This design comes from an exercise in tuning for small area and a short achievable clock period on the open sky130 flow, not from production work. At most, simulation tests tie the RTL to the original design; equivalence was not proved. Some runs may be left out. An edit can pass the tests and still lose a function that they never use. The RTL of runs 2, 3 and 7 to 10 was laid out without a check of its function.

### config.mk
export PLATFORM = sky130hd
export DESIGN_NAME = work_zyq
export DESIGN_NICKNAME = work_zyq
export VERILOG_FILES = /design/flow/design.v
export SDC_FILE = /design/flow/constraint.sdc
export NUM_CORES = 8
export LEC_CHECK = 0
export CAP_MARGIN = 20
export CORE_MARGIN = 2
export CORE_UTILIZATION = 40
export SLEW_MARGIN = 20
### constraint.sdc
create_clock -name core_clock -period 220.0 [get_ports {CLK}]
set_input_delay 44.0000 -clock core_clock [delete_from_list [all_inputs] [get_ports {CLK}]]
set_output_delay 44.0000 -clock core_clock [all_outputs]
set_load 0.01 [all_outputs]
### design.v
module work_zyq(CLK,rst,keystat,dataout);
	input CLK;
	input rst;
	input [4:0]keystat;
	output [31:0]dataout;
	reg [31:0]dataout;
	reg [3:0]preop;
	reg [4:0]prestat;
	reg err,neg;
	integer first,second,ans;
	integer i ;
	always@(posedge CLK)
	begin
		if(rst)
		begin
			dataout = 32'b00000000000000000000000000000000;
			preop = 4'b0000;
			prestat = 5'b10000;
			first = 0;
		end
		else if((keystat!=prestat))
		begin
			prestat <= keystat;
				if(keystat==5'b01110)
				begin
					dataout = 32'b00000000000000000000000000000000;
				end
				else if(keystat==5'h0||keystat==5'h1||keystat==5'h2||keystat==5'h3||keystat==5'h4||keystat==5'h5||keystat==5'h6||keystat==5'h7||keystat==5'h8||keystat==5'h9)
				begin
					dataout[31:4] = dataout[27:0];
					dataout[3:0] = keystat[3:0];
				end
				else if(keystat==5'b01010||keystat==5'b01011||keystat == 5'b01100||keystat==5'b01101) 
				begin
					first = 0 ;
					for(i=0;i<4;i=i+1) begin
						first = first * 10;
						first = first + {dataout[15-4*i],dataout[14-4*i],dataout[13-4*i],dataout[12-4*i]};
					end
					dataout = 32'b00000000000000000000000000000000;
					preop = keystat[3:0];
				end
				else if(keystat==4'b1111)
				begin
					second = 0 ;
					for(i=0;i<4;i=i+1) begin
						second = second * 10;
						second = second + {dataout[15-4*i],dataout[14-4*i],dataout[13-4*i],dataout[12-4*i]};
					end
					dataout = 32'b00000000000000000000000000000000;
					err = 1'b0;
					neg = 1'b0;
					case(preop)
						4'b1010: 
						begin
							ans = first + second;
						end
						4'b1011: 
						begin
							if(first>second)
							begin
								ans = first - second;
							end
							else 
							begin
								ans = second-first;
								neg = 1'b1;
							end
						end
						4'b1100: 
						begin
							ans = first * second;
						end
						4'b1101: 
						begin
							if(second==0)
							begin
								err=1'b1;
							end
							else 
							begin
								ans = first/second;
							end
						end
						default:ans = first;
					endcase
					dataout = 32'b00000000000000000000000000000000;
					case(err)
					1'b0:
					begin
						for(i = 0 ; i < 8 ; i = i + 1)
						begin
							{dataout[4*i+3],dataout[4*i+2],dataout[4*i+1],dataout[4*i]} = ans%10;
							ans=ans/10;
						end
						ans = 0 ;
						for(i = 0 ; i < 8 ; i = i + 1)
						begin
							if({dataout[4*i+3],dataout[4*i+2],dataout[4*i+1],dataout[4*i]}!=4'b0000)	
							begin
								ans = i;
							end
						end
						if(neg==1'b1&&ans<7)
						begin
							ans = ans+1;
							dataout[4*ans +: 4] = 4'b1111;
						end
					end
					1'b1:
						dataout = {4'b0000,4'b0000,4'b0000,4'b0000,4'b0000,4'b1110,4'b1101,4'b1101};
					default:dataout=dataout;
					endcase
				end
		end
	end
endmodule
### run.sh
#!/bin/bash
# synth_recipe.tcl (not shown) runs the flow's synth.tcl, then flattens the netlist and writes it again
# the make line also repeats each setting of config.mk as NAME=value (left out here)
make -C /OpenROAD-flow-scripts/flow DESIGN_CONFIG=/design/flow/config.mk WORK_HOME=/design/flow/orfs CLKGATE_MAP_FILE= SYNTH_SCRIPT=/design/flow/synth_recipe.tcl finish
==> impl_metrics.tcl, run 1 <==
set metrics [dict create \
    yosysMostFrequentCell "nor2_1" \
    critPathTopFamily "compound AO/OA/AOI/OAI gates" \
    max_slew.worst_pin.slew_ps 1380 \
    grt_first_pass_wirelength_mm 910.7 \
    dr.pass1.iters 9 \
    netlist_area_um2 158100 \
    antenna_found_initial 9 \
    critPathKind "register to register" \
    ys_seq_elements 92 \
    die_x_um 632.7 \
    finalWeightedCongestion 0.9879 \
    min_period_ps 212220 \
    synth_top_area_share 0.05626 \
    reg2regPathDepth 948 \
    min_path_type "register to register" \
    stdcell_area_um2 180800 \
    final_nets 22540 \
    cts.sinks 92 \
    worstSetupStartpoint "dataout[13]" \
    areaGrowthSynthToFinish_pct 14.33 \
    regArea_um2 2163 \
    critPathMaxFanout 16 \
    drt-initial-drc-count 16730 \
    synthArstFlopShare 0 \
    synth.avg_cell_area_um2 7.871 \
    gr-total-overflow 0 \
    fmax_ghz 0.004712 \
    critical_path_depth 890 \
    multiInputGateArea_um2 148700 \
    slowest_delay_ps 660 \
    grt_pass1_vias 154700 \
    synth_cell_types 260 \
    rr_startpoint "dataout[13]" \
    worstReg2RegEnd "dataout[9]" \
    crit_top_cell "o21a_1" \
    synth_warnings 1 \
    drcViolationCount 0 \
    slew_viol_final 0 \
    cts_tree "built" \
    cp-endpoint "dataout[9]" \
    arrival_ps 212520 \
    muxShareOfSynthArea 0.03117 \
    place_area_um2 165600 \
    synth-main-ff-cell "dfxtp_1" \
    synth_compound_area_frac 0.3516 \
    path_clk_slew_ps 90 \
    seq_area_frac_synth 0.01367 \
    fillers 39570 \
    synth_top_family_by_area "compound AO/OA/AOI/OAI gates" \
    io_buffers 38 \
    num_rows 230 \
    final_cells 26760 \
    cts_buffers 9 \
    die_h_um 632.7 \
    cts-root-buf "clkbuf_16" \
    synth_edf_count 32 \
    synth_area_leaders "ha_1 (5.6%), xnor2_1 (5.3%), nor2_1 (4.4%), nand2_1 (4.2%), a21oi_1 (3.6%)" \
    placed_cells 25990 \
    crit_path_top_delay_cell "or4_4" \
    hold_viol_final 0 \
    layout-drive-gt1-share 0.3377 \
    cts-htree-levels 3 \
    slew_headroom 0.07968 \
    hpwlAfterDp_mm 468.6 \
    skew_ps 19.78 \
    synth-simple-area-share 0.3055 \
    clockBufferDepth 2 \
    synth_xor_area_frac 0.09791 \
    outcome "finished clean" \
]
[run 1: layer usage]
metal / vias up / track usage / part of all wire
met1: 82550 / 0.3883 / 0.45
met3: 1059 / 0.02685 / 0.067
met4: 8 / 0.06843 / 0.031
li1: 79910 / - / -
met2: 6756 / 0.4498 / 0.45
met5: - / 0 / 0.000089
[run 1: registers in the layout (all words and copies together), names as in the netlist]
| register | flops |
|---|---|
| ans | 32 |
| dataout | 32 |
| first | 19 |
| prestat | 5 |
| preop | 4 |
[run 1: what timing repair did]
action                     4_1_cts  5_1_grt
cloned                           1       33
gates resized for setup        119     1386
pin swaps                       28      615
setup endpoints to repair       32       32
setup buffers                   33      693
hold buffers                     0        0
[run 1: area by class of cell]
class                      instances  share of cell area
antenna                            2          0.00002769
clock buffer                       9            0.001246
clock inverter                     7           0.0003668
inverter                         785             0.01726
multi-input combinational      18120              0.8228
sequential                        92             0.01197
tap                             5220             0.03613
timing repair buffer            2529              0.1102
[run 1: kinds of logic after synthesis]
kind of cell / count (synthesis)
simple gates: 8301
compound gates: 6705
buf+inv: 1947
xor+xnor: 1573
fa+ha+maj: 1027
mux: 442
flops: 92
other cells: 2
[run 1: stage by stage]
step	util	hold slack [ps]	setup WS (ps)	TNS [ps]
floorplan	-	442.5	17.88	0
global placement	0.4212	462.1	-4084	-115370
detailed placement	0.4213	467.3	-5288	-152720
CTS	0.4247	477.3	36.41	0
global route	0.4598	520.6	-1959	-45070
finish	0.4598	478.7	7783	0
[run 1: layout by cell type (no fill, tap or decap), types with 234 or more instances in the layout]
cell type  synthesis  routed
a21oi_1         1132    1045
buf_4             64    2372
nor2_1          1842    1797
nand3_1          636     613
inv_1            719     711
nor3_1           710     670
xor2_1           416     382
nand4_1          348     348
o21ai_1          225     234
xnor2_1          961     869
ha_1             711     689
fa_1             280     278
a31oi_1          290     266
o21ai_0          735     691
nand2_1         1782    1756
Run 1, routing congestion:
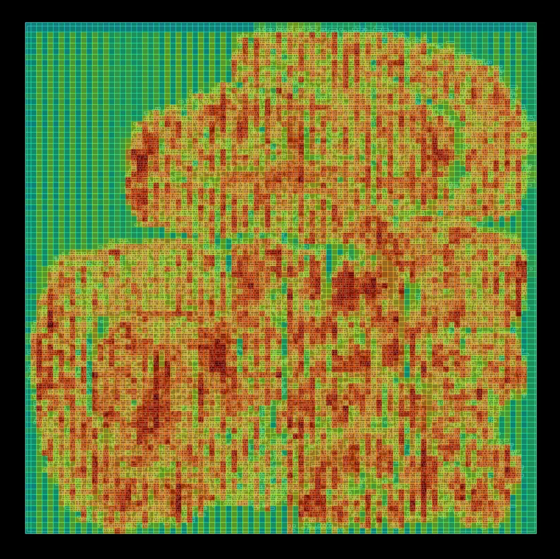
GRT Total Usage: 0.2765
DR WL/cell: 22.58 µm

Run 1, the metal 1 layer:
Scale bar: 200 µm.
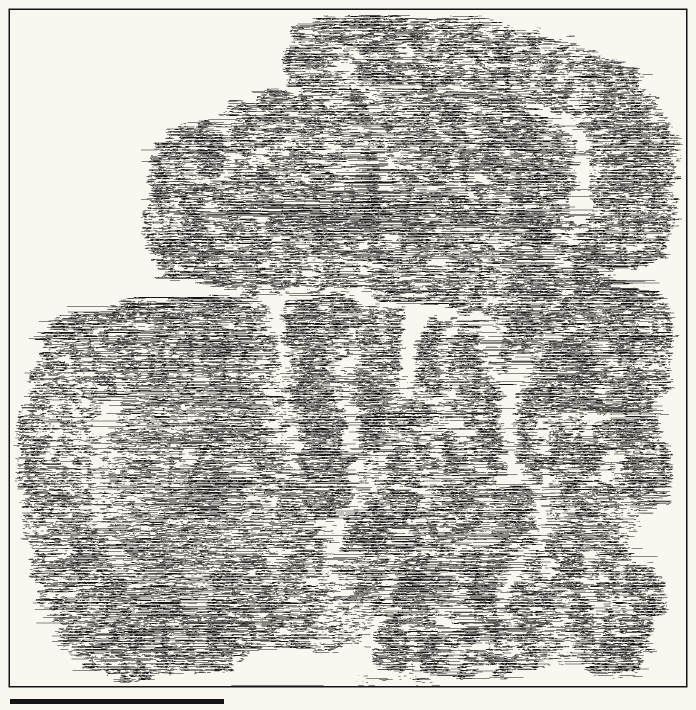
nets with wire on the layer	21564
main direction	horizontal

Run 1, met2 routing:
Cells faint in the background.
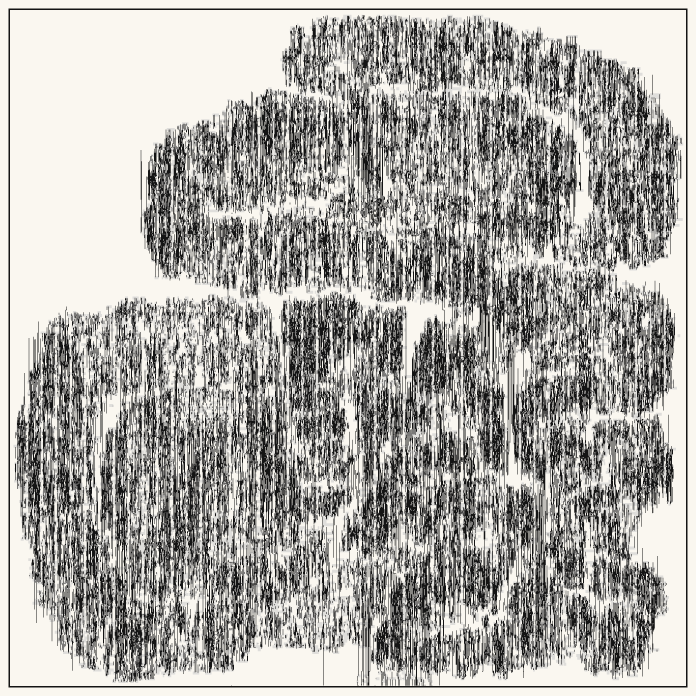
longest straight run	175 µm
share of all routed wire	45%
nets with wire on the layer	19466
main direction	vertical
total wire length: 604.5 mm
DR vias: 170300
met2 usage in global routing: 0.4498

==> run 2: a larger rewrite; changed files in full <==
==> design.v <==
module work_zyq(CLK,rst,keystat,dataout);
	input CLK;
	input rst;
	input [4:0]keystat;
	output [31:0]dataout;
	reg [31:0]dataout;
	reg [14:0]first;       
	reg [2:0]preop;        
	reg [4:0]prestat;      
	wire [14:0] second;
	zq_v4 uv(.d(dataout[15:0]), .v(second));
	wire [15:0] t;
	wire tco;
	zq_rca #(15) usub(.a(first), .b(~second), .ci(1'b1), .s(t[14:0]), .co(tco));
	wire tz = ~|t[14:0];
	wire gt = tco & ~tz;
	wire [14:0] mag;       
	zq_cneg #(15) uneg(.x(t[14:0]), .n(~tco), .y(mag));
	wire [15:0] sum;
	zq_rca #(15) uadd(.a(first), .b(second), .ci(1'b0), .s(sum[14:0]), .co(sum[15]));
	wire [28:0] prod;
	zq_mul15 umul(.a(first), .b(second), .p(prod));
	wire [14:0] quo;
	zq_div15 udiv(.n(first), .d(second), .q(quo));
	wire is_add = preop == 3'b110;
	wire is_sub = preop == 3'b111;
	wire is_mul = preop == 3'b100;
	wire is_div = preop == 3'b101;
	wire is_none = ~preop[2];
	wire [28:0] ans = ({29{is_add}} & {13'd0, sum}) |
	                  ({29{is_sub}} & {14'd0, mag}) |
	                  ({29{is_mul}} & prod) |
	                  ({29{is_div}} & {14'd0, quo}) |
	                  ({29{is_none}} & {14'd0, first});
	wire [31:0] bcd;
	zq_bcd29 ubcd(.b(ans), .d(bcd));
	wire neg = is_sub & ~gt;
	wire ge10    = mag >= 15'd10;
	wire ge100   = mag >= 15'd100;
	wire ge1000  = mag >= 15'd1000;
	wire ge10000 = mag >= 15'd10000;
	wire [5:1] sgn;
	assign sgn[1] = neg & ~ge10;
	assign sgn[2] = neg & ge10 & ~ge100;
	assign sgn[3] = neg & ge100 & ~ge1000;
	assign sgn[4] = neg & ge1000 & ~ge10000;
	assign sgn[5] = neg & ge10000;
	wire dz = is_div & ~|second;
	wire [31:0] res = dz ? 32'h00000EDD :
		bcd | {8'd0, {4{sgn[5]}}, {4{sgn[4]}}, {4{sgn[3]}}, {4{sgn[2]}}, {4{sgn[1]}}, 4'd0};
	wire edge_ = keystat != prestat;
	wire k_dig = keystat <= 5'd9;
	wire k_op  = keystat[4:1] == 4'b0101 || keystat[4:1] == 4'b0110;
	wire k_clr = keystat == 5'h0E;
	wire k_eq  = keystat == 5'h0F;
	always @(posedge CLK) begin
		if (rst) begin
			dataout <= 32'd0;
			preop <= 3'd0;
			prestat <= 5'h10;
			first <= 15'd0;
		end else if (edge_) begin
			prestat <= keystat;
			if (k_clr)
				dataout <= 32'd0;
			else if (k_dig)
				dataout <= {dataout[27:0], keystat[3:0]};
			else if (k_op) begin
				first <= second;
				dataout <= 32'd0;
				preop <= {1'b1, keystat[1:0]};
			end else if (k_eq)
				dataout <= res;
		end
	end
endmodule
module zq_fa(a, b, c, s, co);
	input a, b, c;
	output s, co;
	assign s = a ^ b ^ c;
	assign co = (a & b) | (a & c) | (b & c);
endmodule
module zq_rca(a, b, ci, s, co);
	parameter W = 8;
	input [W-1:0] a, b;
	input ci;
	output [W-1:0] s;
	output co;
	wire [W:0] c;
	assign c[0] = ci;
	genvar i;
	generate for (i = 0; i < W; i = i + 1) begin : g
		zq_fa f(.a(a[i]), .b(b[i]), .c(c[i]), .s(s[i]), .co(c[i+1]));
	end endgenerate
	assign co = c[W];
endmodule
module zq_cneg(x, n, y);
	parameter W = 8;
	input [W-1:0] x;
	input n;
	output [W-1:0] y;
	wire [W:0] c;
	assign c[0] = n;
	genvar i;
	generate for (i = 0; i < W; i = i + 1) begin : g
		wire xi = x[i] ^ n;
		assign y[i] = xi ^ c[i];
		assign c[i+1] = xi & c[i];
	end endgenerate
endmodule
module zq_v4(d, v);
	input [15:0] d;
	output [14:0] v;
	wire [7:0] x, y;    
	assign x = {1'b0, d[15:12], 3'b0} + {3'b0, d[15:12], 1'b0} + {4'b0, d[11:8]};
	assign y = {1'b0, d[7:4], 3'b0} + {3'b0, d[7:4], 1'b0} + {4'b0, d[3:0]};
	assign v = {x, 6'b0} + {1'b0, x, 5'b0} + {4'b0, x, 2'b0} + {7'b0, y};
endmodule
module zq_mul15(a, b, p);
	input [14:0] a, b;
	output [28:0] p;
	reg [29:0] s, c, pp;
	reg [29:0] ns, nc;
	integer i;
	always @* begin
		s = {15'd0, a & {15{b[0]}}};
		c = 30'd0;
		for (i = 1; i < 15; i = i + 1) begin
			pp = {15'd0, a & {15{b[i]}}} << i;
			ns = s ^ c ^ pp;
			nc = ((s & c) | (s & pp) | (c & pp)) << 1;
			s = ns;
			c = nc;
		end
	end
	wire co;
	zq_rca #(29) uf(.a(s[28:0]), .b(c[28:0]), .ci(1'b0), .s(p), .co(co));
endmodule
module zq_div15(n, d, q);
	input [14:0] n, d;
	output [14:0] q;
	wire [14:0] r [15:0];
	assign r[15] = n;
	genvar j;
	generate for (j = 14; j >= 0; j = j - 1) begin : row
		localparam W = 15 - j;
		wire [W-1:0] t;
		wire co;
		zq_rca #(W) u(.a(r[j+1][14:j]), .b(~d[W-1:0]), .ci(1'b1), .s(t), .co(co));
		if (j == 0) begin : last
			assign q[j] = co;
		end else begin : mid
			assign q[j] = co & ~|d[14:W];
		end
		if (j > 0) begin : nx
			assign r[j] = {q[j] ? t : r[j+1][14:j], r[j+1][j-1:0]};
		end else begin : nx0
			assign r[j] = 15'd0;
		end
	end endgenerate
endmodule
module zq_bcd29(b, d);
	input [28:0] b;
	output [31:0] d;
	function [3:0] add3;
		input [3:0] a;
		begin
			add3[3] = a[3] | (a[2] & (a[1] | a[0]));
			add3[2] = add3[3] ? (a[3] & a[0]) : a[2];
			add3[1] = add3[3] ? ~(a[1] ^ a[0]) : a[1];
			add3[0] = a[0] ^ add3[3];
		end
	endfunction
	function [31:0] conv;
		input [28:0] b;
		reg [35:0] x;
		integer i, k;
		begin
			x = 36'd0;
			for (i = 28; i >= 0; i = i - 1) begin
				for (k = 0; k < 8; k = k + 1)
					x[4*k +: 4] = add3(x[4*k +: 4]);
				x = {x[34:0], b[i]};
			end
			conv = x[31:0];
		end
	endfunction
	assign d = conv(b);
endmodule
==> config.mk <==
export PLATFORM = sky130hd
export DESIGN_NAME = work_zyq
export DESIGN_NICKNAME = work_zyq
export VERILOG_FILES = /design/flow/design.v
export SDC_FILE = /design/flow/constraint.sdc
export NUM_CORES = 8
export LEC_CHECK = 0
export ABC_AREA = 1
export CAP_MARGIN = 20
export CORE_MARGIN = 2
export CORE_UTILIZATION = 40
export SLEW_MARGIN = 20
Run 2, routing congestion:
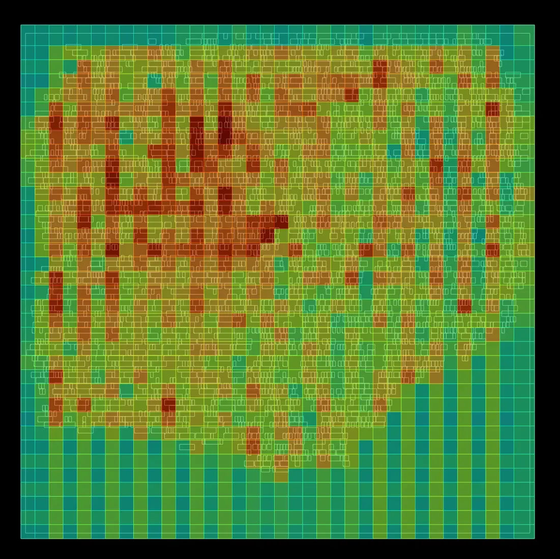
met3 Track Usage GR: 0.02363
GRT Total Usage: 0.1808
met2 usage in global routing: 0.3131
DR WL/cell: 13.27 µm
fin util: 0.4282

Run 2, pin placement:
Pins as bars across the die edge, other pins in grey.
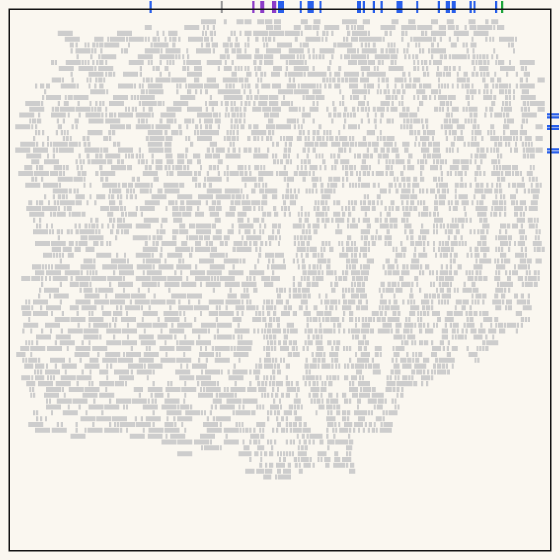
colour	port	pins	direction	edge
green	CLK	1	input	north
blue	dataout	32	output	26 north, 6 east
purple	keystat	5	input	north

Run 2, the metal 1 layer:
Scale bar: 100 µm.
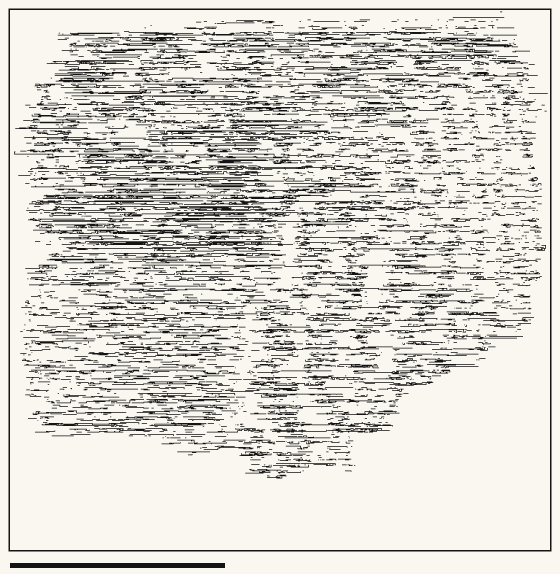
nets with wire on the layer	3707
longest straight run	61.2 µm

Run 2, met4 routing:
Scale bar: 100 µm. Cells faint in the background.
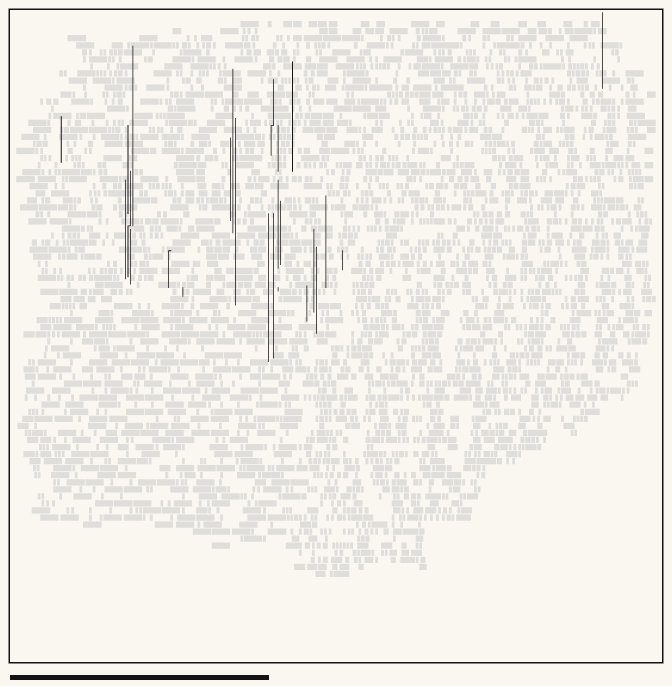
wire length on this layer	822 µm
share of all routed wire	1.5%
longest straight run	72.1 µm
nets with wire on the layer	24
total wire length: 55.52 mm
DR vias: 20480

==> run 2 against run 1 <==
  * Still clean
  * Utilization is 3.2 points lower
  * Via count is 88% lower
  * Sequential share of layout area is 3.1 points higher
  * Hold slack worse by 11 ps
  * Flip-flop and latch count is 37 lower
  * Clock-buffer cell count is 3 lower
  * Critical path type unchanged
  * Critical endpoint is now dataout[0]
==> impl_metrics.tcl, run 2 <==
set metrics [dict create \
    critPathMaxFanout 23 \
    gr-total-overflow 0 \
    path_clk_slew_ps 70 \
    cts-root-buf "clkbuf_16" \
    finalWeightedCongestion 0.8994 \
    synth_edf_count 0 \
    hpwlAfterDp_mm 47.25 \
    critPathTopFamily "adder cells" \
    dr.pass1.iters 5 \
    pre_cts_slack_ps 165120 \
    place_area_um2 25700 \
    io_buffers 38 \
    final_nets 3963 \
    stdcell_area_um2 25890 \
    finalSetupTns_ps 0 \
    outcome "finished clean" \
    largest_register_ffs 32 \
    final_common_cell "nand2_1" \
    slew_headroom 0.3377 \
    cts_tree "built" \
    clockBufferDepth 2 \
    hold_viol_final 0 \
    critPathKind "register to register" \
    met1_usage 0.2463 \
    multiInputGateArea_um2 20690 \
    die_x_um 251.6 \
    synth_top_area_share 0.2612 \
    grt_pass1_vias 20300 \
    regMostFlops "dataout" \
    slew_viol_final 0 \
    max_slew.worst_pin.slew_ps 968.4 \
    grt.busiest_layer "met2" \
    min_period_ps 55220 \
    drcViolationCount 0 \
    seq_area_frac_synth 0.04490 \
    synth-main-ff-cell "dfxtp_1" \
    synth.avg_cell_area_um2 7.196 \
    cts_hold_buf 0 \
    num_rows 90 \
    crit_top_cell "fa_1" \
    netlist_area_um2 24520 \
    layout-drive-gt1-share 0.1699 \
    synth_area_leaders "fa_1 (26%), nand2_1 (15%), ha_1 (12%), inv_1 (7.0%), nand2_2 (4.7%)" \
    synth_warnings 4 \
    antenna_found_initial 1 \
    areaGrowthSynthToFinish_pct 5.581 \
]
-- run 2: cell types whose count changed after synthesis, moves of 477 or more --
cell,previous run,this run
nor2_1,1842,99
a21oi_1,1132,68
xnor2_1,961,24
nand2_1,1782,977
nor3_1,710,7
o21ai_0,735,75
ha_1,711,234
-- run 2: worst paths after layout --
path | from | endpoint | cells after the start
worst min-delay path | dataout[28] | dataout[28] | 2
worst max register to register | dataout[11] | dataout[0] | 179
worst min register to register | dataout[28] | dataout[28] | 2
worst max-delay path | dataout[11] | dataout[0] | 179
-- run 2: tightest hold or removal path: stages (launching register included) --
cell and delay, ps:
dfxtp_1 310, nand2_1 60, a21oi_1 60
-- run 2: area by class of cell --
class | instances | share of cell area
Multi-Input combinational cell | 2666 | 0.7992
Inverter | 607 | 0.09026
Sequential cell | 55 | 0.04252
Tap cell | 782 | 0.03779
Timing Repair Buffer | 67 | 0.02290
Clock buffer | 6 | 0.004977
Clock inverter | 2 | 0.002319
-- run 2: kinds of logic after synthesis --
group	count (synthesis)	share of synthesized area
buf+inv	687	0.1120
flops	55	0.04490
compound gates	287	0.07408
simple gates	1725	0.3490
mux	17	0.007194
xor+xnor	74	0.02857
fa+ha+maj	563	0.3843
-- run 2: per-layer routing --
layer | vias to the layer above | wire length [µm]
li1 | 10610 | -
met1 | 9539 | 26930
met2 | 270 | 25720
met3 | 53 | 2042
met4 | 2 | 821
met5 | - | 9
-- run 2: stage by stage --
| stage | hold WS, ps | instances |
|---|---|---|
| after floorplan | 490.0 | 3408 |
| after global placement | 455.8 | 4177 |
| after detailed placement | 460.4 | 4177 |
| after CTS | 471.7 | 4185 |
| after global routing | 491.5 | 4185 |
| final | 467.7 | 4185 |
==> run 2 -> run 3 <==
--- a/config.mk
+++ b/config.mk
@@ -5,7 +5,6 @@
 export SDC_FILE = /design/flow/constraint.sdc
 export NUM_CORES = 8
 export LEC_CHECK = 0
-export ABC_AREA = 1
 export CAP_MARGIN = 20
 export CORE_MARGIN = 2
 export CORE_UTILIZATION = 40
Run 3, the metal 1 layer:
Scale bar: 100 µm.
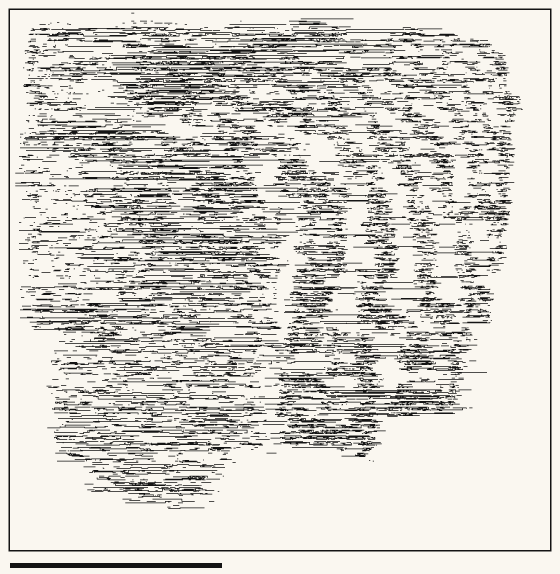
share of all routed wire	45%
nets with wire on the layer	3296
wire length on this layer	30.8 mm
DR vias: 21940
total wire length: 68.75 mm
met1 Use GR: 0.2799

Run 3, met2 routing:
Cells faint in the background.
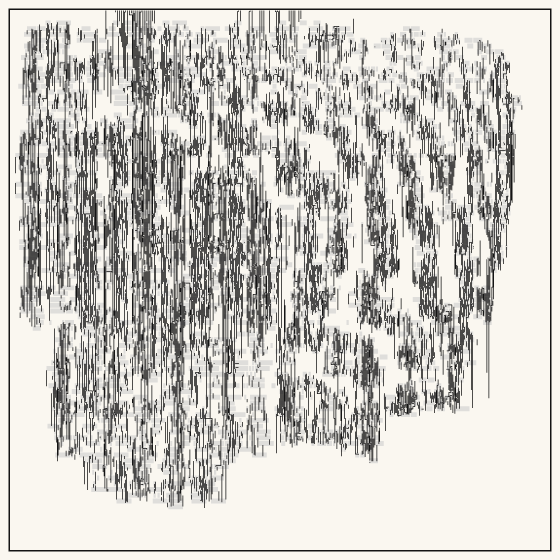
nets with wire on the layer	3029
main direction	vertical
share of all routed wire	48%
wire length on this layer	33.2 mm
longest straight run	81.3 µm
met2 usage in global routing: 0.3679

==> run 3 against run 2 <==
  * Critical endpoint unchanged
  * Highest routed layer is now met4
  * Clock skew down 7.6 ps
  * Cell count down 10%
  * Setup slack worse by 1600 ps
  * Still clean on timing, DRC and antenna
==> impl_metrics.tcl, run 3 <==
set metrics [dict create \
    cts_buffers 5 \
    cts.sinks 55 \
    crit_path_top_delay_cell "nor4_1" \
    crit_top_cell "fa_1" \
    post_cts_buffers 0 \
    drt-initial-drc-count 1544 \
    synth_top_area_share 0.2543 \
    path_clk_slew_ps 80 \
    ys_seq_elements 55 \
    slew_viol_final 0 \
    min_period_ps 56800 \
    seq_area_frac_synth 0.04371 \
    cts_tree "built" \
    cts_hold_buf 0 \
    netlist_area_um2 25190 \
    diodes 0 \
    drcViolationCount 0 \
    grt_first_pass_wirelength_mm 112.9 \
    min_path_type "register to register" \
    cts-root-buf "clkbuf_16" \
    final_nets 3473 \
    synthArstFlopShare 0 \
    areaGrowthSynthToFinish_pct 5.891 \
    reg2regPathDepth 172 \
    synth_warnings 4 \
    num_rows 91 \
    fillers 6102 \
    grt_pass1_vias 22090 \
    synth_edf_count 0 \
    synth_area_leaders "fa_1 (25%), ha_1 (12%), mux2_2 (4.6%), nand2_1 (4.6%), dfxtp_1 (4.4%)" \
    hold_viol_final 0 \
    final_common_cell "fa_1" \
    arrival_ps 57050 \
    gr-total-overflow 0 \
    finalSetupTns_ps 0 \
    antenna_found_initial 0 \
    critPathTopFamily "adder cells" \
    critPathKind "register to register" \
    cts-htree-levels 2 \
    largest_register_ffs 32 \
    clockBufferDepth 2 \
    io_buffers 38 \
    max_slew.worst_pin.slew_ps 1042 \
    synth.avg_cell_area_um2 8.610 \
    regMostFlops "dataout" \
    layout-drive-gt1-share 0.1074 \
    skew_ps 5.046 \
    synth-main-ff-cell "dfxtp_1" \
    cts_resized 0 \
    outcome "finished clean" \
    routed_via_density 5.851 \
    fmax_ghz 0.01761 \
]
Run 3, pin placement:
Pins as bars across the die edge, other pins in grey.
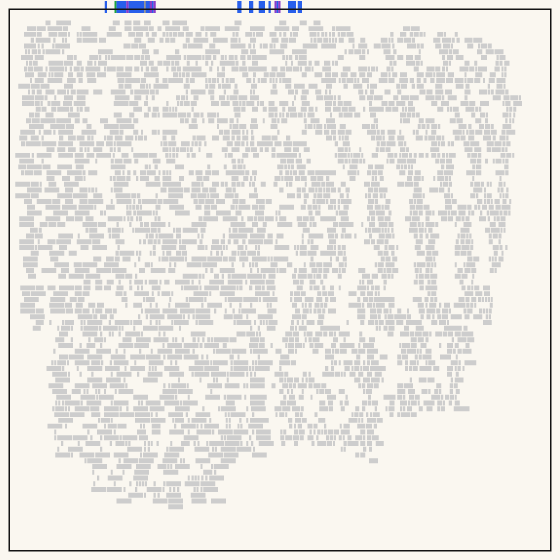
colour	port	pins	direction	edge
green	CLK	1	input	north
purple	keystat	5	input	north
blue	dataout	32	output	north

Run 3, routing congestion:
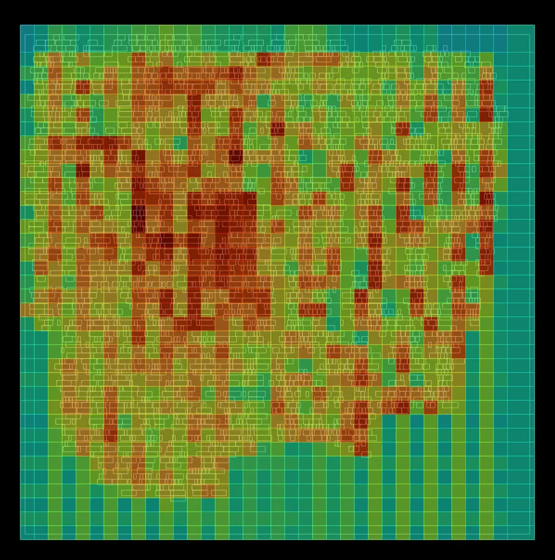
GRT Total Usage: 0.2109
GR peak layer: met2
DR WL/cell: 18.33 µm
fin util: 0.4307
met3 Track Usage GR: 0.01983

run 3: changes by cell type after synthesis, sizes merged, moves of 63 or more:
cell	delta
mux2	+107
xnor2	+95
inv	-298
nor2	+119
nand2	-896
mux2i	+63
nand3	-246
run 3: worst paths after layout:
check	slack, ps	from	endpoint
setup / recovery	163200	dataout[12]	dataout[0]
hold / removal	500	dataout[30]	dataout[30]
setup reg to reg	163200	dataout[12]	dataout[0]
hold reg to reg	500	dataout[30]	dataout[30]
run 3: area by class of cell:
cell class / instances / area, µm² / share of cell area
Clock buffer: 5 / 125.1 / 0.004690
Timing Repair Buffer: 80 / 690.7 / 0.02589
Sequential cell: 55 / 1101 / 0.04128
Clock inverter: 3 / 33.78 / 0.001266
Inverter: 292 / 1100 / 0.04123
Multi-Input combinational cell: 2478 / 22580 / 0.8464
Tap cell: 837 / 1047 / 0.03926
run 3: per-stage QoR:
stage | cell area (µm²) | hold slack [ps] | setup WS, ps | util | cells
finish | 26680 | 497.5 | 163200 | 0.4307 | 3750
detailed placement | 26520 | 480.2 | 163390 | 0.4281 | 3742
floorplan | 25190 | 523.8 | 169120 | - | 2926
global placement | 26520 | 468.3 | 165140 | 0.4281 | 3742
global route | 26680 | 535.6 | 160170 | 0.4307 | 3750
CTS | 26670 | 501.0 | 163230 | 0.4307 | 3750
run 3: kinds of logic after synthesis:
logic type | Yosys count | synth area share
AO/OA/AOI/OAI | 715 | 0.2160
XOR/XNOR | 149 | 0.05419
adder cells (fa/ha/maj) | 566 | 0.3753
buffers and inverters | 393 | 0.06357
flip-flops | 55 | 0.04371
multiplexers | 187 | 0.08046
AND/OR/NAND/NOR | 861 | 0.1668
run 3: routing by layer:
| metal | track usage | vias up | part of all wire |
|---|---|---|---|
| met5 | 0 | - | 0 |
| met4 | 0.05347 | 0 | 0.023 |
| met3 | 0.01983 | 85 | 0.045 |
| met2 | 0.3679 | 549 | 0.48 |
| met1 | 0.2799 | 10920 | 0.45 |
| li1 | - | 10390 | - |
run 3: worst reg2reg max path: cells and delay by family, from the launching register on:
family          cells  cell delay, ps
buf+inv             9             830
compound gates     30            6250
flops               1             440
xor+xnor            1              90
simple gates       24            7760
fa+ha+maj         108           41440
==> run 4: too many edits to list; what changed since run 3 <==
design.v: 189 -> 1715 lines; modules unchanged: 2
  work_zyq: edited, 76 -> 75 lines
  zq_rca: edited, 14 -> 15 lines
  zq_v4: edited, 8 -> 166 lines
  zq_mul15: edited, 20 -> 691 lines
  zq_div15: edited, 23 -> 726 lines
  removed: zq_fa
==> module work_zyq as of run 4 <==
module work_zyq(CLK,rst,keystat,dataout);
	input CLK;
	input rst;
	input [4:0]keystat;
	output [31:0]dataout;
	reg [31:0]dataout;
	reg [14:0]first;       
	reg [2:0]preop;        
	reg [4:0]prestat;      
	wire [14:0] second;
	zq_v4 uv(.d(dataout[15:0]), .v(second));
	wire [14:0] t;
	wire tco;              
	zq_rca #(15) usub(.a(first), .b(~second), .ci(1'b1), .s(t), .co(tco));
	wire gt = tco & |t;
	wire [14:0] mag;       
	zq_cneg #(15) uneg(.x(t), .n(~tco), .y(mag));
	wire [15:0] sum;
	zq_rca #(15) uadd(.a(first), .b(second), .ci(1'b0), .s(sum[14:0]), .co(sum[15]));
	wire [28:0] prod;
	zq_mul15 umul(.a(first), .b(second), .p(prod));
	wire [14:0] quo;
	zq_div15 udiv(.n(first), .d(second), .q(quo));
	wire is_add = preop == 3'b110;
	wire is_sub = preop == 3'b111;
	wire is_mul = preop == 3'b100;
	wire is_div = preop == 3'b101;
	wire is_none = ~preop[2];
	wire [28:0] ans = ({29{is_add}} & {13'd0, sum}) |
	                  ({29{is_sub}} & {14'd0, mag}) |
	                  ({29{is_mul}} & prod) |
	                  ({29{is_div}} & {14'd0, quo}) |
	                  ({29{is_none}} & {14'd0, first});
	wire [31:0] bcd;
	zq_bcd29 ubcd(.b(ans), .d(bcd));
	wire neg = is_sub & ~gt;
	wire ge10    = mag >= 15'd10;
	wire ge100   = mag >= 15'd100;
	wire ge1000  = mag >= 15'd1000;
	wire ge10000 = mag >= 15'd10000;
	wire [5:1] sgn;
	assign sgn[1] = neg & ~ge10;
	assign sgn[2] = neg & ge10 & ~ge100;
	assign sgn[3] = neg & ge100 & ~ge1000;
	assign sgn[4] = neg & ge1000 & ~ge10000;
	assign sgn[5] = neg & ge10000;
	wire dz = is_div & ~|second;
	wire [31:0] res = dz ? 32'h00000EDD :
		bcd | {8'd0, {4{sgn[5]}}, {4{sgn[4]}}, {4{sgn[3]}}, {4{sgn[2]}}, {4{sgn[1]}}, 4'd0};
	wire kedge = keystat != prestat;
	wire k_dig = keystat <= 5'd9;
	wire k_op  = keystat[4:1] == 4'b0101 || keystat[4:1] == 4'b0110;
	wire k_clr = keystat == 5'h0E;
	wire k_eq  = keystat == 5'h0F;
	always @(posedge CLK) begin
		if (rst) begin
			dataout <= 32'd0;
			preop <= 3'd0;
			prestat <= 5'h10;
			first <= 15'd0;
		end else if (kedge) begin
			prestat <= keystat;
			if (k_clr)
				dataout <= 32'd0;
			else if (k_dig)
				dataout <= {dataout[27:0], keystat[3:0]};
			else if (k_op) begin
				first <= second;
				dataout <= 32'd0;
				preop <= {1'b1, keystat[1:0]};
			end else if (k_eq)
				dataout <= res;
		end
	end
endmodule
==> module zq_rca as of run 4 <==
module zq_rca(a, b, ci, s, co);
	parameter W = 8;
	input [W-1:0] a, b;
	input ci;
	output [W-1:0] s;
	output co;
	wire [W:0] c;
	assign c[0] = ci;
	genvar i;
	generate for (i = 0; i < W; i = i + 1) begin : g
		assign s[i] = a[i] ^ b[i] ^ c[i];
		assign c[i+1] = (a[i] & b[i]) | (a[i] & c[i]) | (b[i] & c[i]);
	end endgenerate
	assign co = c[W];
endmodule
==> module zq_v4 as of run 4 <==
module zq_v4(d, v);
	input [15:0] d;
	output [14:0] v;
	wire [3:0] d3 = d[15:12], d2 = d[11:8], d1 = d[7:4], d0 = d[3:0];
	wire v_1, v_2, v_3, v_4, v_5, v_6, v_7, v_8, v_9, v_10, v_11, v_12, v_13, v_14, v_15, v_16;
	wire v_17, v_18, v_19, v_20, v_21, v_22, v_23, v_24, v_25, v_26, v_27, v_28, v_29, v_30, v_31, v_32;
	wire v_33, v_34, v_35, v_36, v_37, v_38, v_39, v_40, v_41, v_42, v_43, v_44, v_45, v_46, v_47, v_48;
	wire v_49, v_50, v_51, v_52, v_53, v_54, v_55, v_56, v_57, v_58, v_59, v_60, v_61, v_62, v_63, v_64;
	wire v_65, v_66, v_67, v_68, v_69, v_70, v_71, v_72, v_73, v_74, v_75, v_76, v_77, v_78, v_79, v_80;
	wire v_81, v_82, v_83, v_84, v_85, v_86, v_87, v_88, v_89, v_90, v_91, v_92, v_93, v_94, v_95, v_96;
	wire v_97, v_98, v_99, v_100, v_101, v_102, v_103, v_104, v_105, v_106, v_107, v_108, v_109, v_110, v_111, v_112;
	wire v_113, v_114, v_115, v_116, v_117, v_118, v_119, v_120, v_121, v_122, v_123, v_124, v_125, v_126, v_127, v_128;
	wire v_129, v_130, v_131, v_132, v_133, v_134, v_135, v_136, v_137, v_138, v_139, v_140, v_141, v_142, v_143, v_144;
	wire v_145, v_146, v_147, v_148, v_149, v_150;
	assign v_1 = d3[0] ^ d2[1];
	assign v_2 = d3[0] & d2[1];
	assign v_3 = d3[1] ^ d2[2];
	assign v_4 = d3[1] & d2[2];
	assign v_5 = d3[2] ^ d3[0] ^ d2[3];
	assign v_6 = (d3[2] & d3[0]) | (d3[2] & d2[3]) | (d3[0] & d2[3]);
	assign v_7 = d3[3] ^ d3[1] ^ d3[0];
	assign v_8 = (d3[3] & d3[1]) | (d3[3] & d3[0]) | (d3[1] & d3[0]);
	assign v_9 = d2[1] ^ d2[0];
	assign v_10 = d2[1] & d2[0];
	assign v_11 = d3[2] ^ d3[1] ^ d3[0];
	assign v_12 = (d3[2] & d3[1]) | (d3[2] & d3[0]) | (d3[1] & d3[0]);
	assign v_13 = d2[2] ^ d2[1];
	assign v_14 = d2[2] & d2[1];
	assign v_15 = d3[3] ^ d3[2] ^ d3[1];
	assign v_16 = (d3[3] & d3[2]) | (d3[3] & d3[1]) | (d3[2] & d3[1]);
	assign v_17 = d3[0] ^ d2[3] ^ d2[2];
	assign v_18 = (d3[0] & d2[3]) | (d3[0] & d2[2]) | (d2[3] & d2[2]);
	assign v_19 = d3[3] ^ d3[2] ^ d3[1];
	assign v_20 = (d3[3] & d3[2]) | (d3[3] & d3[1]) | (d3[2] & d3[1]);
	assign v_21 = d3[0] ^ d2[3];
	assign v_22 = d3[0] & d2[3];
	assign v_23 = d3[3] ^ d3[2];
	assign v_24 = d3[3] & d3[2];
	assign v_25 = v_1 ^ d1[2];
	assign v_26 = v_1 & d1[2];
	assign v_27 = v_3 ^ d1[3] ^ d1[1];
	assign v_28 = (v_3 & d1[3]) | (v_3 & d1[1]) | (d1[3] & d1[1]);
	assign v_29 = v_5 ^ d2[0] ^ d1[2];
	assign v_30 = (v_5 & d2[0]) | (v_5 & d1[2]) | (d2[0] & d1[2]);
	assign v_31 = v_7 ^ v_9 ^ d1[3];
	assign v_32 = (v_7 & v_9) | (v_7 & d1[3]) | (v_9 & d1[3]);
	assign v_33 = v_11 ^ v_13 ^ v_8;
	assign v_34 = (v_11 & v_13) | (v_11 & v_8) | (v_13 & v_8);
	assign v_35 = v_15 ^ v_17 ^ v_12;
	assign v_36 = (v_15 & v_17) | (v_15 & v_12) | (v_17 & v_12);
	assign v_37 = v_19 ^ v_21 ^ v_16;
	assign v_38 = (v_19 & v_21) | (v_19 & v_16) | (v_21 & v_16);
	assign v_39 = v_23 ^ d3[1] ^ v_20;
	assign v_40 = (v_23 & d3[1]) | (v_23 & v_20) | (d3[1] & v_20);
	assign v_41 = d3[3] ^ d3[2];
	assign v_42 = d3[3] & d3[2];
	assign v_43 = d2[0] ^ d1[1];
	assign v_44 = d2[0] & d1[1];
	assign v_45 = v_25 ^ d1[0] ^ d0[3];
	assign v_46 = (v_25 & d1[0]) | (v_25 & d0[3]) | (d1[0] & d0[3]);
	assign v_47 = v_27 ^ v_2 ^ v_26;
	assign v_48 = (v_27 & v_2) | (v_27 & v_26) | (v_2 & v_26);
	assign v_49 = v_29 ^ v_4 ^ v_28;
	assign v_50 = (v_29 & v_4) | (v_29 & v_28) | (v_4 & v_28);
	assign v_51 = v_31 ^ v_6 ^ v_30;
	assign v_52 = (v_31 & v_6) | (v_31 & v_30) | (v_6 & v_30);
	assign v_53 = v_33 ^ v_10 ^ v_32;
	assign v_54 = (v_33 & v_10) | (v_33 & v_32) | (v_10 & v_32);
	assign v_55 = v_35 ^ v_14 ^ v_34;
	assign v_56 = (v_35 & v_14) | (v_35 & v_34) | (v_14 & v_34);
	assign v_57 = v_37 ^ v_18 ^ v_36;
	assign v_58 = (v_37 & v_18) | (v_37 & v_36) | (v_18 & v_36);
	assign v_59 = v_39 ^ v_22 ^ v_38;
	assign v_60 = (v_39 & v_22) | (v_39 & v_38) | (v_22 & v_38);
	assign v_61 = v_41 ^ v_24 ^ v_40;
	assign v_62 = (v_41 & v_24) | (v_41 & v_40) | (v_24 & v_40);
	assign v_63 = d3[3] ^ v_42;
	assign v_64 = d3[3] & v_42;
	assign v_65 = d1[0] & d0[1];
	assign v_66 = d1[0] ^ d0[1];
	assign v_67 = v_43 & d0[2];
	assign v_68 = v_43 ^ d0[2];
	assign v_69 = v_45 & v_44;
	assign v_70 = v_45 ^ v_44;
	assign v_71 = v_47 & v_46;
	assign v_72 = v_47 ^ v_46;
	assign v_73 = v_49 & v_48;
	assign v_74 = v_49 ^ v_48;
	assign v_75 = v_51 & v_50;
	assign v_76 = v_51 ^ v_50;
	assign v_77 = v_53 & v_52;
	assign v_78 = v_53 ^ v_52;
	assign v_79 = v_55 & v_54;
	assign v_80 = v_55 ^ v_54;
	assign v_81 = v_57 & v_56;
	assign v_82 = v_57 ^ v_56;
	assign v_83 = v_59 & v_58;
	assign v_84 = v_59 ^ v_58;
	assign v_85 = v_61 & v_60;
	assign v_86 = v_61 ^ v_60;
	assign v_87 = v_63 & v_62;
	assign v_88 = v_63 ^ v_62;
	assign v_89 = v_66 & d0[0];
	assign v_90 = v_69 | (v_70 & v_67);
	assign v_91 = v_70 & v_68;
	assign v_92 = v_73 | (v_74 & v_71);
	assign v_93 = v_74 & v_72;
	assign v_94 = v_77 | (v_78 & v_75);
	assign v_95 = v_78 & v_76;
	assign v_96 = v_81 | (v_82 & v_79);
	assign v_97 = v_82 & v_80;
	assign v_98 = v_85 | (v_86 & v_83);
	assign v_99 = v_86 & v_84;
	assign v_100 = v_64 & v_87;
	assign v_101 = v_64 & v_88;
	assign v_102 = v_67 | (v_68 & v_65);
	assign v_103 = v_68 & v_89;
	assign v_104 = v_90 | (v_91 & v_65);
	assign v_105 = v_91 & v_89;
	assign v_106 = v_75 | (v_76 & v_92);
	assign v_107 = v_76 & v_93;
	assign v_108 = v_94 | (v_95 & v_92);
	assign v_109 = v_95 & v_93;
	assign v_110 = v_83 | (v_84 & v_96);
	assign v_111 = v_84 & v_97;
	assign v_112 = v_98 | (v_99 & v_96);
	assign v_113 = v_99 & v_97;
	assign v_114 = v_71 | (v_72 & v_104);
	assign v_115 = v_72 & v_105;
	assign v_116 = v_92 | (v_93 & v_104);
	assign v_117 = v_93 & v_105;
	assign v_118 = v_106 | (v_107 & v_104);
	assign v_119 = v_107 & v_105;
	assign v_120 = v_108 | (v_109 & v_104);
	assign v_121 = v_109 & v_105;
	assign v_122 = v_87 | (v_88 & v_112);
	assign v_123 = v_88 & v_113;
	assign v_124 = v_100 | (v_101 & v_112);
	assign v_125 = v_101 & v_113;
	assign v_126 = v_79 | (v_80 & v_120);
	assign v_127 = v_80 & v_121;
	assign v_128 = v_96 | (v_97 & v_120);
	assign v_129 = v_97 & v_121;
	assign v_130 = v_110 | (v_111 & v_120);
	assign v_131 = v_111 & v_121;
	assign v_132 = v_112 | (v_113 & v_120);
	assign v_133 = v_113 & v_121;
	assign v_134 = v_122 | (v_123 & v_120);
	assign v_135 = v_123 & v_121;
	assign v_136 = v_124 | (v_125 & v_120);
	assign v_137 = v_125 & v_121;
	assign v_138 = v_68 ^ v_65;
	assign v_139 = v_70 ^ v_102;
	assign v_140 = v_72 ^ v_104;
	assign v_141 = v_74 ^ v_114;
	assign v_142 = v_76 ^ v_116;
	assign v_143 = v_78 ^ v_118;
	assign v_144 = v_80 ^ v_120;
	assign v_145 = v_82 ^ v_126;
	assign v_146 = v_84 ^ v_128;
	assign v_147 = v_86 ^ v_130;
	assign v_148 = v_88 ^ v_132;
	assign v_149 = v_64 ^ v_134;
	assign v_150 = 1'b0 ^ v_136;
	assign v = {v_150, v_149, v_148, v_147, v_146, v_145, v_144, v_143, v_142, v_141, v_140, v_139, v_138, v_66, d0[0]};
endmodule
Run 4, met4 routing:
Scale bar: 100 µm. Cells faint in the background.
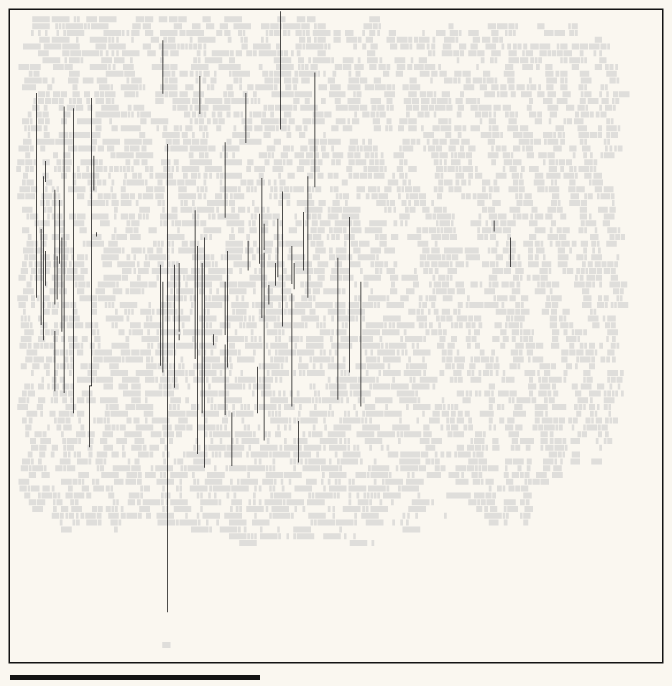
main direction	vertical
longest straight run	187 µm
nets with wire on the layer	40
wire length on this layer	2310 µm

Run 4, the metal 1 layer:
Scale bar: 100 µm.
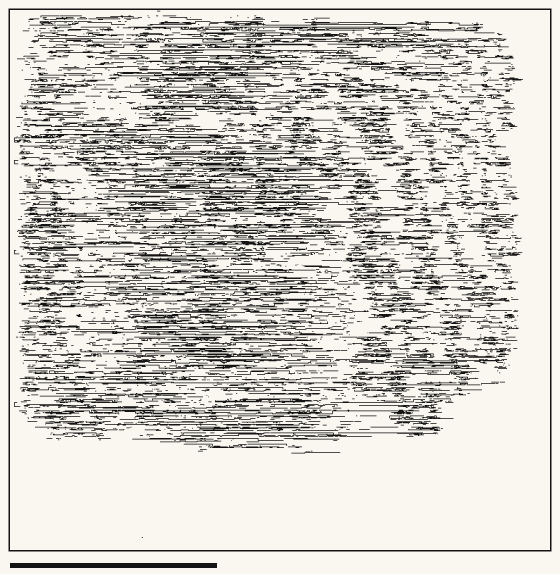
wire length on this layer	34.0 mm
longest straight run	84.2 µm
main direction	horizontal
nets with wire on the layer	3654
share of all routed wire	46%
DR vias: 23490
total wire length: 74.67 mm
met1 Use GR: 0.3038

==> run 4 against run 3 <==
  * Still clean on timing, DRC and antenna
  * Synthesized area is 4.7% higher
  * Flip-flop and latch count unchanged
  * Global-route usage is 0.89 points higher
  * Critical path depth down 163
  * Die area is 4.6% higher
  * Utilization down 0.54 points
  * Wire length rose by 8.6%
  * Synthesized cell count increased by 13%
  * Clock-buffer cell count grew 1
  * Clock skew grew 7.9 ps
  * Cell count rose by 11%
  * Critical endpoint is now dataout[4]
==> impl_metrics.tcl, run 4 <==
set metrics [dict create \
    cts_tree "built" \
    routed_via_density 5.658 \
    areaGrowthSynthToFinish_pct 5.636 \
    synth_warnings 2 \
    synth-main-ff-cell "dfxtp_1" \
    largest_register_ffs 32 \
    hpwlAfterDp_mm 58.89 \
    cts.sinks 55 \
    synth_edf_count 0 \
    crit_path_top_delay_cell "a41o_1" \
    synthArstFlopShare 0 \
    fmax_ghz 0.02139 \
    final_cell_mix "inv_1 (462), nor2_1 (360), fa_1 (290)" \
    grt_first_pass_wirelength_mm 121.3 \
    drcViolationCount 0 \
    min_period_ps 46760 \
    diodes 0 \
    arrival_ps 46950 \
    synth.avg_cell_area_um2 7.968 \
    num_rows 94 \
    layout-drive-gt1-share 0.08397 \
    final_nets 3865 \
    cts-htree-levels 2 \
    grt_pass1_vias 22870 \
    synth_cell_types 128 \
    hold_viol_final 0 \
    cts-root-buf "clkbuf_16" \
    ys_seq_elements 55 \
    synth_area_leaders "fa_1 (22%), ha_1 (13%), inv_1 (6.6%), nor2_1 (5.1%), dfxtp_1 (4.2%)" \
    drt-initial-drc-count 1633 \
    regMostFlops "dataout" \
    yosysMostFrequentCell "inv_1" \
    finalWeightedCongestion 0.9084 \
    synth_top_area_share 0.2209 \
    outcome "finished clean" \
    r2r_slack_ps 174940 \
    cts_resized 0 \
    die_h_um 260.8 \
    fillers 6777 \
    path_clk_slew_ps 80 \
    clockBufferDepth 2 \
]
Run 4, routing congestion:
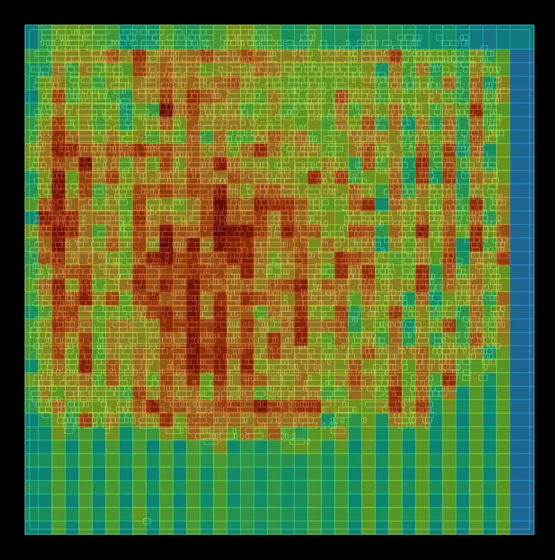
GRT Total Usage: 0.2198
DR WL/cell: 17.99 µm
met3 Track Usage GR: 0.02321
met2 usage in global routing: 0.3635
fin util: 0.4253

Run 4, met2 routing:
Cells faint in the background.
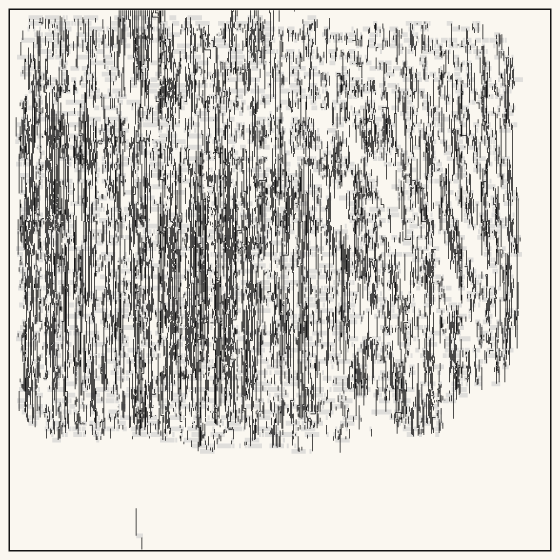
wire length on this layer	33.8 mm
share of all routed wire	45%

## run 4: layer usage
layer / track usage / part of all wire / vias up
met4: 0.05968 / 0.031 / 4
met1: 0.3038 / 0.46 / 11300
met2: 0.3635 / 0.45 / 667
met5: 0 / 0.00036 / -
li1: - / - / 11400
met3: 0.02321 / 0.060 / 117
## run 4: layout make-up
type	count	area, µm²	area share
clock buffers	6	138.9	0.004985
clock inverters	1	8.758	0.0003144
inverters	487	1831	0.06570
multi-input cells	2654	22970	0.8246
flip-flops and latches	55	1101	0.03952
well taps	864	1081	0.03880
repair buffers	84	725.7	0.02605
## run 4: worst paths after layout
check                              endpoint  depth (start not counted)        start
worst min-delay path            dataout[21]                          2  dataout[21]
worst max register to register   dataout[0]                        172  dataout[14]
worst max-delay path             dataout[4]                          9   keystat[1]
worst min register to register  dataout[21]                          2  dataout[21]
## run 4: cells by family (layout without fill, tap and decap cells)
group,after synthesis,after routing,synth area share
AND/OR/NAND/NOR,941,941,0.1673
AO/OA/AOI/OAI,814,814,0.2241
buffers and inverters,601,578,0.08928
adder cells (fa/ha/maj),572,572,0.3541
XOR/XNOR,175,175,0.06162
multiplexers,152,152,0.06186
flip-flops,55,55,0.04175
## run 4: worst min-delay path, stage by stage, from the launching register on
cell,delay [ps]
dfxtp_1,330
nand2_1,60
a21oi_1,50
## run 4: stage by stage
stage | worst slack, ps | std cells | hold slack, ps | area (µm²)
global placement | 172780 | 4144 | 462.2 | 27710
floorplan | 174260 | 3310 | 483.5 | 26370
detailed placement | 172730 | 4144 | 462.7 | 27710
global route | 171960 | 4151 | 490.9 | 27860
CTS | 173040 | 4151 | 478.7 | 27860
finish | 173240 | 4151 | 476.0 | 27860
==> run 4 -> run 5 <==
==> flow/run.sh (new file) <==
#!/bin/bash
# Own layout flow: the standard synthesis and layout, except that Yosys maps the
# logic with the area-oriented ABC script in flow/abc.script (no gate upsizing), then
# the standard layout (standard.sh) from floorplan to finish, with buf_2 port buffers.
# Each tool's full output goes to a log file in the work folder.
set -euo pipefail
WORK=$(pwd)
FL=$WORK/flow

# synthesis script: synth_recipe.tcl with ORFS's synth.tcl swapped for a copy whose
# ABC call uses flow/abc.script
sed "s#^source \$::env(SCRIPTS_DIR)/synth_preamble.tcl#source \$::env(SCRIPTS_DIR)/synth_preamble.tcl\nset abc_args [lreplace \$abc_args 1 1 $FL/abc.script]#" \
  "$FLOW_HOME/scripts/synth.tcl" > "$WORK/own_synth.tcl"
grep -q "lreplace \$abc_args 1 1" "$WORK/own_synth.tcl"
sed "s#\$::env(SCRIPTS_DIR)/synth.tcl#$WORK/own_synth.tcl#" "$WORK/synth_recipe.tcl" > "$WORK/own_synth_recipe.tcl"
grep -q "own_synth.tcl" "$WORK/own_synth_recipe.tcl"
sed "s#SYNTH_SCRIPT=[^ ]*#SYNTH_SCRIPT=$WORK/own_synth_recipe.tcl#" "$WORK/standard.sh" > "$WORK/own_synth.sh"
grep -q "own_synth_recipe.tcl" "$WORK/own_synth.sh"

bash "$WORK/own_synth.sh" synth > "$WORK/synth.log" 2>&1
export BUFFER_PORTS_ARGS="-buffer_cell sky130_fd_sc_hd__buf_2"
bash "$WORK/standard.sh" > "$WORK/layout.log" 2>&1
test -f "$WORK/out/final.def"
==> flow/abc.script (new file) <==
strash
dch
amap
topo
==> standard.sh (new file) <==
#!/bin/bash
# synth_recipe.tcl (not shown) runs the flow's synth.tcl, then flattens the netlist and writes it again
# the make line also repeats each setting of config.mk as NAME=value (left out here)
make -C /OpenROAD-flow-scripts/flow DESIGN_CONFIG=/design/flow/config.mk WORK_HOME=/design/flow/orfs CLKGATE_MAP_FILE= SYNTH_SCRIPT=/design/flow/synth_recipe.tcl "${@:-finish}"
removed: run.sh
==> run 5 against run 4 <==
  * Non-clock buffer count is 5 lower
  * Via count decreased by 15%
  * Utilization increased by 0.69 points
  * Cell count shrank 17%
  * Fmax grew 0.85%
  * Register-to-register slack better by 450 ps
  * First-iteration DRC count shrank 30%
  * Critical path type unchanged
==> impl_metrics.tcl, run 5 <==
set metrics [dict create \
    synth.avg_cell_area_um2 7.836 \
    netlist_area_um2 21060 \
    drt-initial-drc-count 1136 \
    antenna_found_initial 0 \
    synthArstFlopShare 0 \
    cts-root-buf "clkbuf_16" \
    gr-total-overflow 0 \
    grt_pass1_vias 19850 \
    cts.sinks 55 \
    placed_cells 3454 \
    routed_via_density 5.736 \
    areaGrowthSynthToFinish_pct 7.446 \
    final_nets 3351 \
    hold_depth 2 \
    min_path_type "register to register" \
    seq_area_frac_synth 0.05229 \
    path_clk_slew_ps 80 \
    outcome "finished clean" \
    final_cell_mix "clkinv_1 (521), nor2_1 (457), fa_1 (290)" \
    yosysMostFrequentCell "clkinv_1" \
    synth_edf_count 0 \
    hpwlAfterDp_mm 47.38 \
    cts_hold_buf 0 \
    min_period_ps 46360 \
    ys_seq_elements 55 \
    fin_hold_ws_ps 495.0 \
    post_cts_buffers 0 \
    clockBufferDepth 2 \
    cts_tree "built" \
    synth_warnings 2 \
    grt.busiest_layer "met2" \
    regMostFlops "dataout" \
    layout-drive-gt1-share 0.03353 \
    synth-main-ff-cell "dfxtp_1" \
    final_cells 3462 \
    synth_top_area_share 0.2767 \
    arrival_ps 46610 \
    grt_first_pass_wirelength_mm 101.8 \
    die_h_um 233.4 \
    die_x_um 233.4 \
]
-- run 5: cell types whose count changed after synthesis, moves of 62 or more --
cell      before  now
nand2_1      242  126
xnor2_1      122    0
inv_1        462    0
mux2i_1       82    0
mux2_2        62    0
o22a_1        10  254
clkinv_1       7  521
nor2_1       361  457
o22ai_1       18  180
clkbuf_1      75    0
-- run 5: path summary, 6_finish.rpt --
path / slack (ps) / start / endpoint
max: 173640 / keystat[1] / dataout[1]
min: 500 / dataout[31] / dataout[31]
max reg2reg: 175390 / dataout[12] / dataout[9]
min reg2reg: 500 / dataout[31] / dataout[31]
-- run 5: kinds of logic after synthesis --
logic type	share of synthesized area
compound gates	0.2842
simple gates	0.1271
fa+ha+maj	0.4431
buf+inv	0.09288
flops	0.05229
xor+xnor	0.0004160
-- run 5: per-stage QoR --
stage / util / setup slack (ps) / instance area (µm²)
detailed placement: 0.4289 / 173270 / 22450
CTS: 0.4322 / 173600 / 22620
floorplan: - / 172790 / 21060
finish: 0.4322 / 173640 / 22620
global route: 0.4322 / 169610 / 22620
global placement: 0.4289 / 173380 / 22450
-- run 5: area by class of cell --
type	count	area [µm²]
fillers	5334	29720
multi-input cells	2111	18040
inverters	521	1956
flip-flops and latches	55	1101
well taps	688	860.8
repair buffers	79	498.0
clock buffers	5	125.1
clock inverters	3	46.29
-- run 5: layer usage --
layer	vias up	part of all wire
met4	0	0.029
met2	544	0.46
li1	9655	-
met5	-	0
met3	123	0.067
met1	9536	0.44
-- run 5: worst max-delay path, stage by stage --
cell	delay, ps
buf_2	100
clkinv_1	140
nor2_1	370
nor3_1	220
or2_0	370
nor2_1	210
clkinv_1	450
a221oi_1	410
a21oi_1	70
nor2_1	100
a21oi_1	50
nor2_1	100
Run 5, met4 routing:
Scale bar: 50 µm. Cells faint in the background.
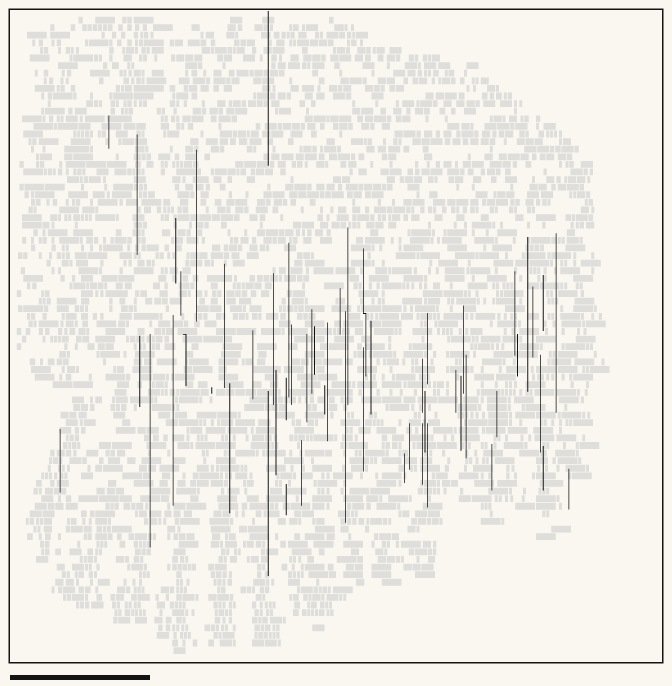
nets with wire on the layer	40
longest straight run	76.2 µm
wire length on this layer	1790 µm

Run 5, the metal 1 layer:
Scale bar: 50 µm.
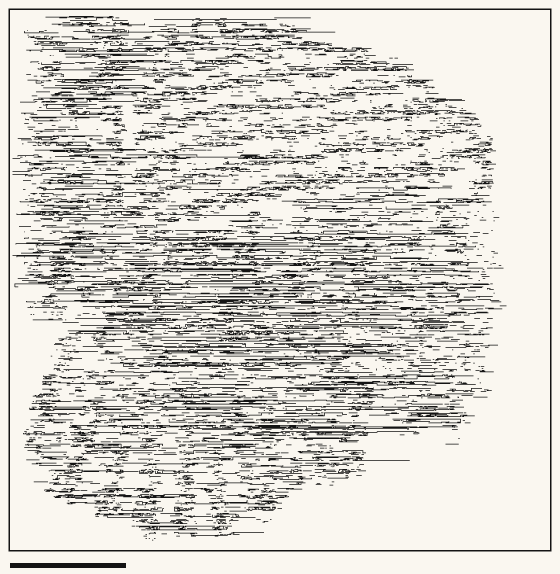
nets with wire on the layer	3111
wire length on this layer	26.8 mm
share of all routed wire	44%
total wire length: 60.75 mm
met1 Use GR: 0.3070
DR vias: 19860

Run 5, met2 routing:
Cells faint in the background.
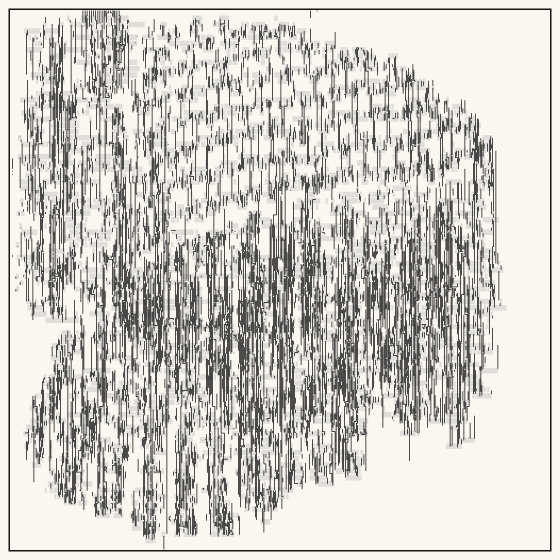
share of all routed wire	46%
main direction	vertical
nets with wire on the layer	2770
wire length on this layer	28.1 mm
met2 usage in global routing: 0.3885

Run 5, routing congestion:
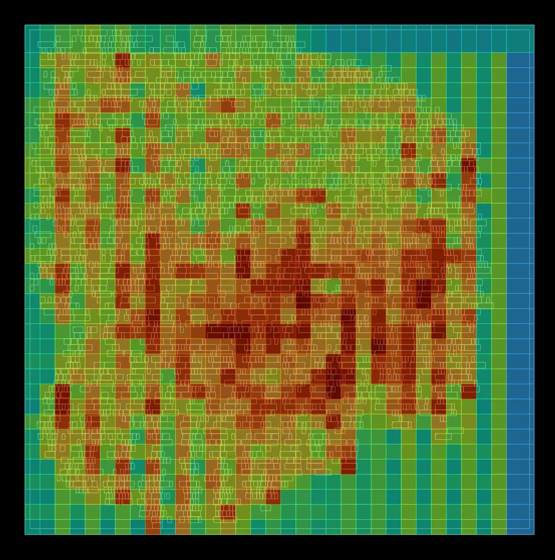
fin util: 0.4322
GRT Total Usage: 0.2313
DR WL/cell: 17.55 µm
met3 Track Usage GR: 0.03809

Run 5, pin placement:
Pins as bars across the die edge, other pins in grey.
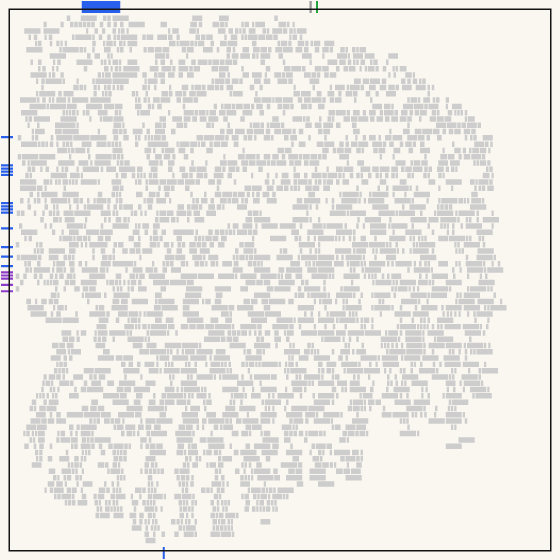

==> run 5 -> run 6 <==
--- a/flow/run.sh
+++ b/flow/run.sh
@@ -1,7 +1,7 @@
 #!/bin/bash
 # Own layout flow: the standard synthesis and layout, except that Yosys maps the
 # logic with the area-oriented ABC script in flow/abc.script (no gate upsizing), then
-# the standard layout (standard.sh) from floorplan to finish, with buf_2 port buffers.
+# the standard layout (standard.sh) from floorplan to finish.
 # Each tool's full output goes to a log file in the work folder.
 set -euo pipefail
 WORK=$(pwd)
@@ -18,6 +18,5 @@
 grep -q "own_synth_recipe.tcl" "$WORK/own_synth.sh"
 
 bash "$WORK/own_synth.sh" synth > "$WORK/synth.log" 2>&1
-export BUFFER_PORTS_ARGS="-buffer_cell sky130_fd_sc_hd__buf_2"
 bash "$WORK/standard.sh" > "$WORK/layout.log" 2>&1
 test -f "$WORK/out/final.def"
Run 6, pin placement:
Pins as bars across the die edge, other pins in grey.
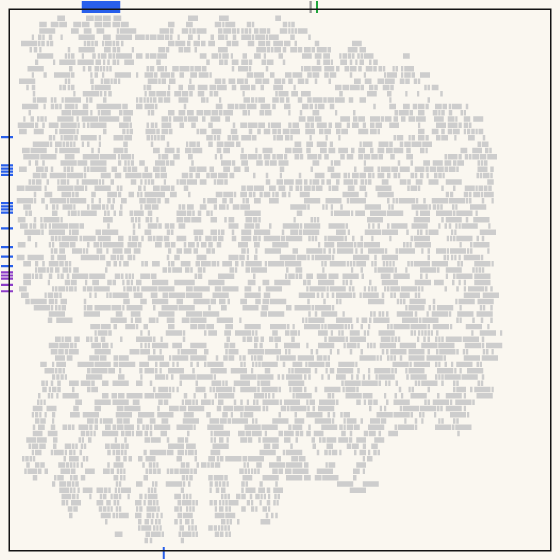
colour	port	pins	direction	edge
purple	keystat	5	input	west
blue	dataout	32	output	18 north, 13 west, 1 south
green	CLK	1	input	north
all pins by edge	20 north, 18 west, 1 south
Die Y-Extent: 233.4 µm
Port Buf Inserts: 38
Die X: 233.4 µm

Run 6, routing congestion:
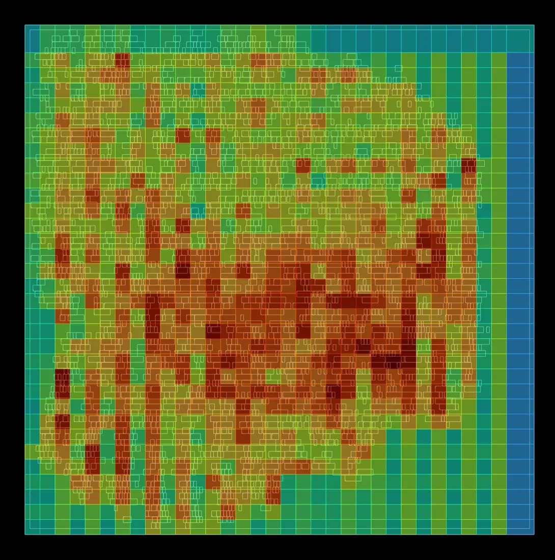
DR WL/cell: 17.96 µm
met2 usage in global routing: 0.3997
met1 Use GR: 0.3035
GRT Total Usage: 0.2327
met3 Track Usage GR: 0.03247

Run 6, the metal 1 layer:
Scale bar: 50 µm.
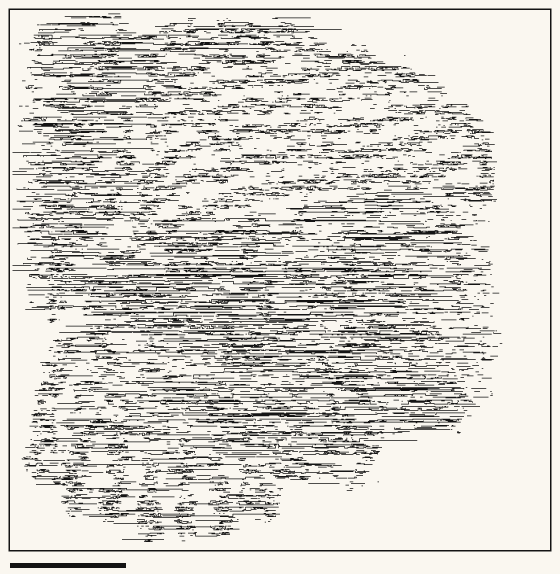
longest straight run	48.1 µm
share of all routed wire	43%
nets with wire on the layer	3097
wire length on this layer	26.8 mm
main direction	horizontal
total wire length: 62.18 mm
DR vias: 20180

Run 6, met2 routing:
Cells faint in the background.
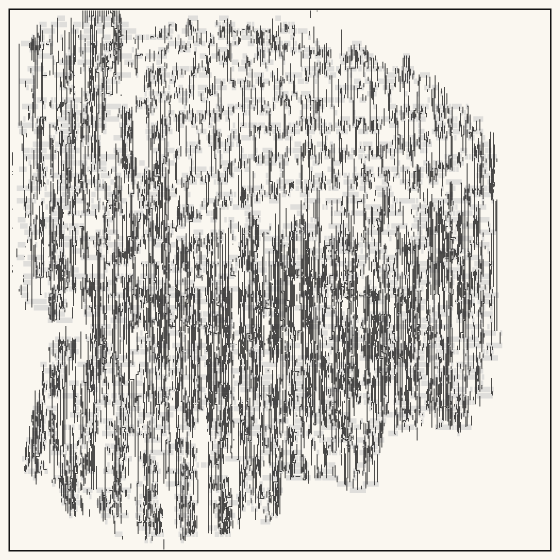
main direction	vertical
share of all routed wire	47%
wire length on this layer	29.5 mm
nets with wire on the layer	2826

==> run 6 against run 5 <==
  * First-iteration DRC count grew 6.1%
  * Setup slack lost 400 ps
  * Critical endpoint unchanged
  * Non-clock buffer count grew 1
  * Clock-buffer cell count is the same
  * Critical path depth is the same
  * Sequential share of layout area is essentially flat
  * Fmax shrank 0.86%
  * Largest cell class unchanged
  * Register-to-register slack gained 460 ps
  * Die area is the same
  * Highest routed layer unchanged
  * Synthesized area is the same
  * Flip-flop and latch count is the same
==> impl_metrics.tcl, run 6 <==
set metrics [dict create \
    clockBufferDepth 2 \
    yosysMostFrequentCell "clkinv_1" \
    synth_edf_count 0 \
    synth_area_leaders "fa_1 (28%), ha_1 (17%), o22a_1 (11%), clkinv_1 (9.3%), nor2_1 (8.1%)" \
    reg2regPathDepth 162 \
    synth.avg_cell_area_um2 7.836 \
    hpwlAfterDp_mm 48.46 \
    multiInputGateArea_um2 18040 \
    finalSetupTns_ps 0 \
    skew_ps 15.80 \
    final_nets 3352 \
    drt-initial-drc-count 1205 \
    drcViolationCount 0 \
    critPathMaxFanout 16 \
    grt_first_pass_wirelength_mm 102.3 \
    cp.buffers_inverters 3 \
    fillers 5321 \
    arrival_ps 47020 \
    placed_cells 3455 \
    final_common_cell "clkinv_1" \
    outcome "finished clean" \
    fmax_ghz 0.02138 \
    slowest_delay_ps 500 \
    synth-main-ff-cell "dfxtp_1" \
    cts.sinks 55 \
    min_from "dataout[29]" \
    cts_resized 0 \
    antenna_found_initial 0 \
    rr_startpoint "dataout[12]" \
    final_cell_mix "clkinv_1 (521), nor2_1 (457), fa_1 (290)" \
    ys_seq_elements 55 \
    critPathTopFamily "simple AND/OR/NAND/NOR gates" \
    regArea_um2 1101 \
    synthArstFlopShare 0 \
    routed_via_density 5.827 \
    hold_path_end "dataout[29]" \
    largest_register_ffs 32 \
    synth_warnings 2 \
]
## run 6: how the worst max path moves through the flow
stage | from | end | slack, ps | cells past startpoint
global route | dataout[12] | dataout[2] | 170810 | 163
detailed placement | keystat[1] | dataout[1] | 172850 | 12
CTS | keystat[1] | dataout[1] | 173170 | 12
finish | keystat[1] | dataout[1] | 173240 | 12
floorplan | keystat[0] | first[1] | 172790 | 7
global placement | keystat[1] | dataout[30] | 172940 | 12
## run 6: layout make-up
| cell class | count | area share |
|---|---|---|
| clock buffers | 5 | 0.005483 |
| clock inverters | 3 | 0.002029 |
| inverters | 521 | 0.08571 |
| multi-input cells | 2111 | 0.7904 |
| flip-flops and latches | 55 | 0.04825 |
| well taps | 688 | 0.03773 |
| repair buffers | 80 | 0.03038 |
## run 6: cell families (layout without fill, tap and decap cells)
| logic type | after synthesis | in the layout | synth area share |
|---|---|---|---|
| adder cells (fa/ha/maj) | 571 | 571 | 0.4431 |
| flip-flops | 55 | 55 | 0.05229 |
| buffers and inverters | 521 | 609 | 0.09288 |
| XOR/XNOR | 1 | 1 | 0.0004160 |
| AND/OR/NAND/NOR | 665 | 665 | 0.1271 |
| AO/OA/AOI/OAI | 874 | 874 | 0.2842 |
## run 6: per-layer routing
layer | track usage | up-vias | wire [µm]
met5 | 0 | - | 0
met4 | 0.06843 | 0 | 1715
met3 | 0.03247 | 120 | 4234
met2 | 0.3997 | 583 | 29470
met1 | 0.3035 | 9810 | 26760
li1 | - | 9666 | -
## run 6: tightest hold or removal path: cells and delay by family, from the launching register on
kind	cells	cell delay, ps
compound gates	1	60
flops	1	340
simple gates	1	70
## run 6: per-stage QoR
step	instance area (µm²)	hold WS [ps]	utilization	worst slack (ps)
floorplan	21060	457.2	-	172790
global placement	22640	474.6	0.4326	172940
detailed placement	22640	487.5	0.4326	172850
CTS	22810	503.8	0.4359	173170
global route	22820	535.2	0.4360	170810
finish	22820	498.3	0.4360	173240
Run 6, met4 routing:
Scale bar: 50 µm. Cells faint in the background.
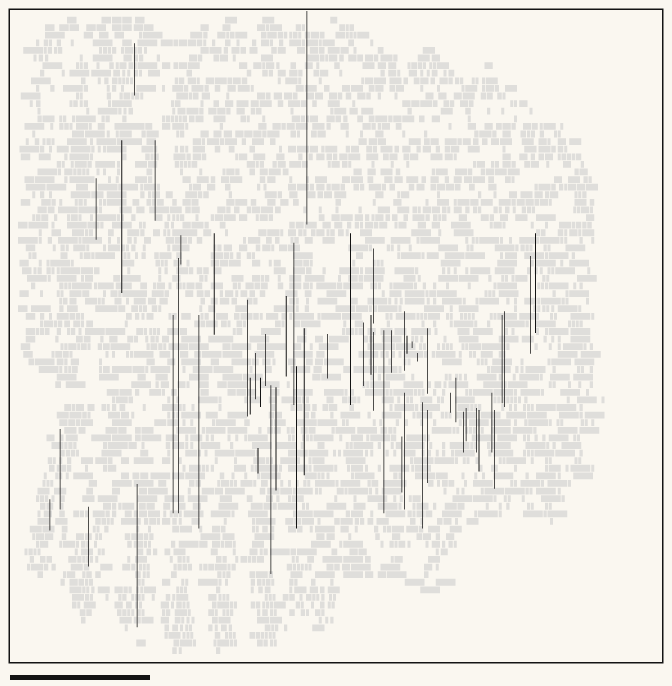

==> run 6 -> run 7 <==
--- a/design.v
+++ b/design.v
@@ -48,29 +48,22 @@
 	wire [31:0] res = dz ? 32'h00000EDD :
 		bcd | {8'd0, {4{sgn[5]}}, {4{sgn[4]}}, {4{sgn[3]}}, {4{sgn[2]}}, {4{sgn[1]}}, 4'd0};
 	wire kedge = keystat != prestat;
-	wire k_dig = keystat <= 5'd9;
-	wire k_op  = keystat[4:1] == 4'b0101 || keystat[4:1] == 4'b0110;
-	wire k_clr = keystat == 5'h0E;
+	wire k_num = ~keystat[4];                         
+	wire k_dig = k_num & ~(keystat[3] & (keystat[2] | keystat[1]));
+	wire k_op  = k_num & keystat[3] & (keystat[2] ^ keystat[1]);
 	wire k_eq  = keystat == 5'h0F;
+	wire run = ~rst & kedge;
+	wire d_keep  = ~rst & ~(kedge & k_num);
+	wire d_shift = run & k_dig;
+	wire d_res   = run & k_eq;
+	wire f_load  = run & k_op;
+	wire f_keep  = ~rst & ~f_load;
 	always @(posedge CLK) begin
-		if (rst) begin
-			dataout <= 32'd0;
-			preop <= 3'd0;
-			prestat <= 5'h10;
-			first <= 15'd0;
-		end else if (kedge) begin
-			prestat <= keystat;
-			if (k_clr)
-				dataout <= 32'd0;
-			else if (k_dig)
-				dataout <= {dataout[27:0], keystat[3:0]};
-			else if (k_op) begin
-				first <= second;
-				dataout <= 32'd0;
-				preop <= {1'b1, keystat[1:0]};
-			end else if (k_eq)
-				dataout <= res;
-		end
+		dataout <= ({32{d_keep}} & dataout) | ({32{d_shift}} & {dataout[27:0], keystat[3:0]}) |
+		           ({32{d_res}} & res);
+		first <= ({15{f_keep}} & first) | ({15{f_load}} & second);
+		preop <= ({3{f_keep}} & preop) | ({3{f_load}} & {1'b1, keystat[1:0]});
+		prestat <= rst ? 5'h10 : keystat;
 	end
 endmodule
 module zq_rca(a, b, ci, s, co);
--- a/flow/run.sh
+++ b/flow/run.sh
@@ -1,7 +1,7 @@
 #!/bin/bash
 # Own layout flow: the standard synthesis and layout, except that Yosys maps the
 # logic with the area-oriented ABC script in flow/abc.script (no gate upsizing), then
-# the standard layout (standard.sh) from floorplan to finish.
+# the standard layout (standard.sh) from floorplan to finish, with buf_2 port buffers.
 # Each tool's full output goes to a log file in the work folder.
 set -euo pipefail
 WORK=$(pwd)
@@ -18,5 +18,6 @@
 grep -q "own_synth_recipe.tcl" "$WORK/own_synth.sh"
 
 bash "$WORK/own_synth.sh" synth > "$WORK/synth.log" 2>&1
+export BUFFER_PORTS_ARGS="-buffer_cell sky130_fd_sc_hd__buf_2"
 bash "$WORK/standard.sh" > "$WORK/layout.log" 2>&1
 test -f "$WORK/out/final.def"
Run 7, met4 routing:
Scale bar: 50 µm. Cells faint in the background.
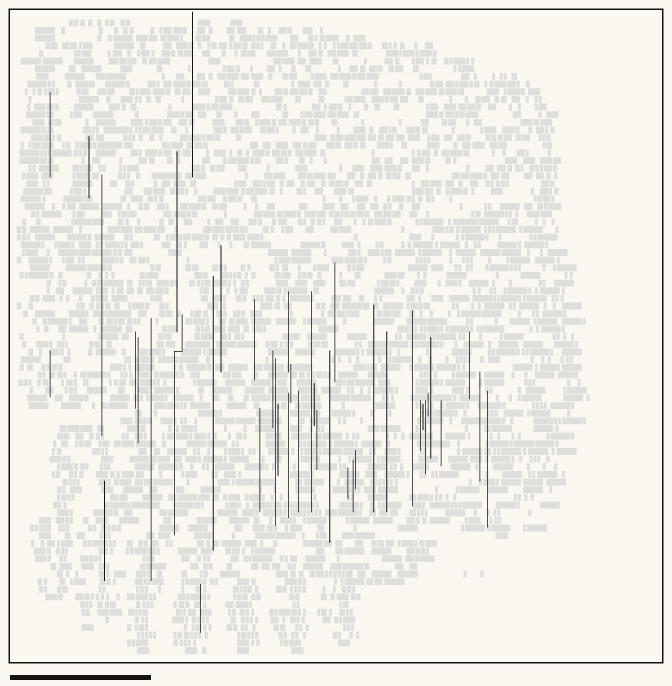
longest straight run	97.2 µm
main direction	vertical
wire length on this layer	1730 µm
share of all routed wire	2.9%

Run 7, the metal 1 layer:
Scale bar: 50 µm.
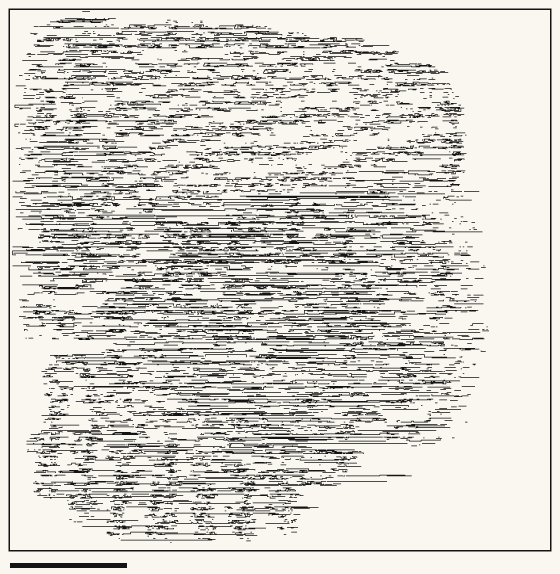
longest straight run	60.3 µm
share of all routed wire	45%
main direction	horizontal
wire length on this layer	26.5 mm
nets with wire on the layer	2986

Run 7, met2 routing:
Cells faint in the background.
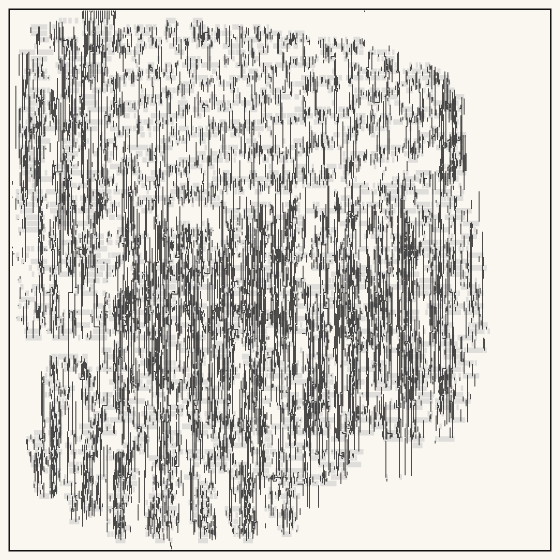
longest straight run	80.6 µm
wire length on this layer	27.8 mm
share of all routed wire	47%
main direction	vertical
nets with wire on the layer	2725
total wire length: 59.42 mm
DR vias: 19380
met2 usage in global routing: 0.3911

Run 7, routing congestion:
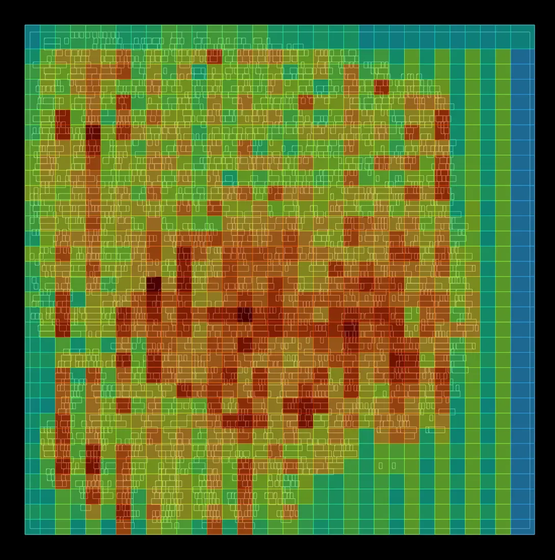
DR WL/cell: 17.64 µm
met1 Use GR: 0.3042
met3 Track Usage GR: 0.02411
fin util: 0.4339

==> run 7 against run 6 <==
  * Hold slack worse by 1.5 ps
  * Wire length shrank 4.4%
  * Highest routed layer unchanged
  * Clock-buffer cell count stayed put
  * Still clean on timing, DRC and antenna
  * Synthesized area fell by 1.5%
==> impl_metrics.tcl, run 7 <==
set metrics [dict create \
    areaGrowthSynthToFinish_pct 7.356 \
    hold_viol_final 0 \
    hpwlAfterDp_mm 46.64 \
    clockBufferDepth 2 \
    die_x_um 231.7 \
    initial_core_util 0.4042 \
    diodes 0 \
    largest_register_ffs 32 \
    final_nets 3266 \
    fin_hold_ws_ps 496.8 \
    dieArea_um2 53670 \
    final_cell_mix "clkinv_1 (524), nor2_1 (364), fa_1 (290)" \
    ys_seq_elements 55 \
    max_slew.worst_pin.slew_ps 967.0 \
    endpoint_kind "register" \
    rsz0062_at_grt "false" \
    detail-route-antenna-nets 0 \
    fmax_ghz 0.02145 \
    yosysMostFrequentCell "clkinv_1" \
    pre_cts_slack_ps 173100 \
    critPathKind "primary input to register" \
    cts.sinks 55 \
    routed_via_density 5.752 \
    finalSetupTns_ps 0 \
    post_cts_buffers 0 \
    placed_cells 3360 \
    gr-total-overflow 0 \
    synth.avg_cell_area_um2 7.957 \
    num_rows 83 \
    netlist_area_um2 20730 \
    regMostFlops "dataout" \
    synth-main-ff-cell "dfxtp_1" \
    synth_area_leaders "fa_1 (28%), ha_1 (17%), o22a_1 (11%), clkinv_1 (9.5%), nor2_1 (6.6%)" \
    finalWeightedCongestion 0.9168 \
    design.core.area_um2 51300 \
    cts_hold_buf 0 \
    drt-initial-drc-count 1281 \
    seq_area_frac_synth 0.05310 \
    path_clk_slew_ps 80 \
    io_pins 39 \
    clock_latency_ps 310 \
    min_path_type "register to register" \
    io_buffers 38 \
    maxCapViolations 0 \
    critPathMaxFanout 18 \
    dr.pass1.iters 8 \
    final_common_cell "clkinv_1" \
    cts-htree-levels 2 \
    final_cells 3369 \
    synth_top_area_share 0.2810 \
    synth_warnings 2 \
    die_h_um 231.7 \
    synth_edf_count 0 \
    worst_slack_ps 173390 \
    drcViolationCount 0 \
    antenna_found_initial 1 \
    arrival_ps 46840 \
    fillers 5283 \
    skew_ps 12.23 \
    synthArstFlopShare 0 \
    cts-root-buf "clkbuf_16" \
    grt_start_max_net_pins 33 \
    cts_resized 0 \
    worst_setup_path_start_kind "primary input" \
    cts_tree "built" \
    synth.largest_area_cell "fa_1" \
    outcome "finished clean" \
    min_period_ps 46610 \
    layout-drive-gt1-share 0.03459 \
    crit_required_ps 220220 \
    grt_first_pass_wirelength_mm 98.81 \
    cts_buffers 5 \
    synth_cell_types 43 \
    slew_viol_final 0 \
    grt_pass1_vias 19060 \
    grt.total_usage 0.2273 \
    slew_headroom 0.3494 \
]
-- run 7: cell count changes after synthesis, moves of 5 or more --
cell and delta:
a221o_1 +6, o22ai_1 +7, nor2_1 -93, a21oi_1 -34, o21ai_0 +11, or2_0 +5, a211oi_1 -7, o221ai_1 +17
nand2_1 +24, a221oi_1 -19
-- run 7: logic make-up after synthesis --
logic type / count (synthesis) / synth area share
AOI/OAI and AO/OA: 855 / 0.2837
adders and majority gates: 571 / 0.4499
DFF: 55 / 0.05310
buffers and inverters: 524 / 0.09486
xor gates and xnor gates: 1 / 0.0004225
and+or+nand+nor: 600 / 0.1180
-- run 7: area by class of cell --
class	instances	area, µm²	share of cell area
inverter	524	1967	0.08836
timing repair buffer	75	465.4	0.02091
tap	680	850.8	0.03822
clock buffer	5	125.1	0.005621
clock inverter	3	27.53	0.001237
sequential	55	1101	0.04946
multi-input combinational	2027	17720	0.7962
-- run 7: path summary, 6_finish.rpt --
check                           cells after the start           to  slack, ps   startpoint
worst max-delay path                               14  dataout[25]     173390   keystat[1]
worst min-delay path                                1  dataout[30]        500  dataout[30]
worst max register to register                    171   dataout[0]     175390  dataout[12]
worst min register to register                      1  dataout[30]        500  dataout[30]
-- run 7: layer usage --
| metal | track usage | wire, µm | vias up |
|---|---|---|---|
| met5 | 0 | 0 | - |
| met4 | 0.05789 | 1733 | 0 |
| met3 | 0.02411 | 3402 | 101 |
| met2 | 0.3911 | 27750 | 509 |
| met1 | 0.3042 | 26530 | 9370 |
| li1 | - | - | 9398 |
-- run 7: metrics by stage --
stage          utilization  cell area, µm²
3_5_place_dp        0.4307           22100
5_1_grt             0.4339           22260
3_3_place_gp        0.4307           22100
6_report            0.4339           22260
2_1_floorplan            -           20730
4_1_cts             0.4337           22250
-- run 7: critical path, stage by stage --
cell	delay (ps)
buf_2	80
clkinv_1	190
nor2_1	160
a21oi_1	50
o211ai_1	90
nor4_1	80
or2_0	250
nor3_1	230
clkinv_1	410
nor2_1	340
clkinv_1	490
nor2_1	280
a222oi_1	90
o31ai_1	80
==> run 7 -> run 8 <==
--- a/flow/run.sh
+++ b/flow/run.sh
@@ -19,5 +19,7 @@
 
 bash "$WORK/own_synth.sh" synth > "$WORK/synth.log" 2>&1
 export BUFFER_PORTS_ARGS="-buffer_cell sky130_fd_sc_hd__buf_2"
+# repair timing toward a 45.0 ns period (the SDC's 220 ns clock is unchanged)
+export SETUP_SLACK_MARGIN=175.0
 bash "$WORK/standard.sh" > "$WORK/layout.log" 2>&1
 test -f "$WORK/out/final.def"
==> run 8 against run 7 <==
  * Cell count increased by 1.1%
  * Design area grew 4.4%
  * Setup slack improved by 1200 ps
  * Die area unchanged
  * Non-clock buffer count increased by 34
  * Critical path type unchanged
==> impl_metrics.tcl, run 8 <==
set metrics [dict create \
    outcome "finished clean" \
    gr-total-overflow 0 \
    placed_cells 3361 \
    layout-drive-gt1-share 0.07667 \
    worst_setup_path_start_kind "primary input" \
    min_path_type "register to register" \
    worstSetupStartpoint "keystat[3]" \
    cts-root-buf "clkbuf_16" \
    detail-route-antenna-nets 0 \
    cts.sinks 55 \
    slew_headroom 0.2728 \
    areaGrowthSynthToFinish_pct 12.12 \
    drt-total-wl_mm 62.18 \
    reg2regPathDepth 172 \
    io_buffers 38 \
    pre_cts_slack_ps 173830 \
    synth_top_area_share 0.2810 \
    ys_seq_elements 55 \
    hold_viol_final 0 \
    synth_area_leaders "fa_1 (28%), ha_1 (17%), o22a_1 (11%), clkinv_1 (9.5%), nor2_1 (6.6%)" \
    hpwlAfterDp_mm 47.16 \
    arrival_ps 45710 \
    cts_hold_buf 0 \
    antenna_found_initial 0 \
    routed_via_density 5.795 \
    path_clk_slew_ps 70 \
    synth.largest_area_cell "fa_1" \
    initial_core_util 0.4042 \
    worst_slack_ps 174550 \
    synth_edf_count 0 \
    dieArea_um2 53670 \
    final_nets 3303 \
    clockBufferDepth 2 \
    fmax_ghz 0.02200 \
    grt.busiest_layer "met2" \
    synth.avg_cell_area_um2 7.957 \
]
==> run 8: metrics by stage <==
stage	instance area [µm²]	util
floorplan	20860	-
global placement	22220	0.4332
detailed placement	22220	0.4332
CTS	22770	0.4438
global route	23250	0.4532
finish	23250	0.4532
==> run 8: area by class of cell <==
cell class	instances	area share
sequential	55	0.04752
tap	680	0.03660
multi-input combinational	2028	0.7793
inverter	524	0.08826
timing repair inverter	2	0.001184
clock buffer	5	0.005382
clock inverter	3	0.001991
timing repair buffer	109	0.03972
==> run 8: repair_timing <==
action,4_1_cts,5_1_grt
setup buffers,14,16
pin swaps,18,12
cloned,4,3
endpoints found under the setup margin,52,51
gates resized for setup,51,122
==> run 8: worst max-delay path, stage by stage <==
cell      delay, ps
buf_8            90
clkinv_8         50
or2_0           240
or3_4           350
nor3_4          200
clkinv_4         90
buf_4           150
buf_12          140
a221oi_1        240
a221o_1         150
==> run 8: logic make-up after synthesis <==
| family | after synthesis | share of synthesized area |
|---|---|---|
| compound gates | 855 | 0.2837 |
| simple gates | 600 | 0.1180 |
| fa+ha+maj | 571 | 0.4499 |
| buf+inv | 524 | 0.09486 |
| flops | 55 | 0.05310 |
| xor+xnor | 1 | 0.0004225 |
==> run 8: worst paths after layout <==
kind                  to  slack [ps]
min          dataout[30]         490
max reg2reg   dataout[0]      177740
min reg2reg  dataout[30]         490
max          dataout[30]      174550
==> run 8: metal layers <==
| metal | wire (µm) | vias up |
|---|---|---|
| met5 | 0 | - |
| met4 | 2210 | 0 |
| li1 | - | 9485 |
| met3 | 3655 | 140 |
| met1 | 27370 | 9527 |
| met2 | 28950 | 585 |
Run 8, the metal 1 layer:
Scale bar: 50 µm.
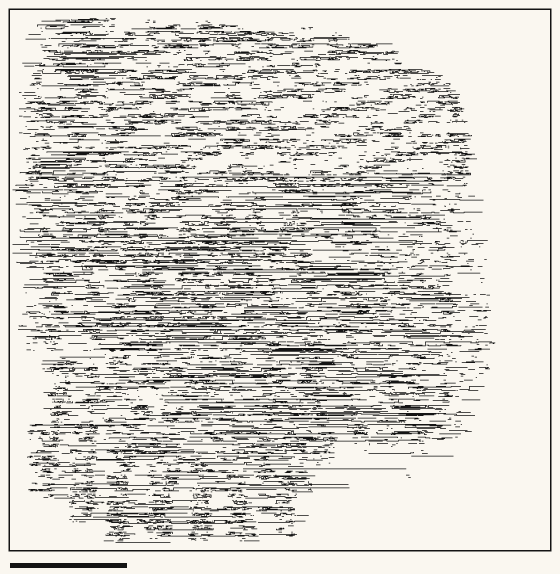
nets with wire on the layer	3052
wire length on this layer	27.4 mm
share of all routed wire	44%
main direction	horizontal
longest straight run	69.9 µm

Run 8, met2 routing:
Cells faint in the background.
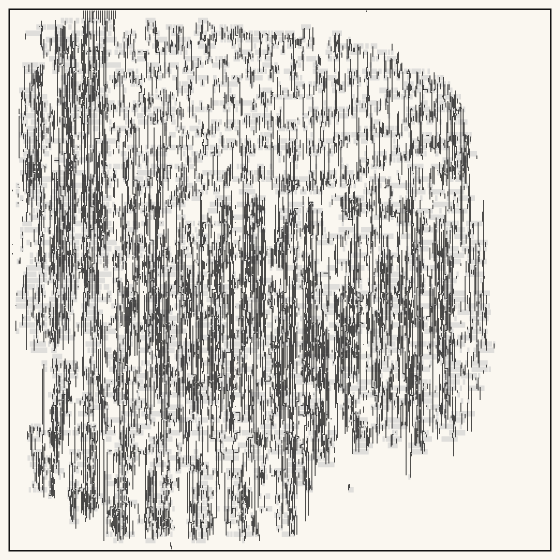
longest straight run	74.8 µm
main direction	vertical

Run 8, pin placement:
Pins as bars across the die edge, other pins in grey.
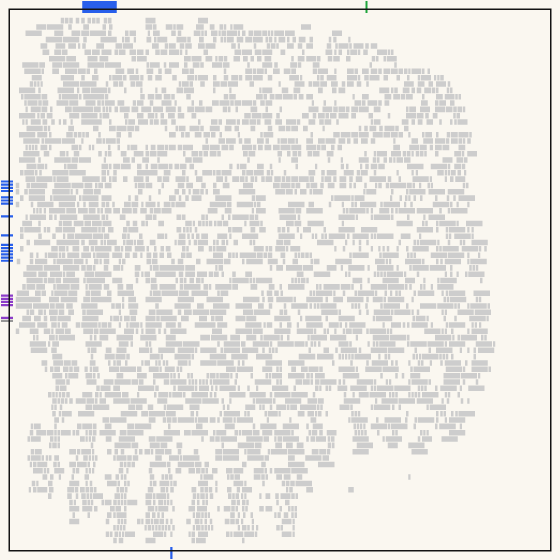
colour	port	pins	direction	edge
purple	keystat	5	input	west
blue	dataout	32	output	16 north, 15 west, 1 south
green	CLK	1	input	north
all pins by edge	21 west, 17 north, 1 south

Run 8, routing congestion:
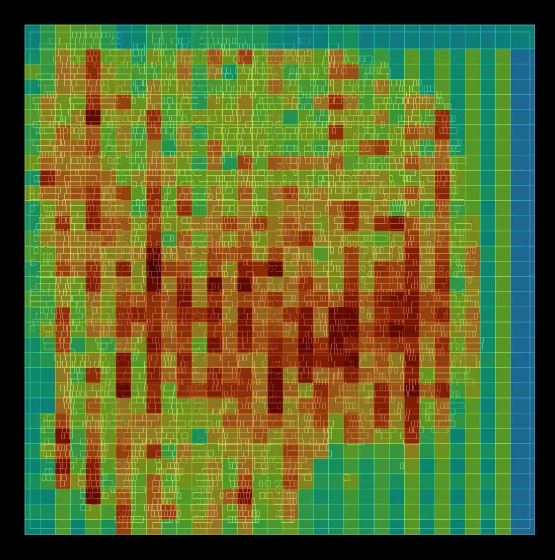
DR WL/cell: 18.26 µm
met3 Track Usage GR: 0.02990
fin util: 0.4532
GRT Total Usage: 0.2349

==> run 8 -> run 9 <==
--- a/flow/run.sh
+++ b/flow/run.sh
@@ -19,7 +19,7 @@
 
 bash "$WORK/own_synth.sh" synth > "$WORK/synth.log" 2>&1
 export BUFFER_PORTS_ARGS="-buffer_cell sky130_fd_sc_hd__buf_2"
-# repair timing toward a 45.0 ns period (the SDC's 220 ns clock is unchanged)
-export SETUP_SLACK_MARGIN=175.0
+# repair timing toward a 46.0 ns period (the SDC's 220 ns clock is unchanged)
+export SETUP_SLACK_MARGIN=174.0
 bash "$WORK/standard.sh" > "$WORK/layout.log" 2>&1
 test -f "$WORK/out/final.def"
Run 9, the metal 1 layer:
Scale bar: 50 µm.
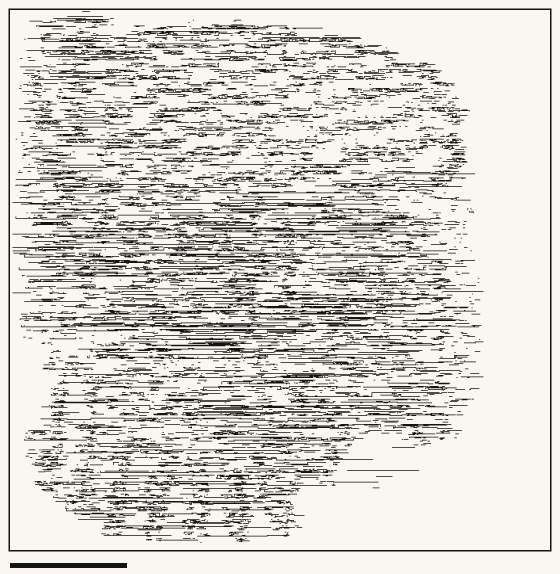
main direction	horizontal
nets with wire on the layer	3028
share of all routed wire	44%
wire length on this layer	26.7 mm
DR vias: 19490
met1 Use GR: 0.2988
total wire length: 60.72 mm

Run 9, met4 routing:
Scale bar: 50 µm. Cells faint in the background.
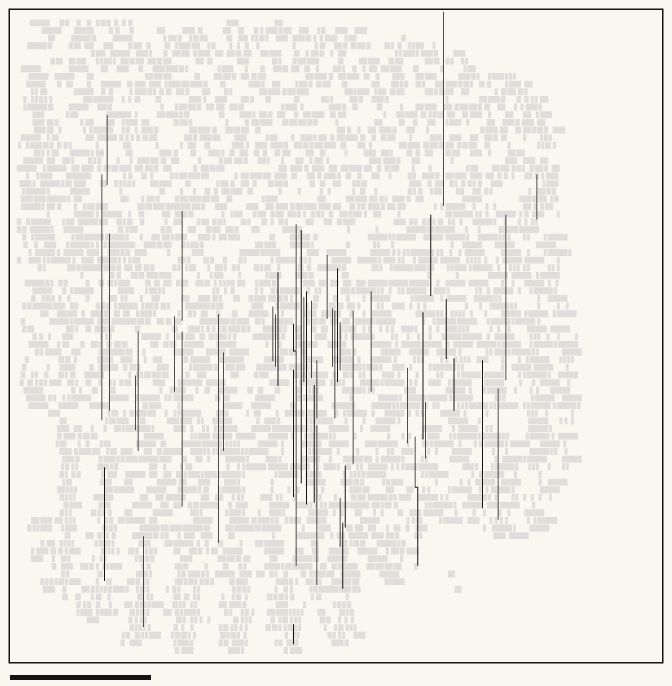
longest straight run	89.8 µm
main direction	vertical
nets with wire on the layer	34
share of all routed wire	3.1%
wire length on this layer	1890 µm

Run 9, routing congestion:
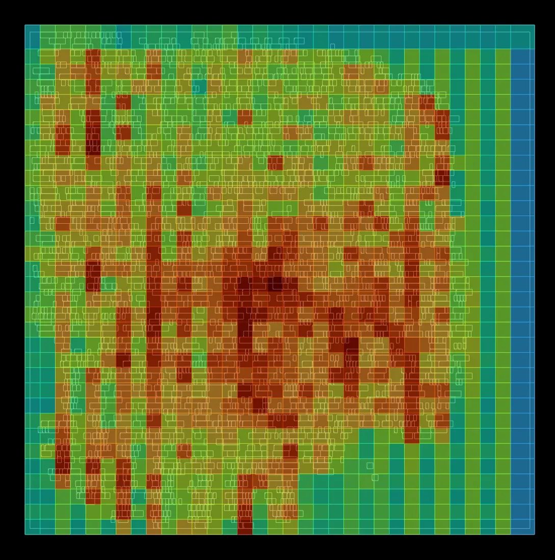
DR WL/cell: 17.99 µm
GRT Total Usage: 0.2296
met2 usage in global routing: 0.3984
fin util: 0.4372

Run 9, met2 routing:
Cells faint in the background.
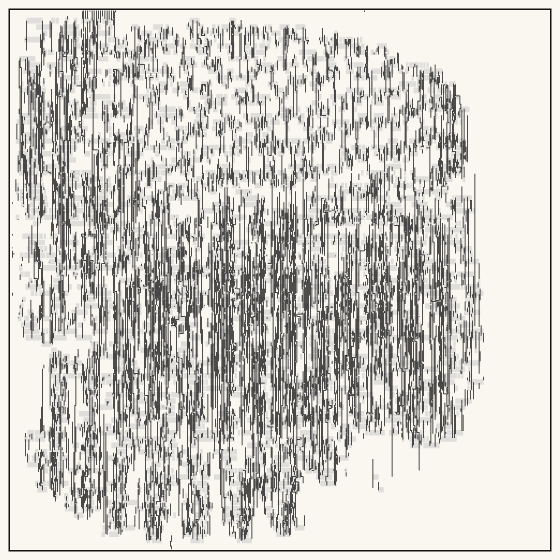
share of all routed wire	47%
main direction	vertical

==> run 9 against run 8 <==
  * Setup slack lost 320 ps
  * Fmax shrank 0.70%
  * Critical path type unchanged
  * Flip-flop and latch count is the same
  * First-iteration DRC count is essentially flat
==> impl_metrics.tcl, run 9 <==
set metrics [dict create \
    outcome "finished clean" \
    cts-htree-levels 2 \
    min_from "dataout[30]" \
    die_x_um 231.7 \
    top_layer_used "met4" \
    hold_viol_final 0 \
    arrival_ps 45940 \
    fmax_ghz 0.02185 \
    maxCapViolations 0 \
    cts-root-buf "clkbuf_16" \
    min_path_type "register to register" \
    rr_startpoint "dataout[12]" \
    grt_first_pass_wirelength_mm 98.95 \
    gr-total-overflow 0 \
    dieArea_um2 53670 \
    synthArstFlopShare 0 \
    met2_length_mm 28.66 \
    areaGrowthSynthToFinish_pct 8.165 \
    slew_viol_final 0 \
    diodes 0 \
    wl_met1_mm 26.72 \
    final_common_cell "clkinv_1" \
    endpoint_kind "register" \
    wl_met3_mm 3.449 \
    critPathMaxFanout 19 \
    rsz0062_at_grt "true" \
    r2r_slack_ps 177070 \
    synth.avg_cell_area_um2 7.957 \
    finalSetupTns_ps 0 \
    cts_tree "built" \
    synth_warnings 2 \
    synth_top_area_share 0.2810 \
    largest_register_ffs 32 \
    io_buffers 38 \
    die_h_um 231.7 \
    design.core.area_um2 51300 \
    critPathTopFamily "simple AND/OR/NAND/NOR gates" \
    max_slew.worst_pin.slew_ps 970.0 \
    synth-main-ff-cell "dfxtp_1" \
    path_clk_slew_ps 80 \
    cts_hold_buf 0 \
    drt-initial-drc-count 1211 \
    ys_seq_elements 55 \
    synth_cell_types 43 \
    num_rows 83 \
    synth_area_leaders "fa_1 (28%), ha_1 (17%), o22a_1 (11%), clkinv_1 (9.5%), nor2_1 (6.6%)" \
    seq_area_frac_synth 0.05310 \
    hpwlAfterDp_mm 47.03 \
    synth.largest_area_cell "fa_1" \
    routed_via_density 5.774 \
    worstReg2RegEnd "dataout[0]" \
    hold_path_end "dataout[30]" \
    hold_depth 1 \
    slowest_delay_ps 540 \
    reg2regPathDepth 171 \
    worst_setup_path_start_kind "primary input" \
    detail-route-antenna-nets 0 \
    antenna_found_initial 0 \
    regMostFlops "dataout" \
    layout-drive-gt1-share 0.04341 \
    netlist_area_um2 20730 \
    setup_viol 0 \
    clock_latency_ps 310 \
    stdcell_area_um2 22430 \
    crit_required_ps 220170 \
    cts.sinks 55 \
    cts_buffers 5 \
    place_area_um2 22110 \
    initial_core_util 0.4042 \
    clockBufferDepth 2 \
    crit_path_top_delay_cell "or3b_4" \
    dr.pass1.iters 5 \
    slew_headroom 0.3474 \
    drcViolationCount 0 \
    synth_cells 2606 \
    io_pins 39 \
    finalWeightedCongestion 0.8965 \
    synth_edf_count 0 \
    min_period_ps 45770 \
    skew_ps 11.34 \
]
[run 9: worst reg2reg max path: cells and delay by family, from the launching register on]
kind,cells,cell delay (ps)
adder cells (fa/ha/maj),55,20850
AO/OA/AOI/OAI,44,8710
buffers and inverters,31,6390
AND/OR/NAND/NOR,41,6350
flip-flops,1,530
[run 9: layout make-up]
| type | count | area, µm² |
|---|---|---|
| repair buffers | 81 | 513.0 |
| inverters | 524 | 1989 |
| flip-flops and latches | 55 | 1101 |
| fillers | 5260 | 28870 |
| multi-input cells | 2027 | 17800 |
| clock inverters | 3 | 47.55 |
| well taps | 680 | 850.8 |
| clock buffers | 5 | 125.1 |
[run 9: metrics by stage]
step | cells | hold slack, ps | setup WS (ps) | util
after floorplan | 2606 | 465.5 | 174010 | -
after global placement | 3360 | 466.3 | 173400 | 0.4309
after detailed placement | 3360 | 475.7 | 173270 | 0.4309
after CTS | 3369 | 492.3 | 174050 | 0.4347
after global routing | 3375 | 525.0 | 173870 | 0.4372
final | 3375 | 491.0 | 174230 | 0.4372
[run 9: worst max-delay path by stage]
| stage | cells after the start | slack, ps | end | start |
|---|---|---|---|---|
| 3_5_place_dp | 14 | 173270 | dataout[25] | keystat[1] |
| 3_3_place_gp | 14 | 173400 | dataout[25] | keystat[1] |
| 6_report | 10 | 174230 | first[10] | keystat[1] |
| 5_1_grt | 171 | 173870 | dataout[0] | dataout[12] |
| 4_1_cts | 9 | 174050 | preop[2] | keystat[1] |
| 2_1_floorplan | 9 | 174010 | first[3] | keystat[1] |
[run 9: layer usage]
| metal | up-vias | global-route usage |
|---|---|---|
| met3 | 112 | 0.02719 |
| met4 | 0 | 0.06851 |
| met1 | 9447 | 0.2988 |
| met5 | - | 0 |
| met2 | 521 | 0.3984 |
| li1 | 9408 | - |
[run 9: cells by family after synthesis]
family	after synthesis	share of synthesized area
AOI/OAI and AO/OA	855	0.2837
buffers and inverters	524	0.09486
adders and majority gates	571	0.4499
xor gates and xnor gates	1	0.0004225
DFF	55	0.05310
and+or+nand+nor	600	0.1180
[run 9: repair_timing]
action	CTS	global route
setup buffers	1	6
gates cloned	0	0
setup endpoints to repair	44	50
pin swaps	0	1
gates resized for setup	6	54
==> run 9 -> run 10 <==
--- a/design.v
+++ b/design.v
@@ -9,14 +9,14 @@
 	reg [4:0]prestat;      
 	wire [14:0] second;
 	zq_v4 uv(.d(dataout[15:0]), .v(second));
-	wire [14:0] t;
-	wire tco;              
-	zq_rca #(15) usub(.a(first), .b(~second), .ci(1'b1), .s(t), .co(tco));
-	wire gt = tco & |t;
+	wire subm = preop[0];
+	wire [14:0] u;
+	wire uco;              
+	zq_rca #(15) uas(.a(first), .b(second ^ {15{subm}}), .ci(subm), .s(u), .co(uco));
+	wire gt = uco & |u;
 	wire [14:0] mag;       
-	zq_cneg #(15) uneg(.x(t), .n(~tco), .y(mag));
-	wire [15:0] sum;
-	zq_rca #(15) uadd(.a(first), .b(second), .ci(1'b0), .s(sum[14:0]), .co(sum[15]));
+	zq_cneg #(15) uneg(.x(u), .n(~uco), .y(mag));
+	wire [15:0] sum = {uco, u};
 	wire [28:0] prod;
 	zq_mul15 umul(.a(first), .b(second), .p(prod));
 	wire [14:0] quo;
Run 10, met2 routing:
Cells faint in the background.
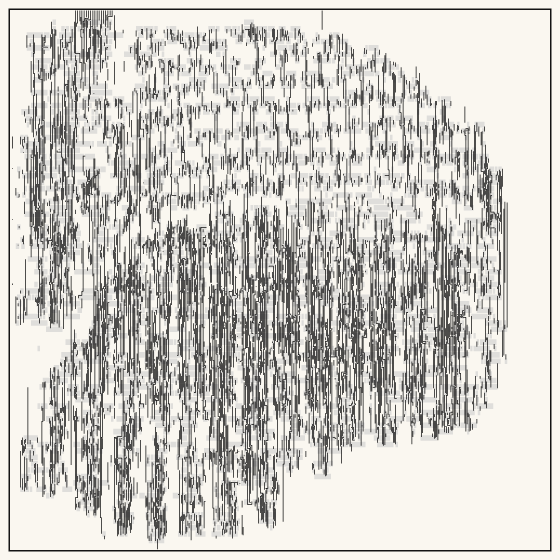
share of all routed wire	47%
wire length on this layer	27.6 mm
main direction	vertical

Run 10, the metal 1 layer:
Scale bar: 50 µm.
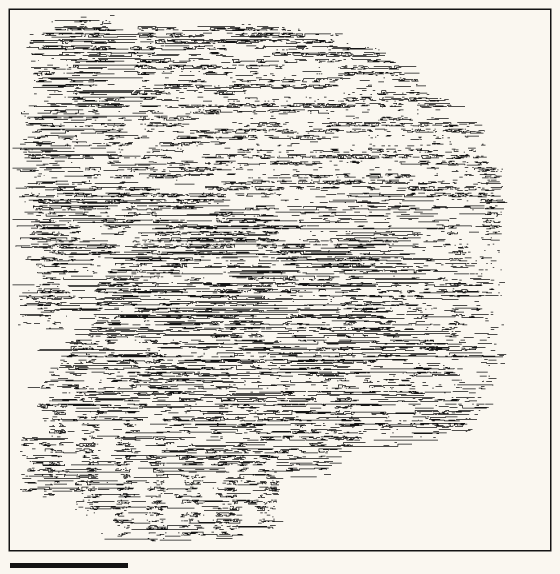
nets with wire on the layer	2989
wire length on this layer	26.1 mm
main direction	horizontal
met1 Use GR: 0.3009
DR vias: 19480
total wire length: 59.11 mm

==> run 10 against run 9 <==
  * Fmax is essentially flat
  * Still clean on timing, DRC and antenna
  * Hold slack got worse by 5.8 ps
  * Sequential share of layout area grew 0.099 points
  * Critical endpoint is now dataout[26]
  * Via count about the same
  * Clock-buffer cell count unchanged
  * Non-clock buffer count decreased by 1
  * Cell count fell by 0.24%
  * Die area down 1.8%
  * Synthesized cell count hardly changed
==> impl_metrics.tcl, run 10 <==
set metrics [dict create \
    synth_area_leaders "fa_1 (27%), ha_1 (16%), o22a_1 (11%), clkinv_1 (9.6%), nor2_1 (6.9%)" \
    cts_tree "built" \
    slowest_delay_ps 270 \
    io_buffers 38 \
    crit_chain "buf_2 > clkinv_1 > o22ai_1 > a2111oi_2 > o2111a_1 > or2_4 > nor3_4 > inv_4 > nor2_2 > clkinv_4 > a221oi_1 > a221o_1" \
    synth_edf_count 0 \
    seq_area_frac_synth 0.05407 \
    detail-route-antenna-nets 0 \
    cts-htree-levels 2 \
    dieArea_um2 52730 \
    final_common_cell "clkinv_1" \
    reg2regPathDepth 173 \
    drcViolationCount 0 \
    antenna_found_initial 0 \
    final_cell_mix "clkinv_1 (515), nor2_1 (372), fa_1 (275)" \
    worstReg2RegEnd "dataout[0]" \
    worst_setup_path_start_kind "primary input" \
    min_period_ps 45810 \
    yosysMostFrequentCell "clkinv_1" \
    layout-drive-gt1-share 0.04119 \
    arrival_ps 46060 \
    clock_latency_ps 310 \
    drt-initial-drc-count 1377 \
    outcome "finished clean" \
    worst_slack_ps 174190 \
    die_x_um 229.6 \
    areaGrowthSynthToFinish_pct 7.963 \
    crit_required_ps 220250 \
    gr-total-overflow 0 \
    initial_core_util 0.4059 \
    path_clk_slew_ps 70 \
    hpwlAfterDp_mm 46.88 \
    slew_viol_final 0 \
    cts-root-buf "clkbuf_16" \
    skew_ps 9.570 \
    synth_cell_types 46 \
    finalSetupTns_ps 0 \
    netlist_area_um2 20360 \
    io_pins 39 \
    dr.pass1.iters 5 \
    hold_viol_final 0 \
    min_from "dataout[29]" \
    max_slew.worst_pin.slew_ps 911.7 \
    r2r_slack_ps 177250 \
    critPathKind "primary input to register" \
    cts_buffers 5 \
    hold_path_end "dataout[29]" \
    num_rows 82 \
    pre_cts_slack_ps 172970 \
    grt_start_max_net_pins 37 \
    cts.sinks 55 \
    critPathTopFamily "compound AO/OA/AOI/OAI gates" \
    grt_first_pass_wirelength_mm 98.55 \
    rsz0062_at_grt "false" \
    avgRoutedWirePerCell_um 17.56 \
    maxCapViolations 0 \
    die_h_um 229.6 \
    min_path_type "register to register" \
    diodes 0 \
    largest_register_ffs 32 \
    setup_viol 0 \
    clockBufferDepth 2 \
    cts_hold_buf 0 \
    design.core.area_um2 50170 \
    synth_top_area_share 0.2723 \
    finalWeightedCongestion 0.9165 \
    cp.buffers_inverters 4 \
    endpoint_kind "register" \
    routed_via_density 5.784 \
    regMostFlops "dataout" \
    synth_warnings 2 \
    hold_depth 2 \
    grt_pass1_vias 19440 \
    fmax_ghz 0.02183 \
]
Run 10, pin placement:
Pins as bars across the die edge, other pins in grey.
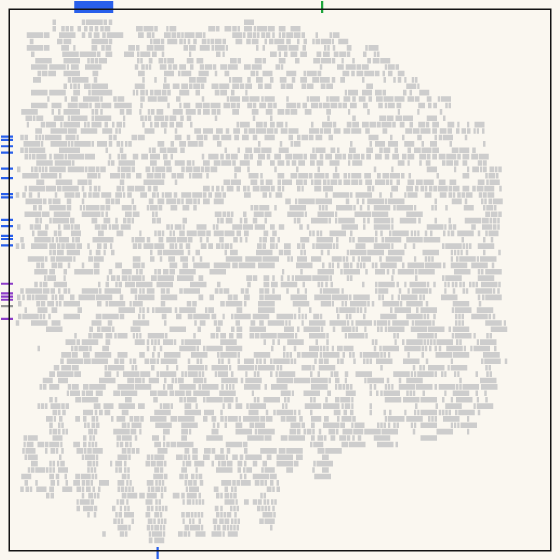
colour	port	pins	direction	edge
blue	dataout	32	output	18 north, 13 west, 1 south
green	CLK	1	input	north
purple	keystat	5	input	west
all pins by edge	19 north, 19 west, 1 south

Run 10, routing congestion:
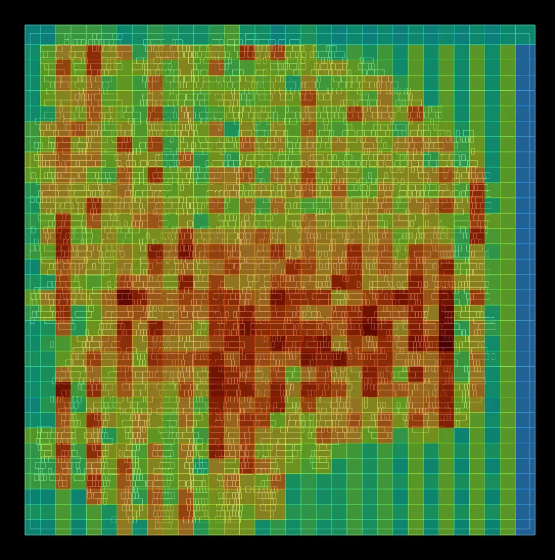
GRT Total Usage: 0.2272
met3 Track Usage GR: 0.02490

==> run 10: cell count changes in the layout (fill, tap and decap cells not counted), moves of 9 or more <==
cell / before / now
o22ai_1: 187 / 212
ha_1: 280 / 265
o21ai_0: 150 / 161
a21oi_1: 102 / 111
nor2_1: 361 / 372
fa_1: 290 / 275
o221ai_1: 22 / 10
==> run 10: layout make-up <==
| cell class | instances | area (µm²) |
|---|---|---|
| Fill cell | 5055 | 28190 |
| Clock inverter | 3 | 28.78 |
| Tap cell | 672 | 840.8 |
| Sequential cell | 55 | 1101 |
| Timing Repair Buffer | 80 | 503.0 |
| Inverter | 520 | 1969 |
| Multi-Input combinational cell | 2032 | 17420 |
| Clock buffer | 5 | 125.1 |
==> run 10: timing repair <==
item                       in CTS  in global routing
setup endpoints to repair      49                 32
buffers inserted                0                  3
pin swaps                       0                  2
gates resized for setup        13                 43
==> run 10: logic make-up after synthesis <==
| kind of cell | count (synthesis) | share of synthesized area |
|---|---|---|
| xor gates and xnor gates | 2 | 0.0008604 |
| buffers and inverters | 520 | 0.09585 |
| adders and majority gates | 542 | 0.4351 |
| AOI/OAI and AO/OA | 885 | 0.2954 |
| DFF | 55 | 0.05407 |
| and+or+nand+nor | 603 | 0.1187 |
==> run 10: worst max path at each step <==
stage	end	slack, ps	start	depth (start not counted)
finish	dataout[26]	174190	keystat[3]	12
global placement	dataout[26]	173100	keystat[2]	12
global route	dataout[26]	174030	keystat[3]	12
detailed placement	dataout[26]	172970	keystat[2]	12
CTS	dataout[26]	174040	keystat[2]	12
floorplan	first[6]	174000	keystat[2]	8
==> run 10: per-layer routing <==
metal,GRT usage,share of wire
met1,0.3009,0.44
met2,0.3902,0.47
met3,0.02490,0.062
met4,0.06575,0.029
met5,0,0
==> run 10: worst min-delay path, cell delays in order (launching register included) <==
cell	delay, ps
dfxtp_1	330
a22oi_1	60
o21ai_0	70
==> run 10: stage by stage <==
stage / hold WS [ps] / instances / cell area [µm²] / utilization
global route: 516.4 / 3367 / 21980 / 0.4382
detailed placement: 468.8 / 3355 / 21740 / 0.4334
CTS: 487.3 / 3363 / 21930 / 0.4371
global placement: 455.8 / 3355 / 21740 / 0.4334
finish: 485.3 / 3367 / 21980 / 0.4382
floorplan: 502.0 / 2607 / 20380 / -

==> gallery <==
Pin placement.
Pins as bars across the die edge, other pins in grey.
image #1
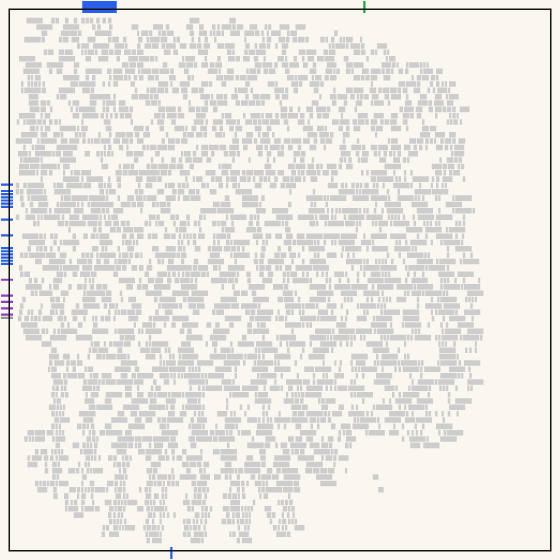
image #2
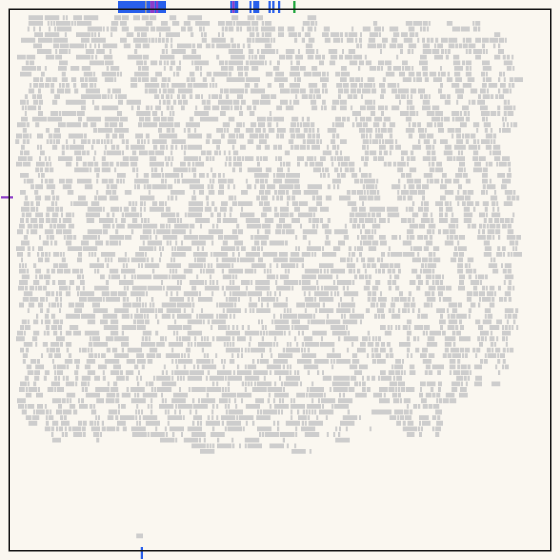
image #3
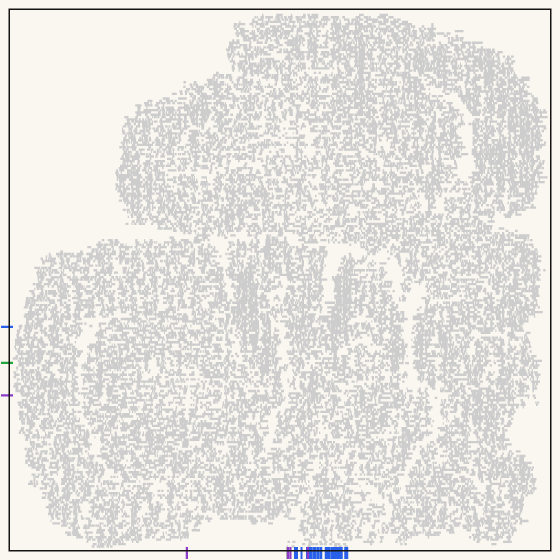
- image #2 = run 4
- image #3 = run 1
- image #1 = run 9


==> screenshots <==
Met4 routing.
picture 1
Scale bar: 50 µm. Cells faint in the background.
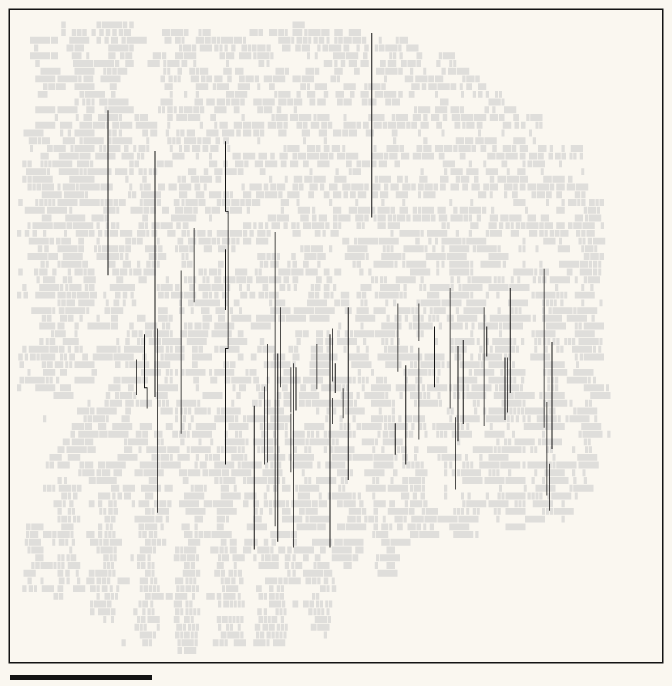
picture 2
Scale bar: 200 µm. Cells faint in the background.
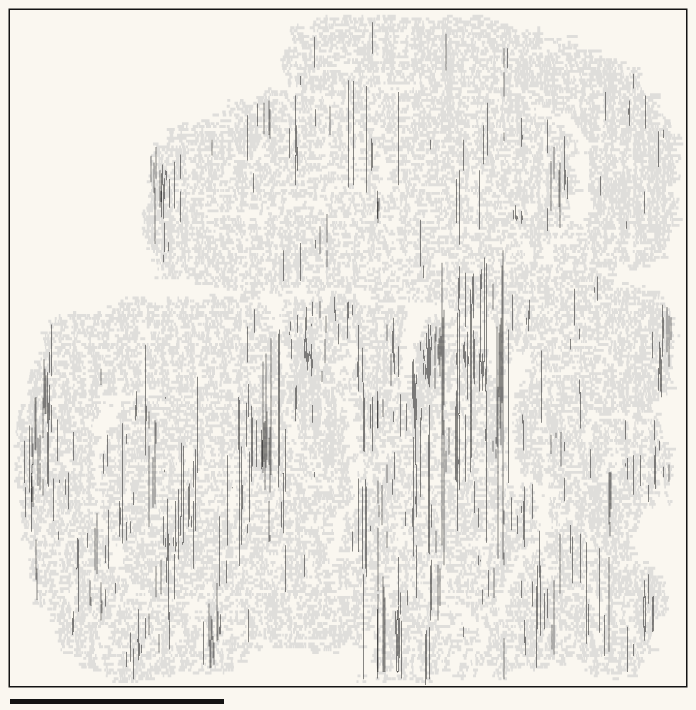
picture 3
Scale bar: 100 µm. Cells faint in the background.
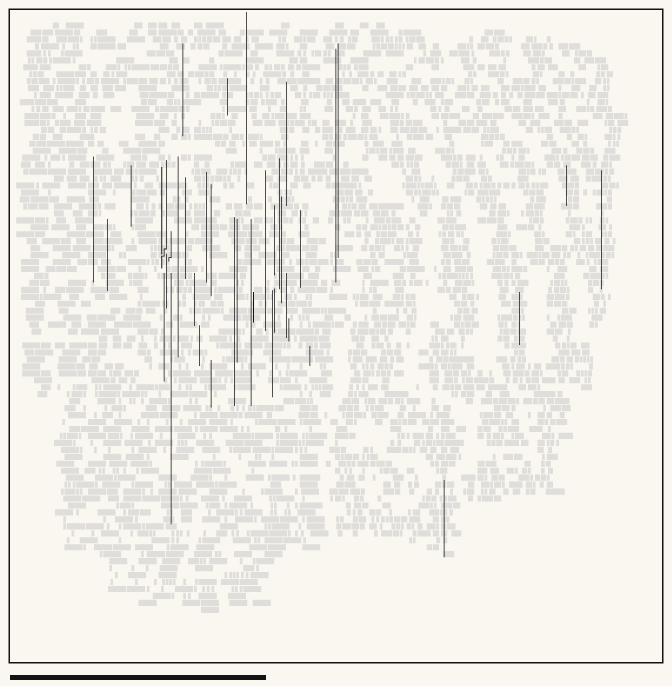
The one with the smallest die is picture 1.
The one with the largest die is picture 2.
For run 3, see picture 3.
For run 1, see picture 2.
For run 10, see picture 1.

Key to picture 2:
longest straight run	289 µm
nets with wire on the layer	436
wire length on this layer	18700 µm

[what the ideal ports hide]
Ports are ideal in the flow. The routed layouts listed here were re-timed in OpenROAD.
Step 1 (the two cells are an assumption about what drives the block):
set clk [get_ports {CLK}]
set_driving_cell -lib_cell sky130_fd_sc_hd__clkbuf_16 $clk
set_driving_cell -lib_cell sky130_fd_sc_hd__buf_2 [delete_from_list [all_inputs] $clk]
Step 2 adds t to the input delays and takes it off the output delays; t is the mean of the earliest and latest rising clock arrival at the registers after step 1. Input paths then give back, and output paths get back, about the clock's delay inside the block.
a / b / c = ideal / step 1 / step 2; a / b = the first two.
| run | shift t [ns] | slack for setup (ns) | hold slack, ns |
|---|---|---|---|
| run 1 | 0.475 | 7.783 / 7.783 / 7.783 | 0.479 / 0.479 / 0.479 |
| run 2 | 0.354 | 164.777 / 164.777 / 164.777 | 0.468 / 0.468 / 0.468 |
| run 3 | 0.356 | 163.202 / 163.202 / 163.202 | 0.498 / 0.498 / 0.498 |
| run 4 | 0.331 | 173.242 / 173.231 / 172.900 | 0.476 / 0.476 / 0.476 |
| run 5 | 0.350 | 173.638 / 173.658 / 173.308 | 0.495 / 0.495 / 0.495 |
| run 6 | 0.354 | 173.237 / 173.255 / 172.901 | 0.498 / 0.498 / 0.498 |
| run 7 | 0.349 | 173.387 / 173.412 / 173.063 | 0.497 / 0.497 / 0.497 |
| run 8 | 0.360 | 174.549 / 174.551 / 174.190 | 0.490 / 0.490 / 0.490 |
| run 9 | 0.359 | 174.229 / 174.260 / 173.901 | 0.491 / 0.491 / 0.491 |
| run 10 | 0.355 | 174.188 / 174.209 / 173.854 | 0.485 / 0.485 / 0.485 |
After both steps every run listed still meets setup and hold. The setup slack of run 8, which loses most, moves by +0.002 ns with the drivers and by -0.359 ns with both steps.
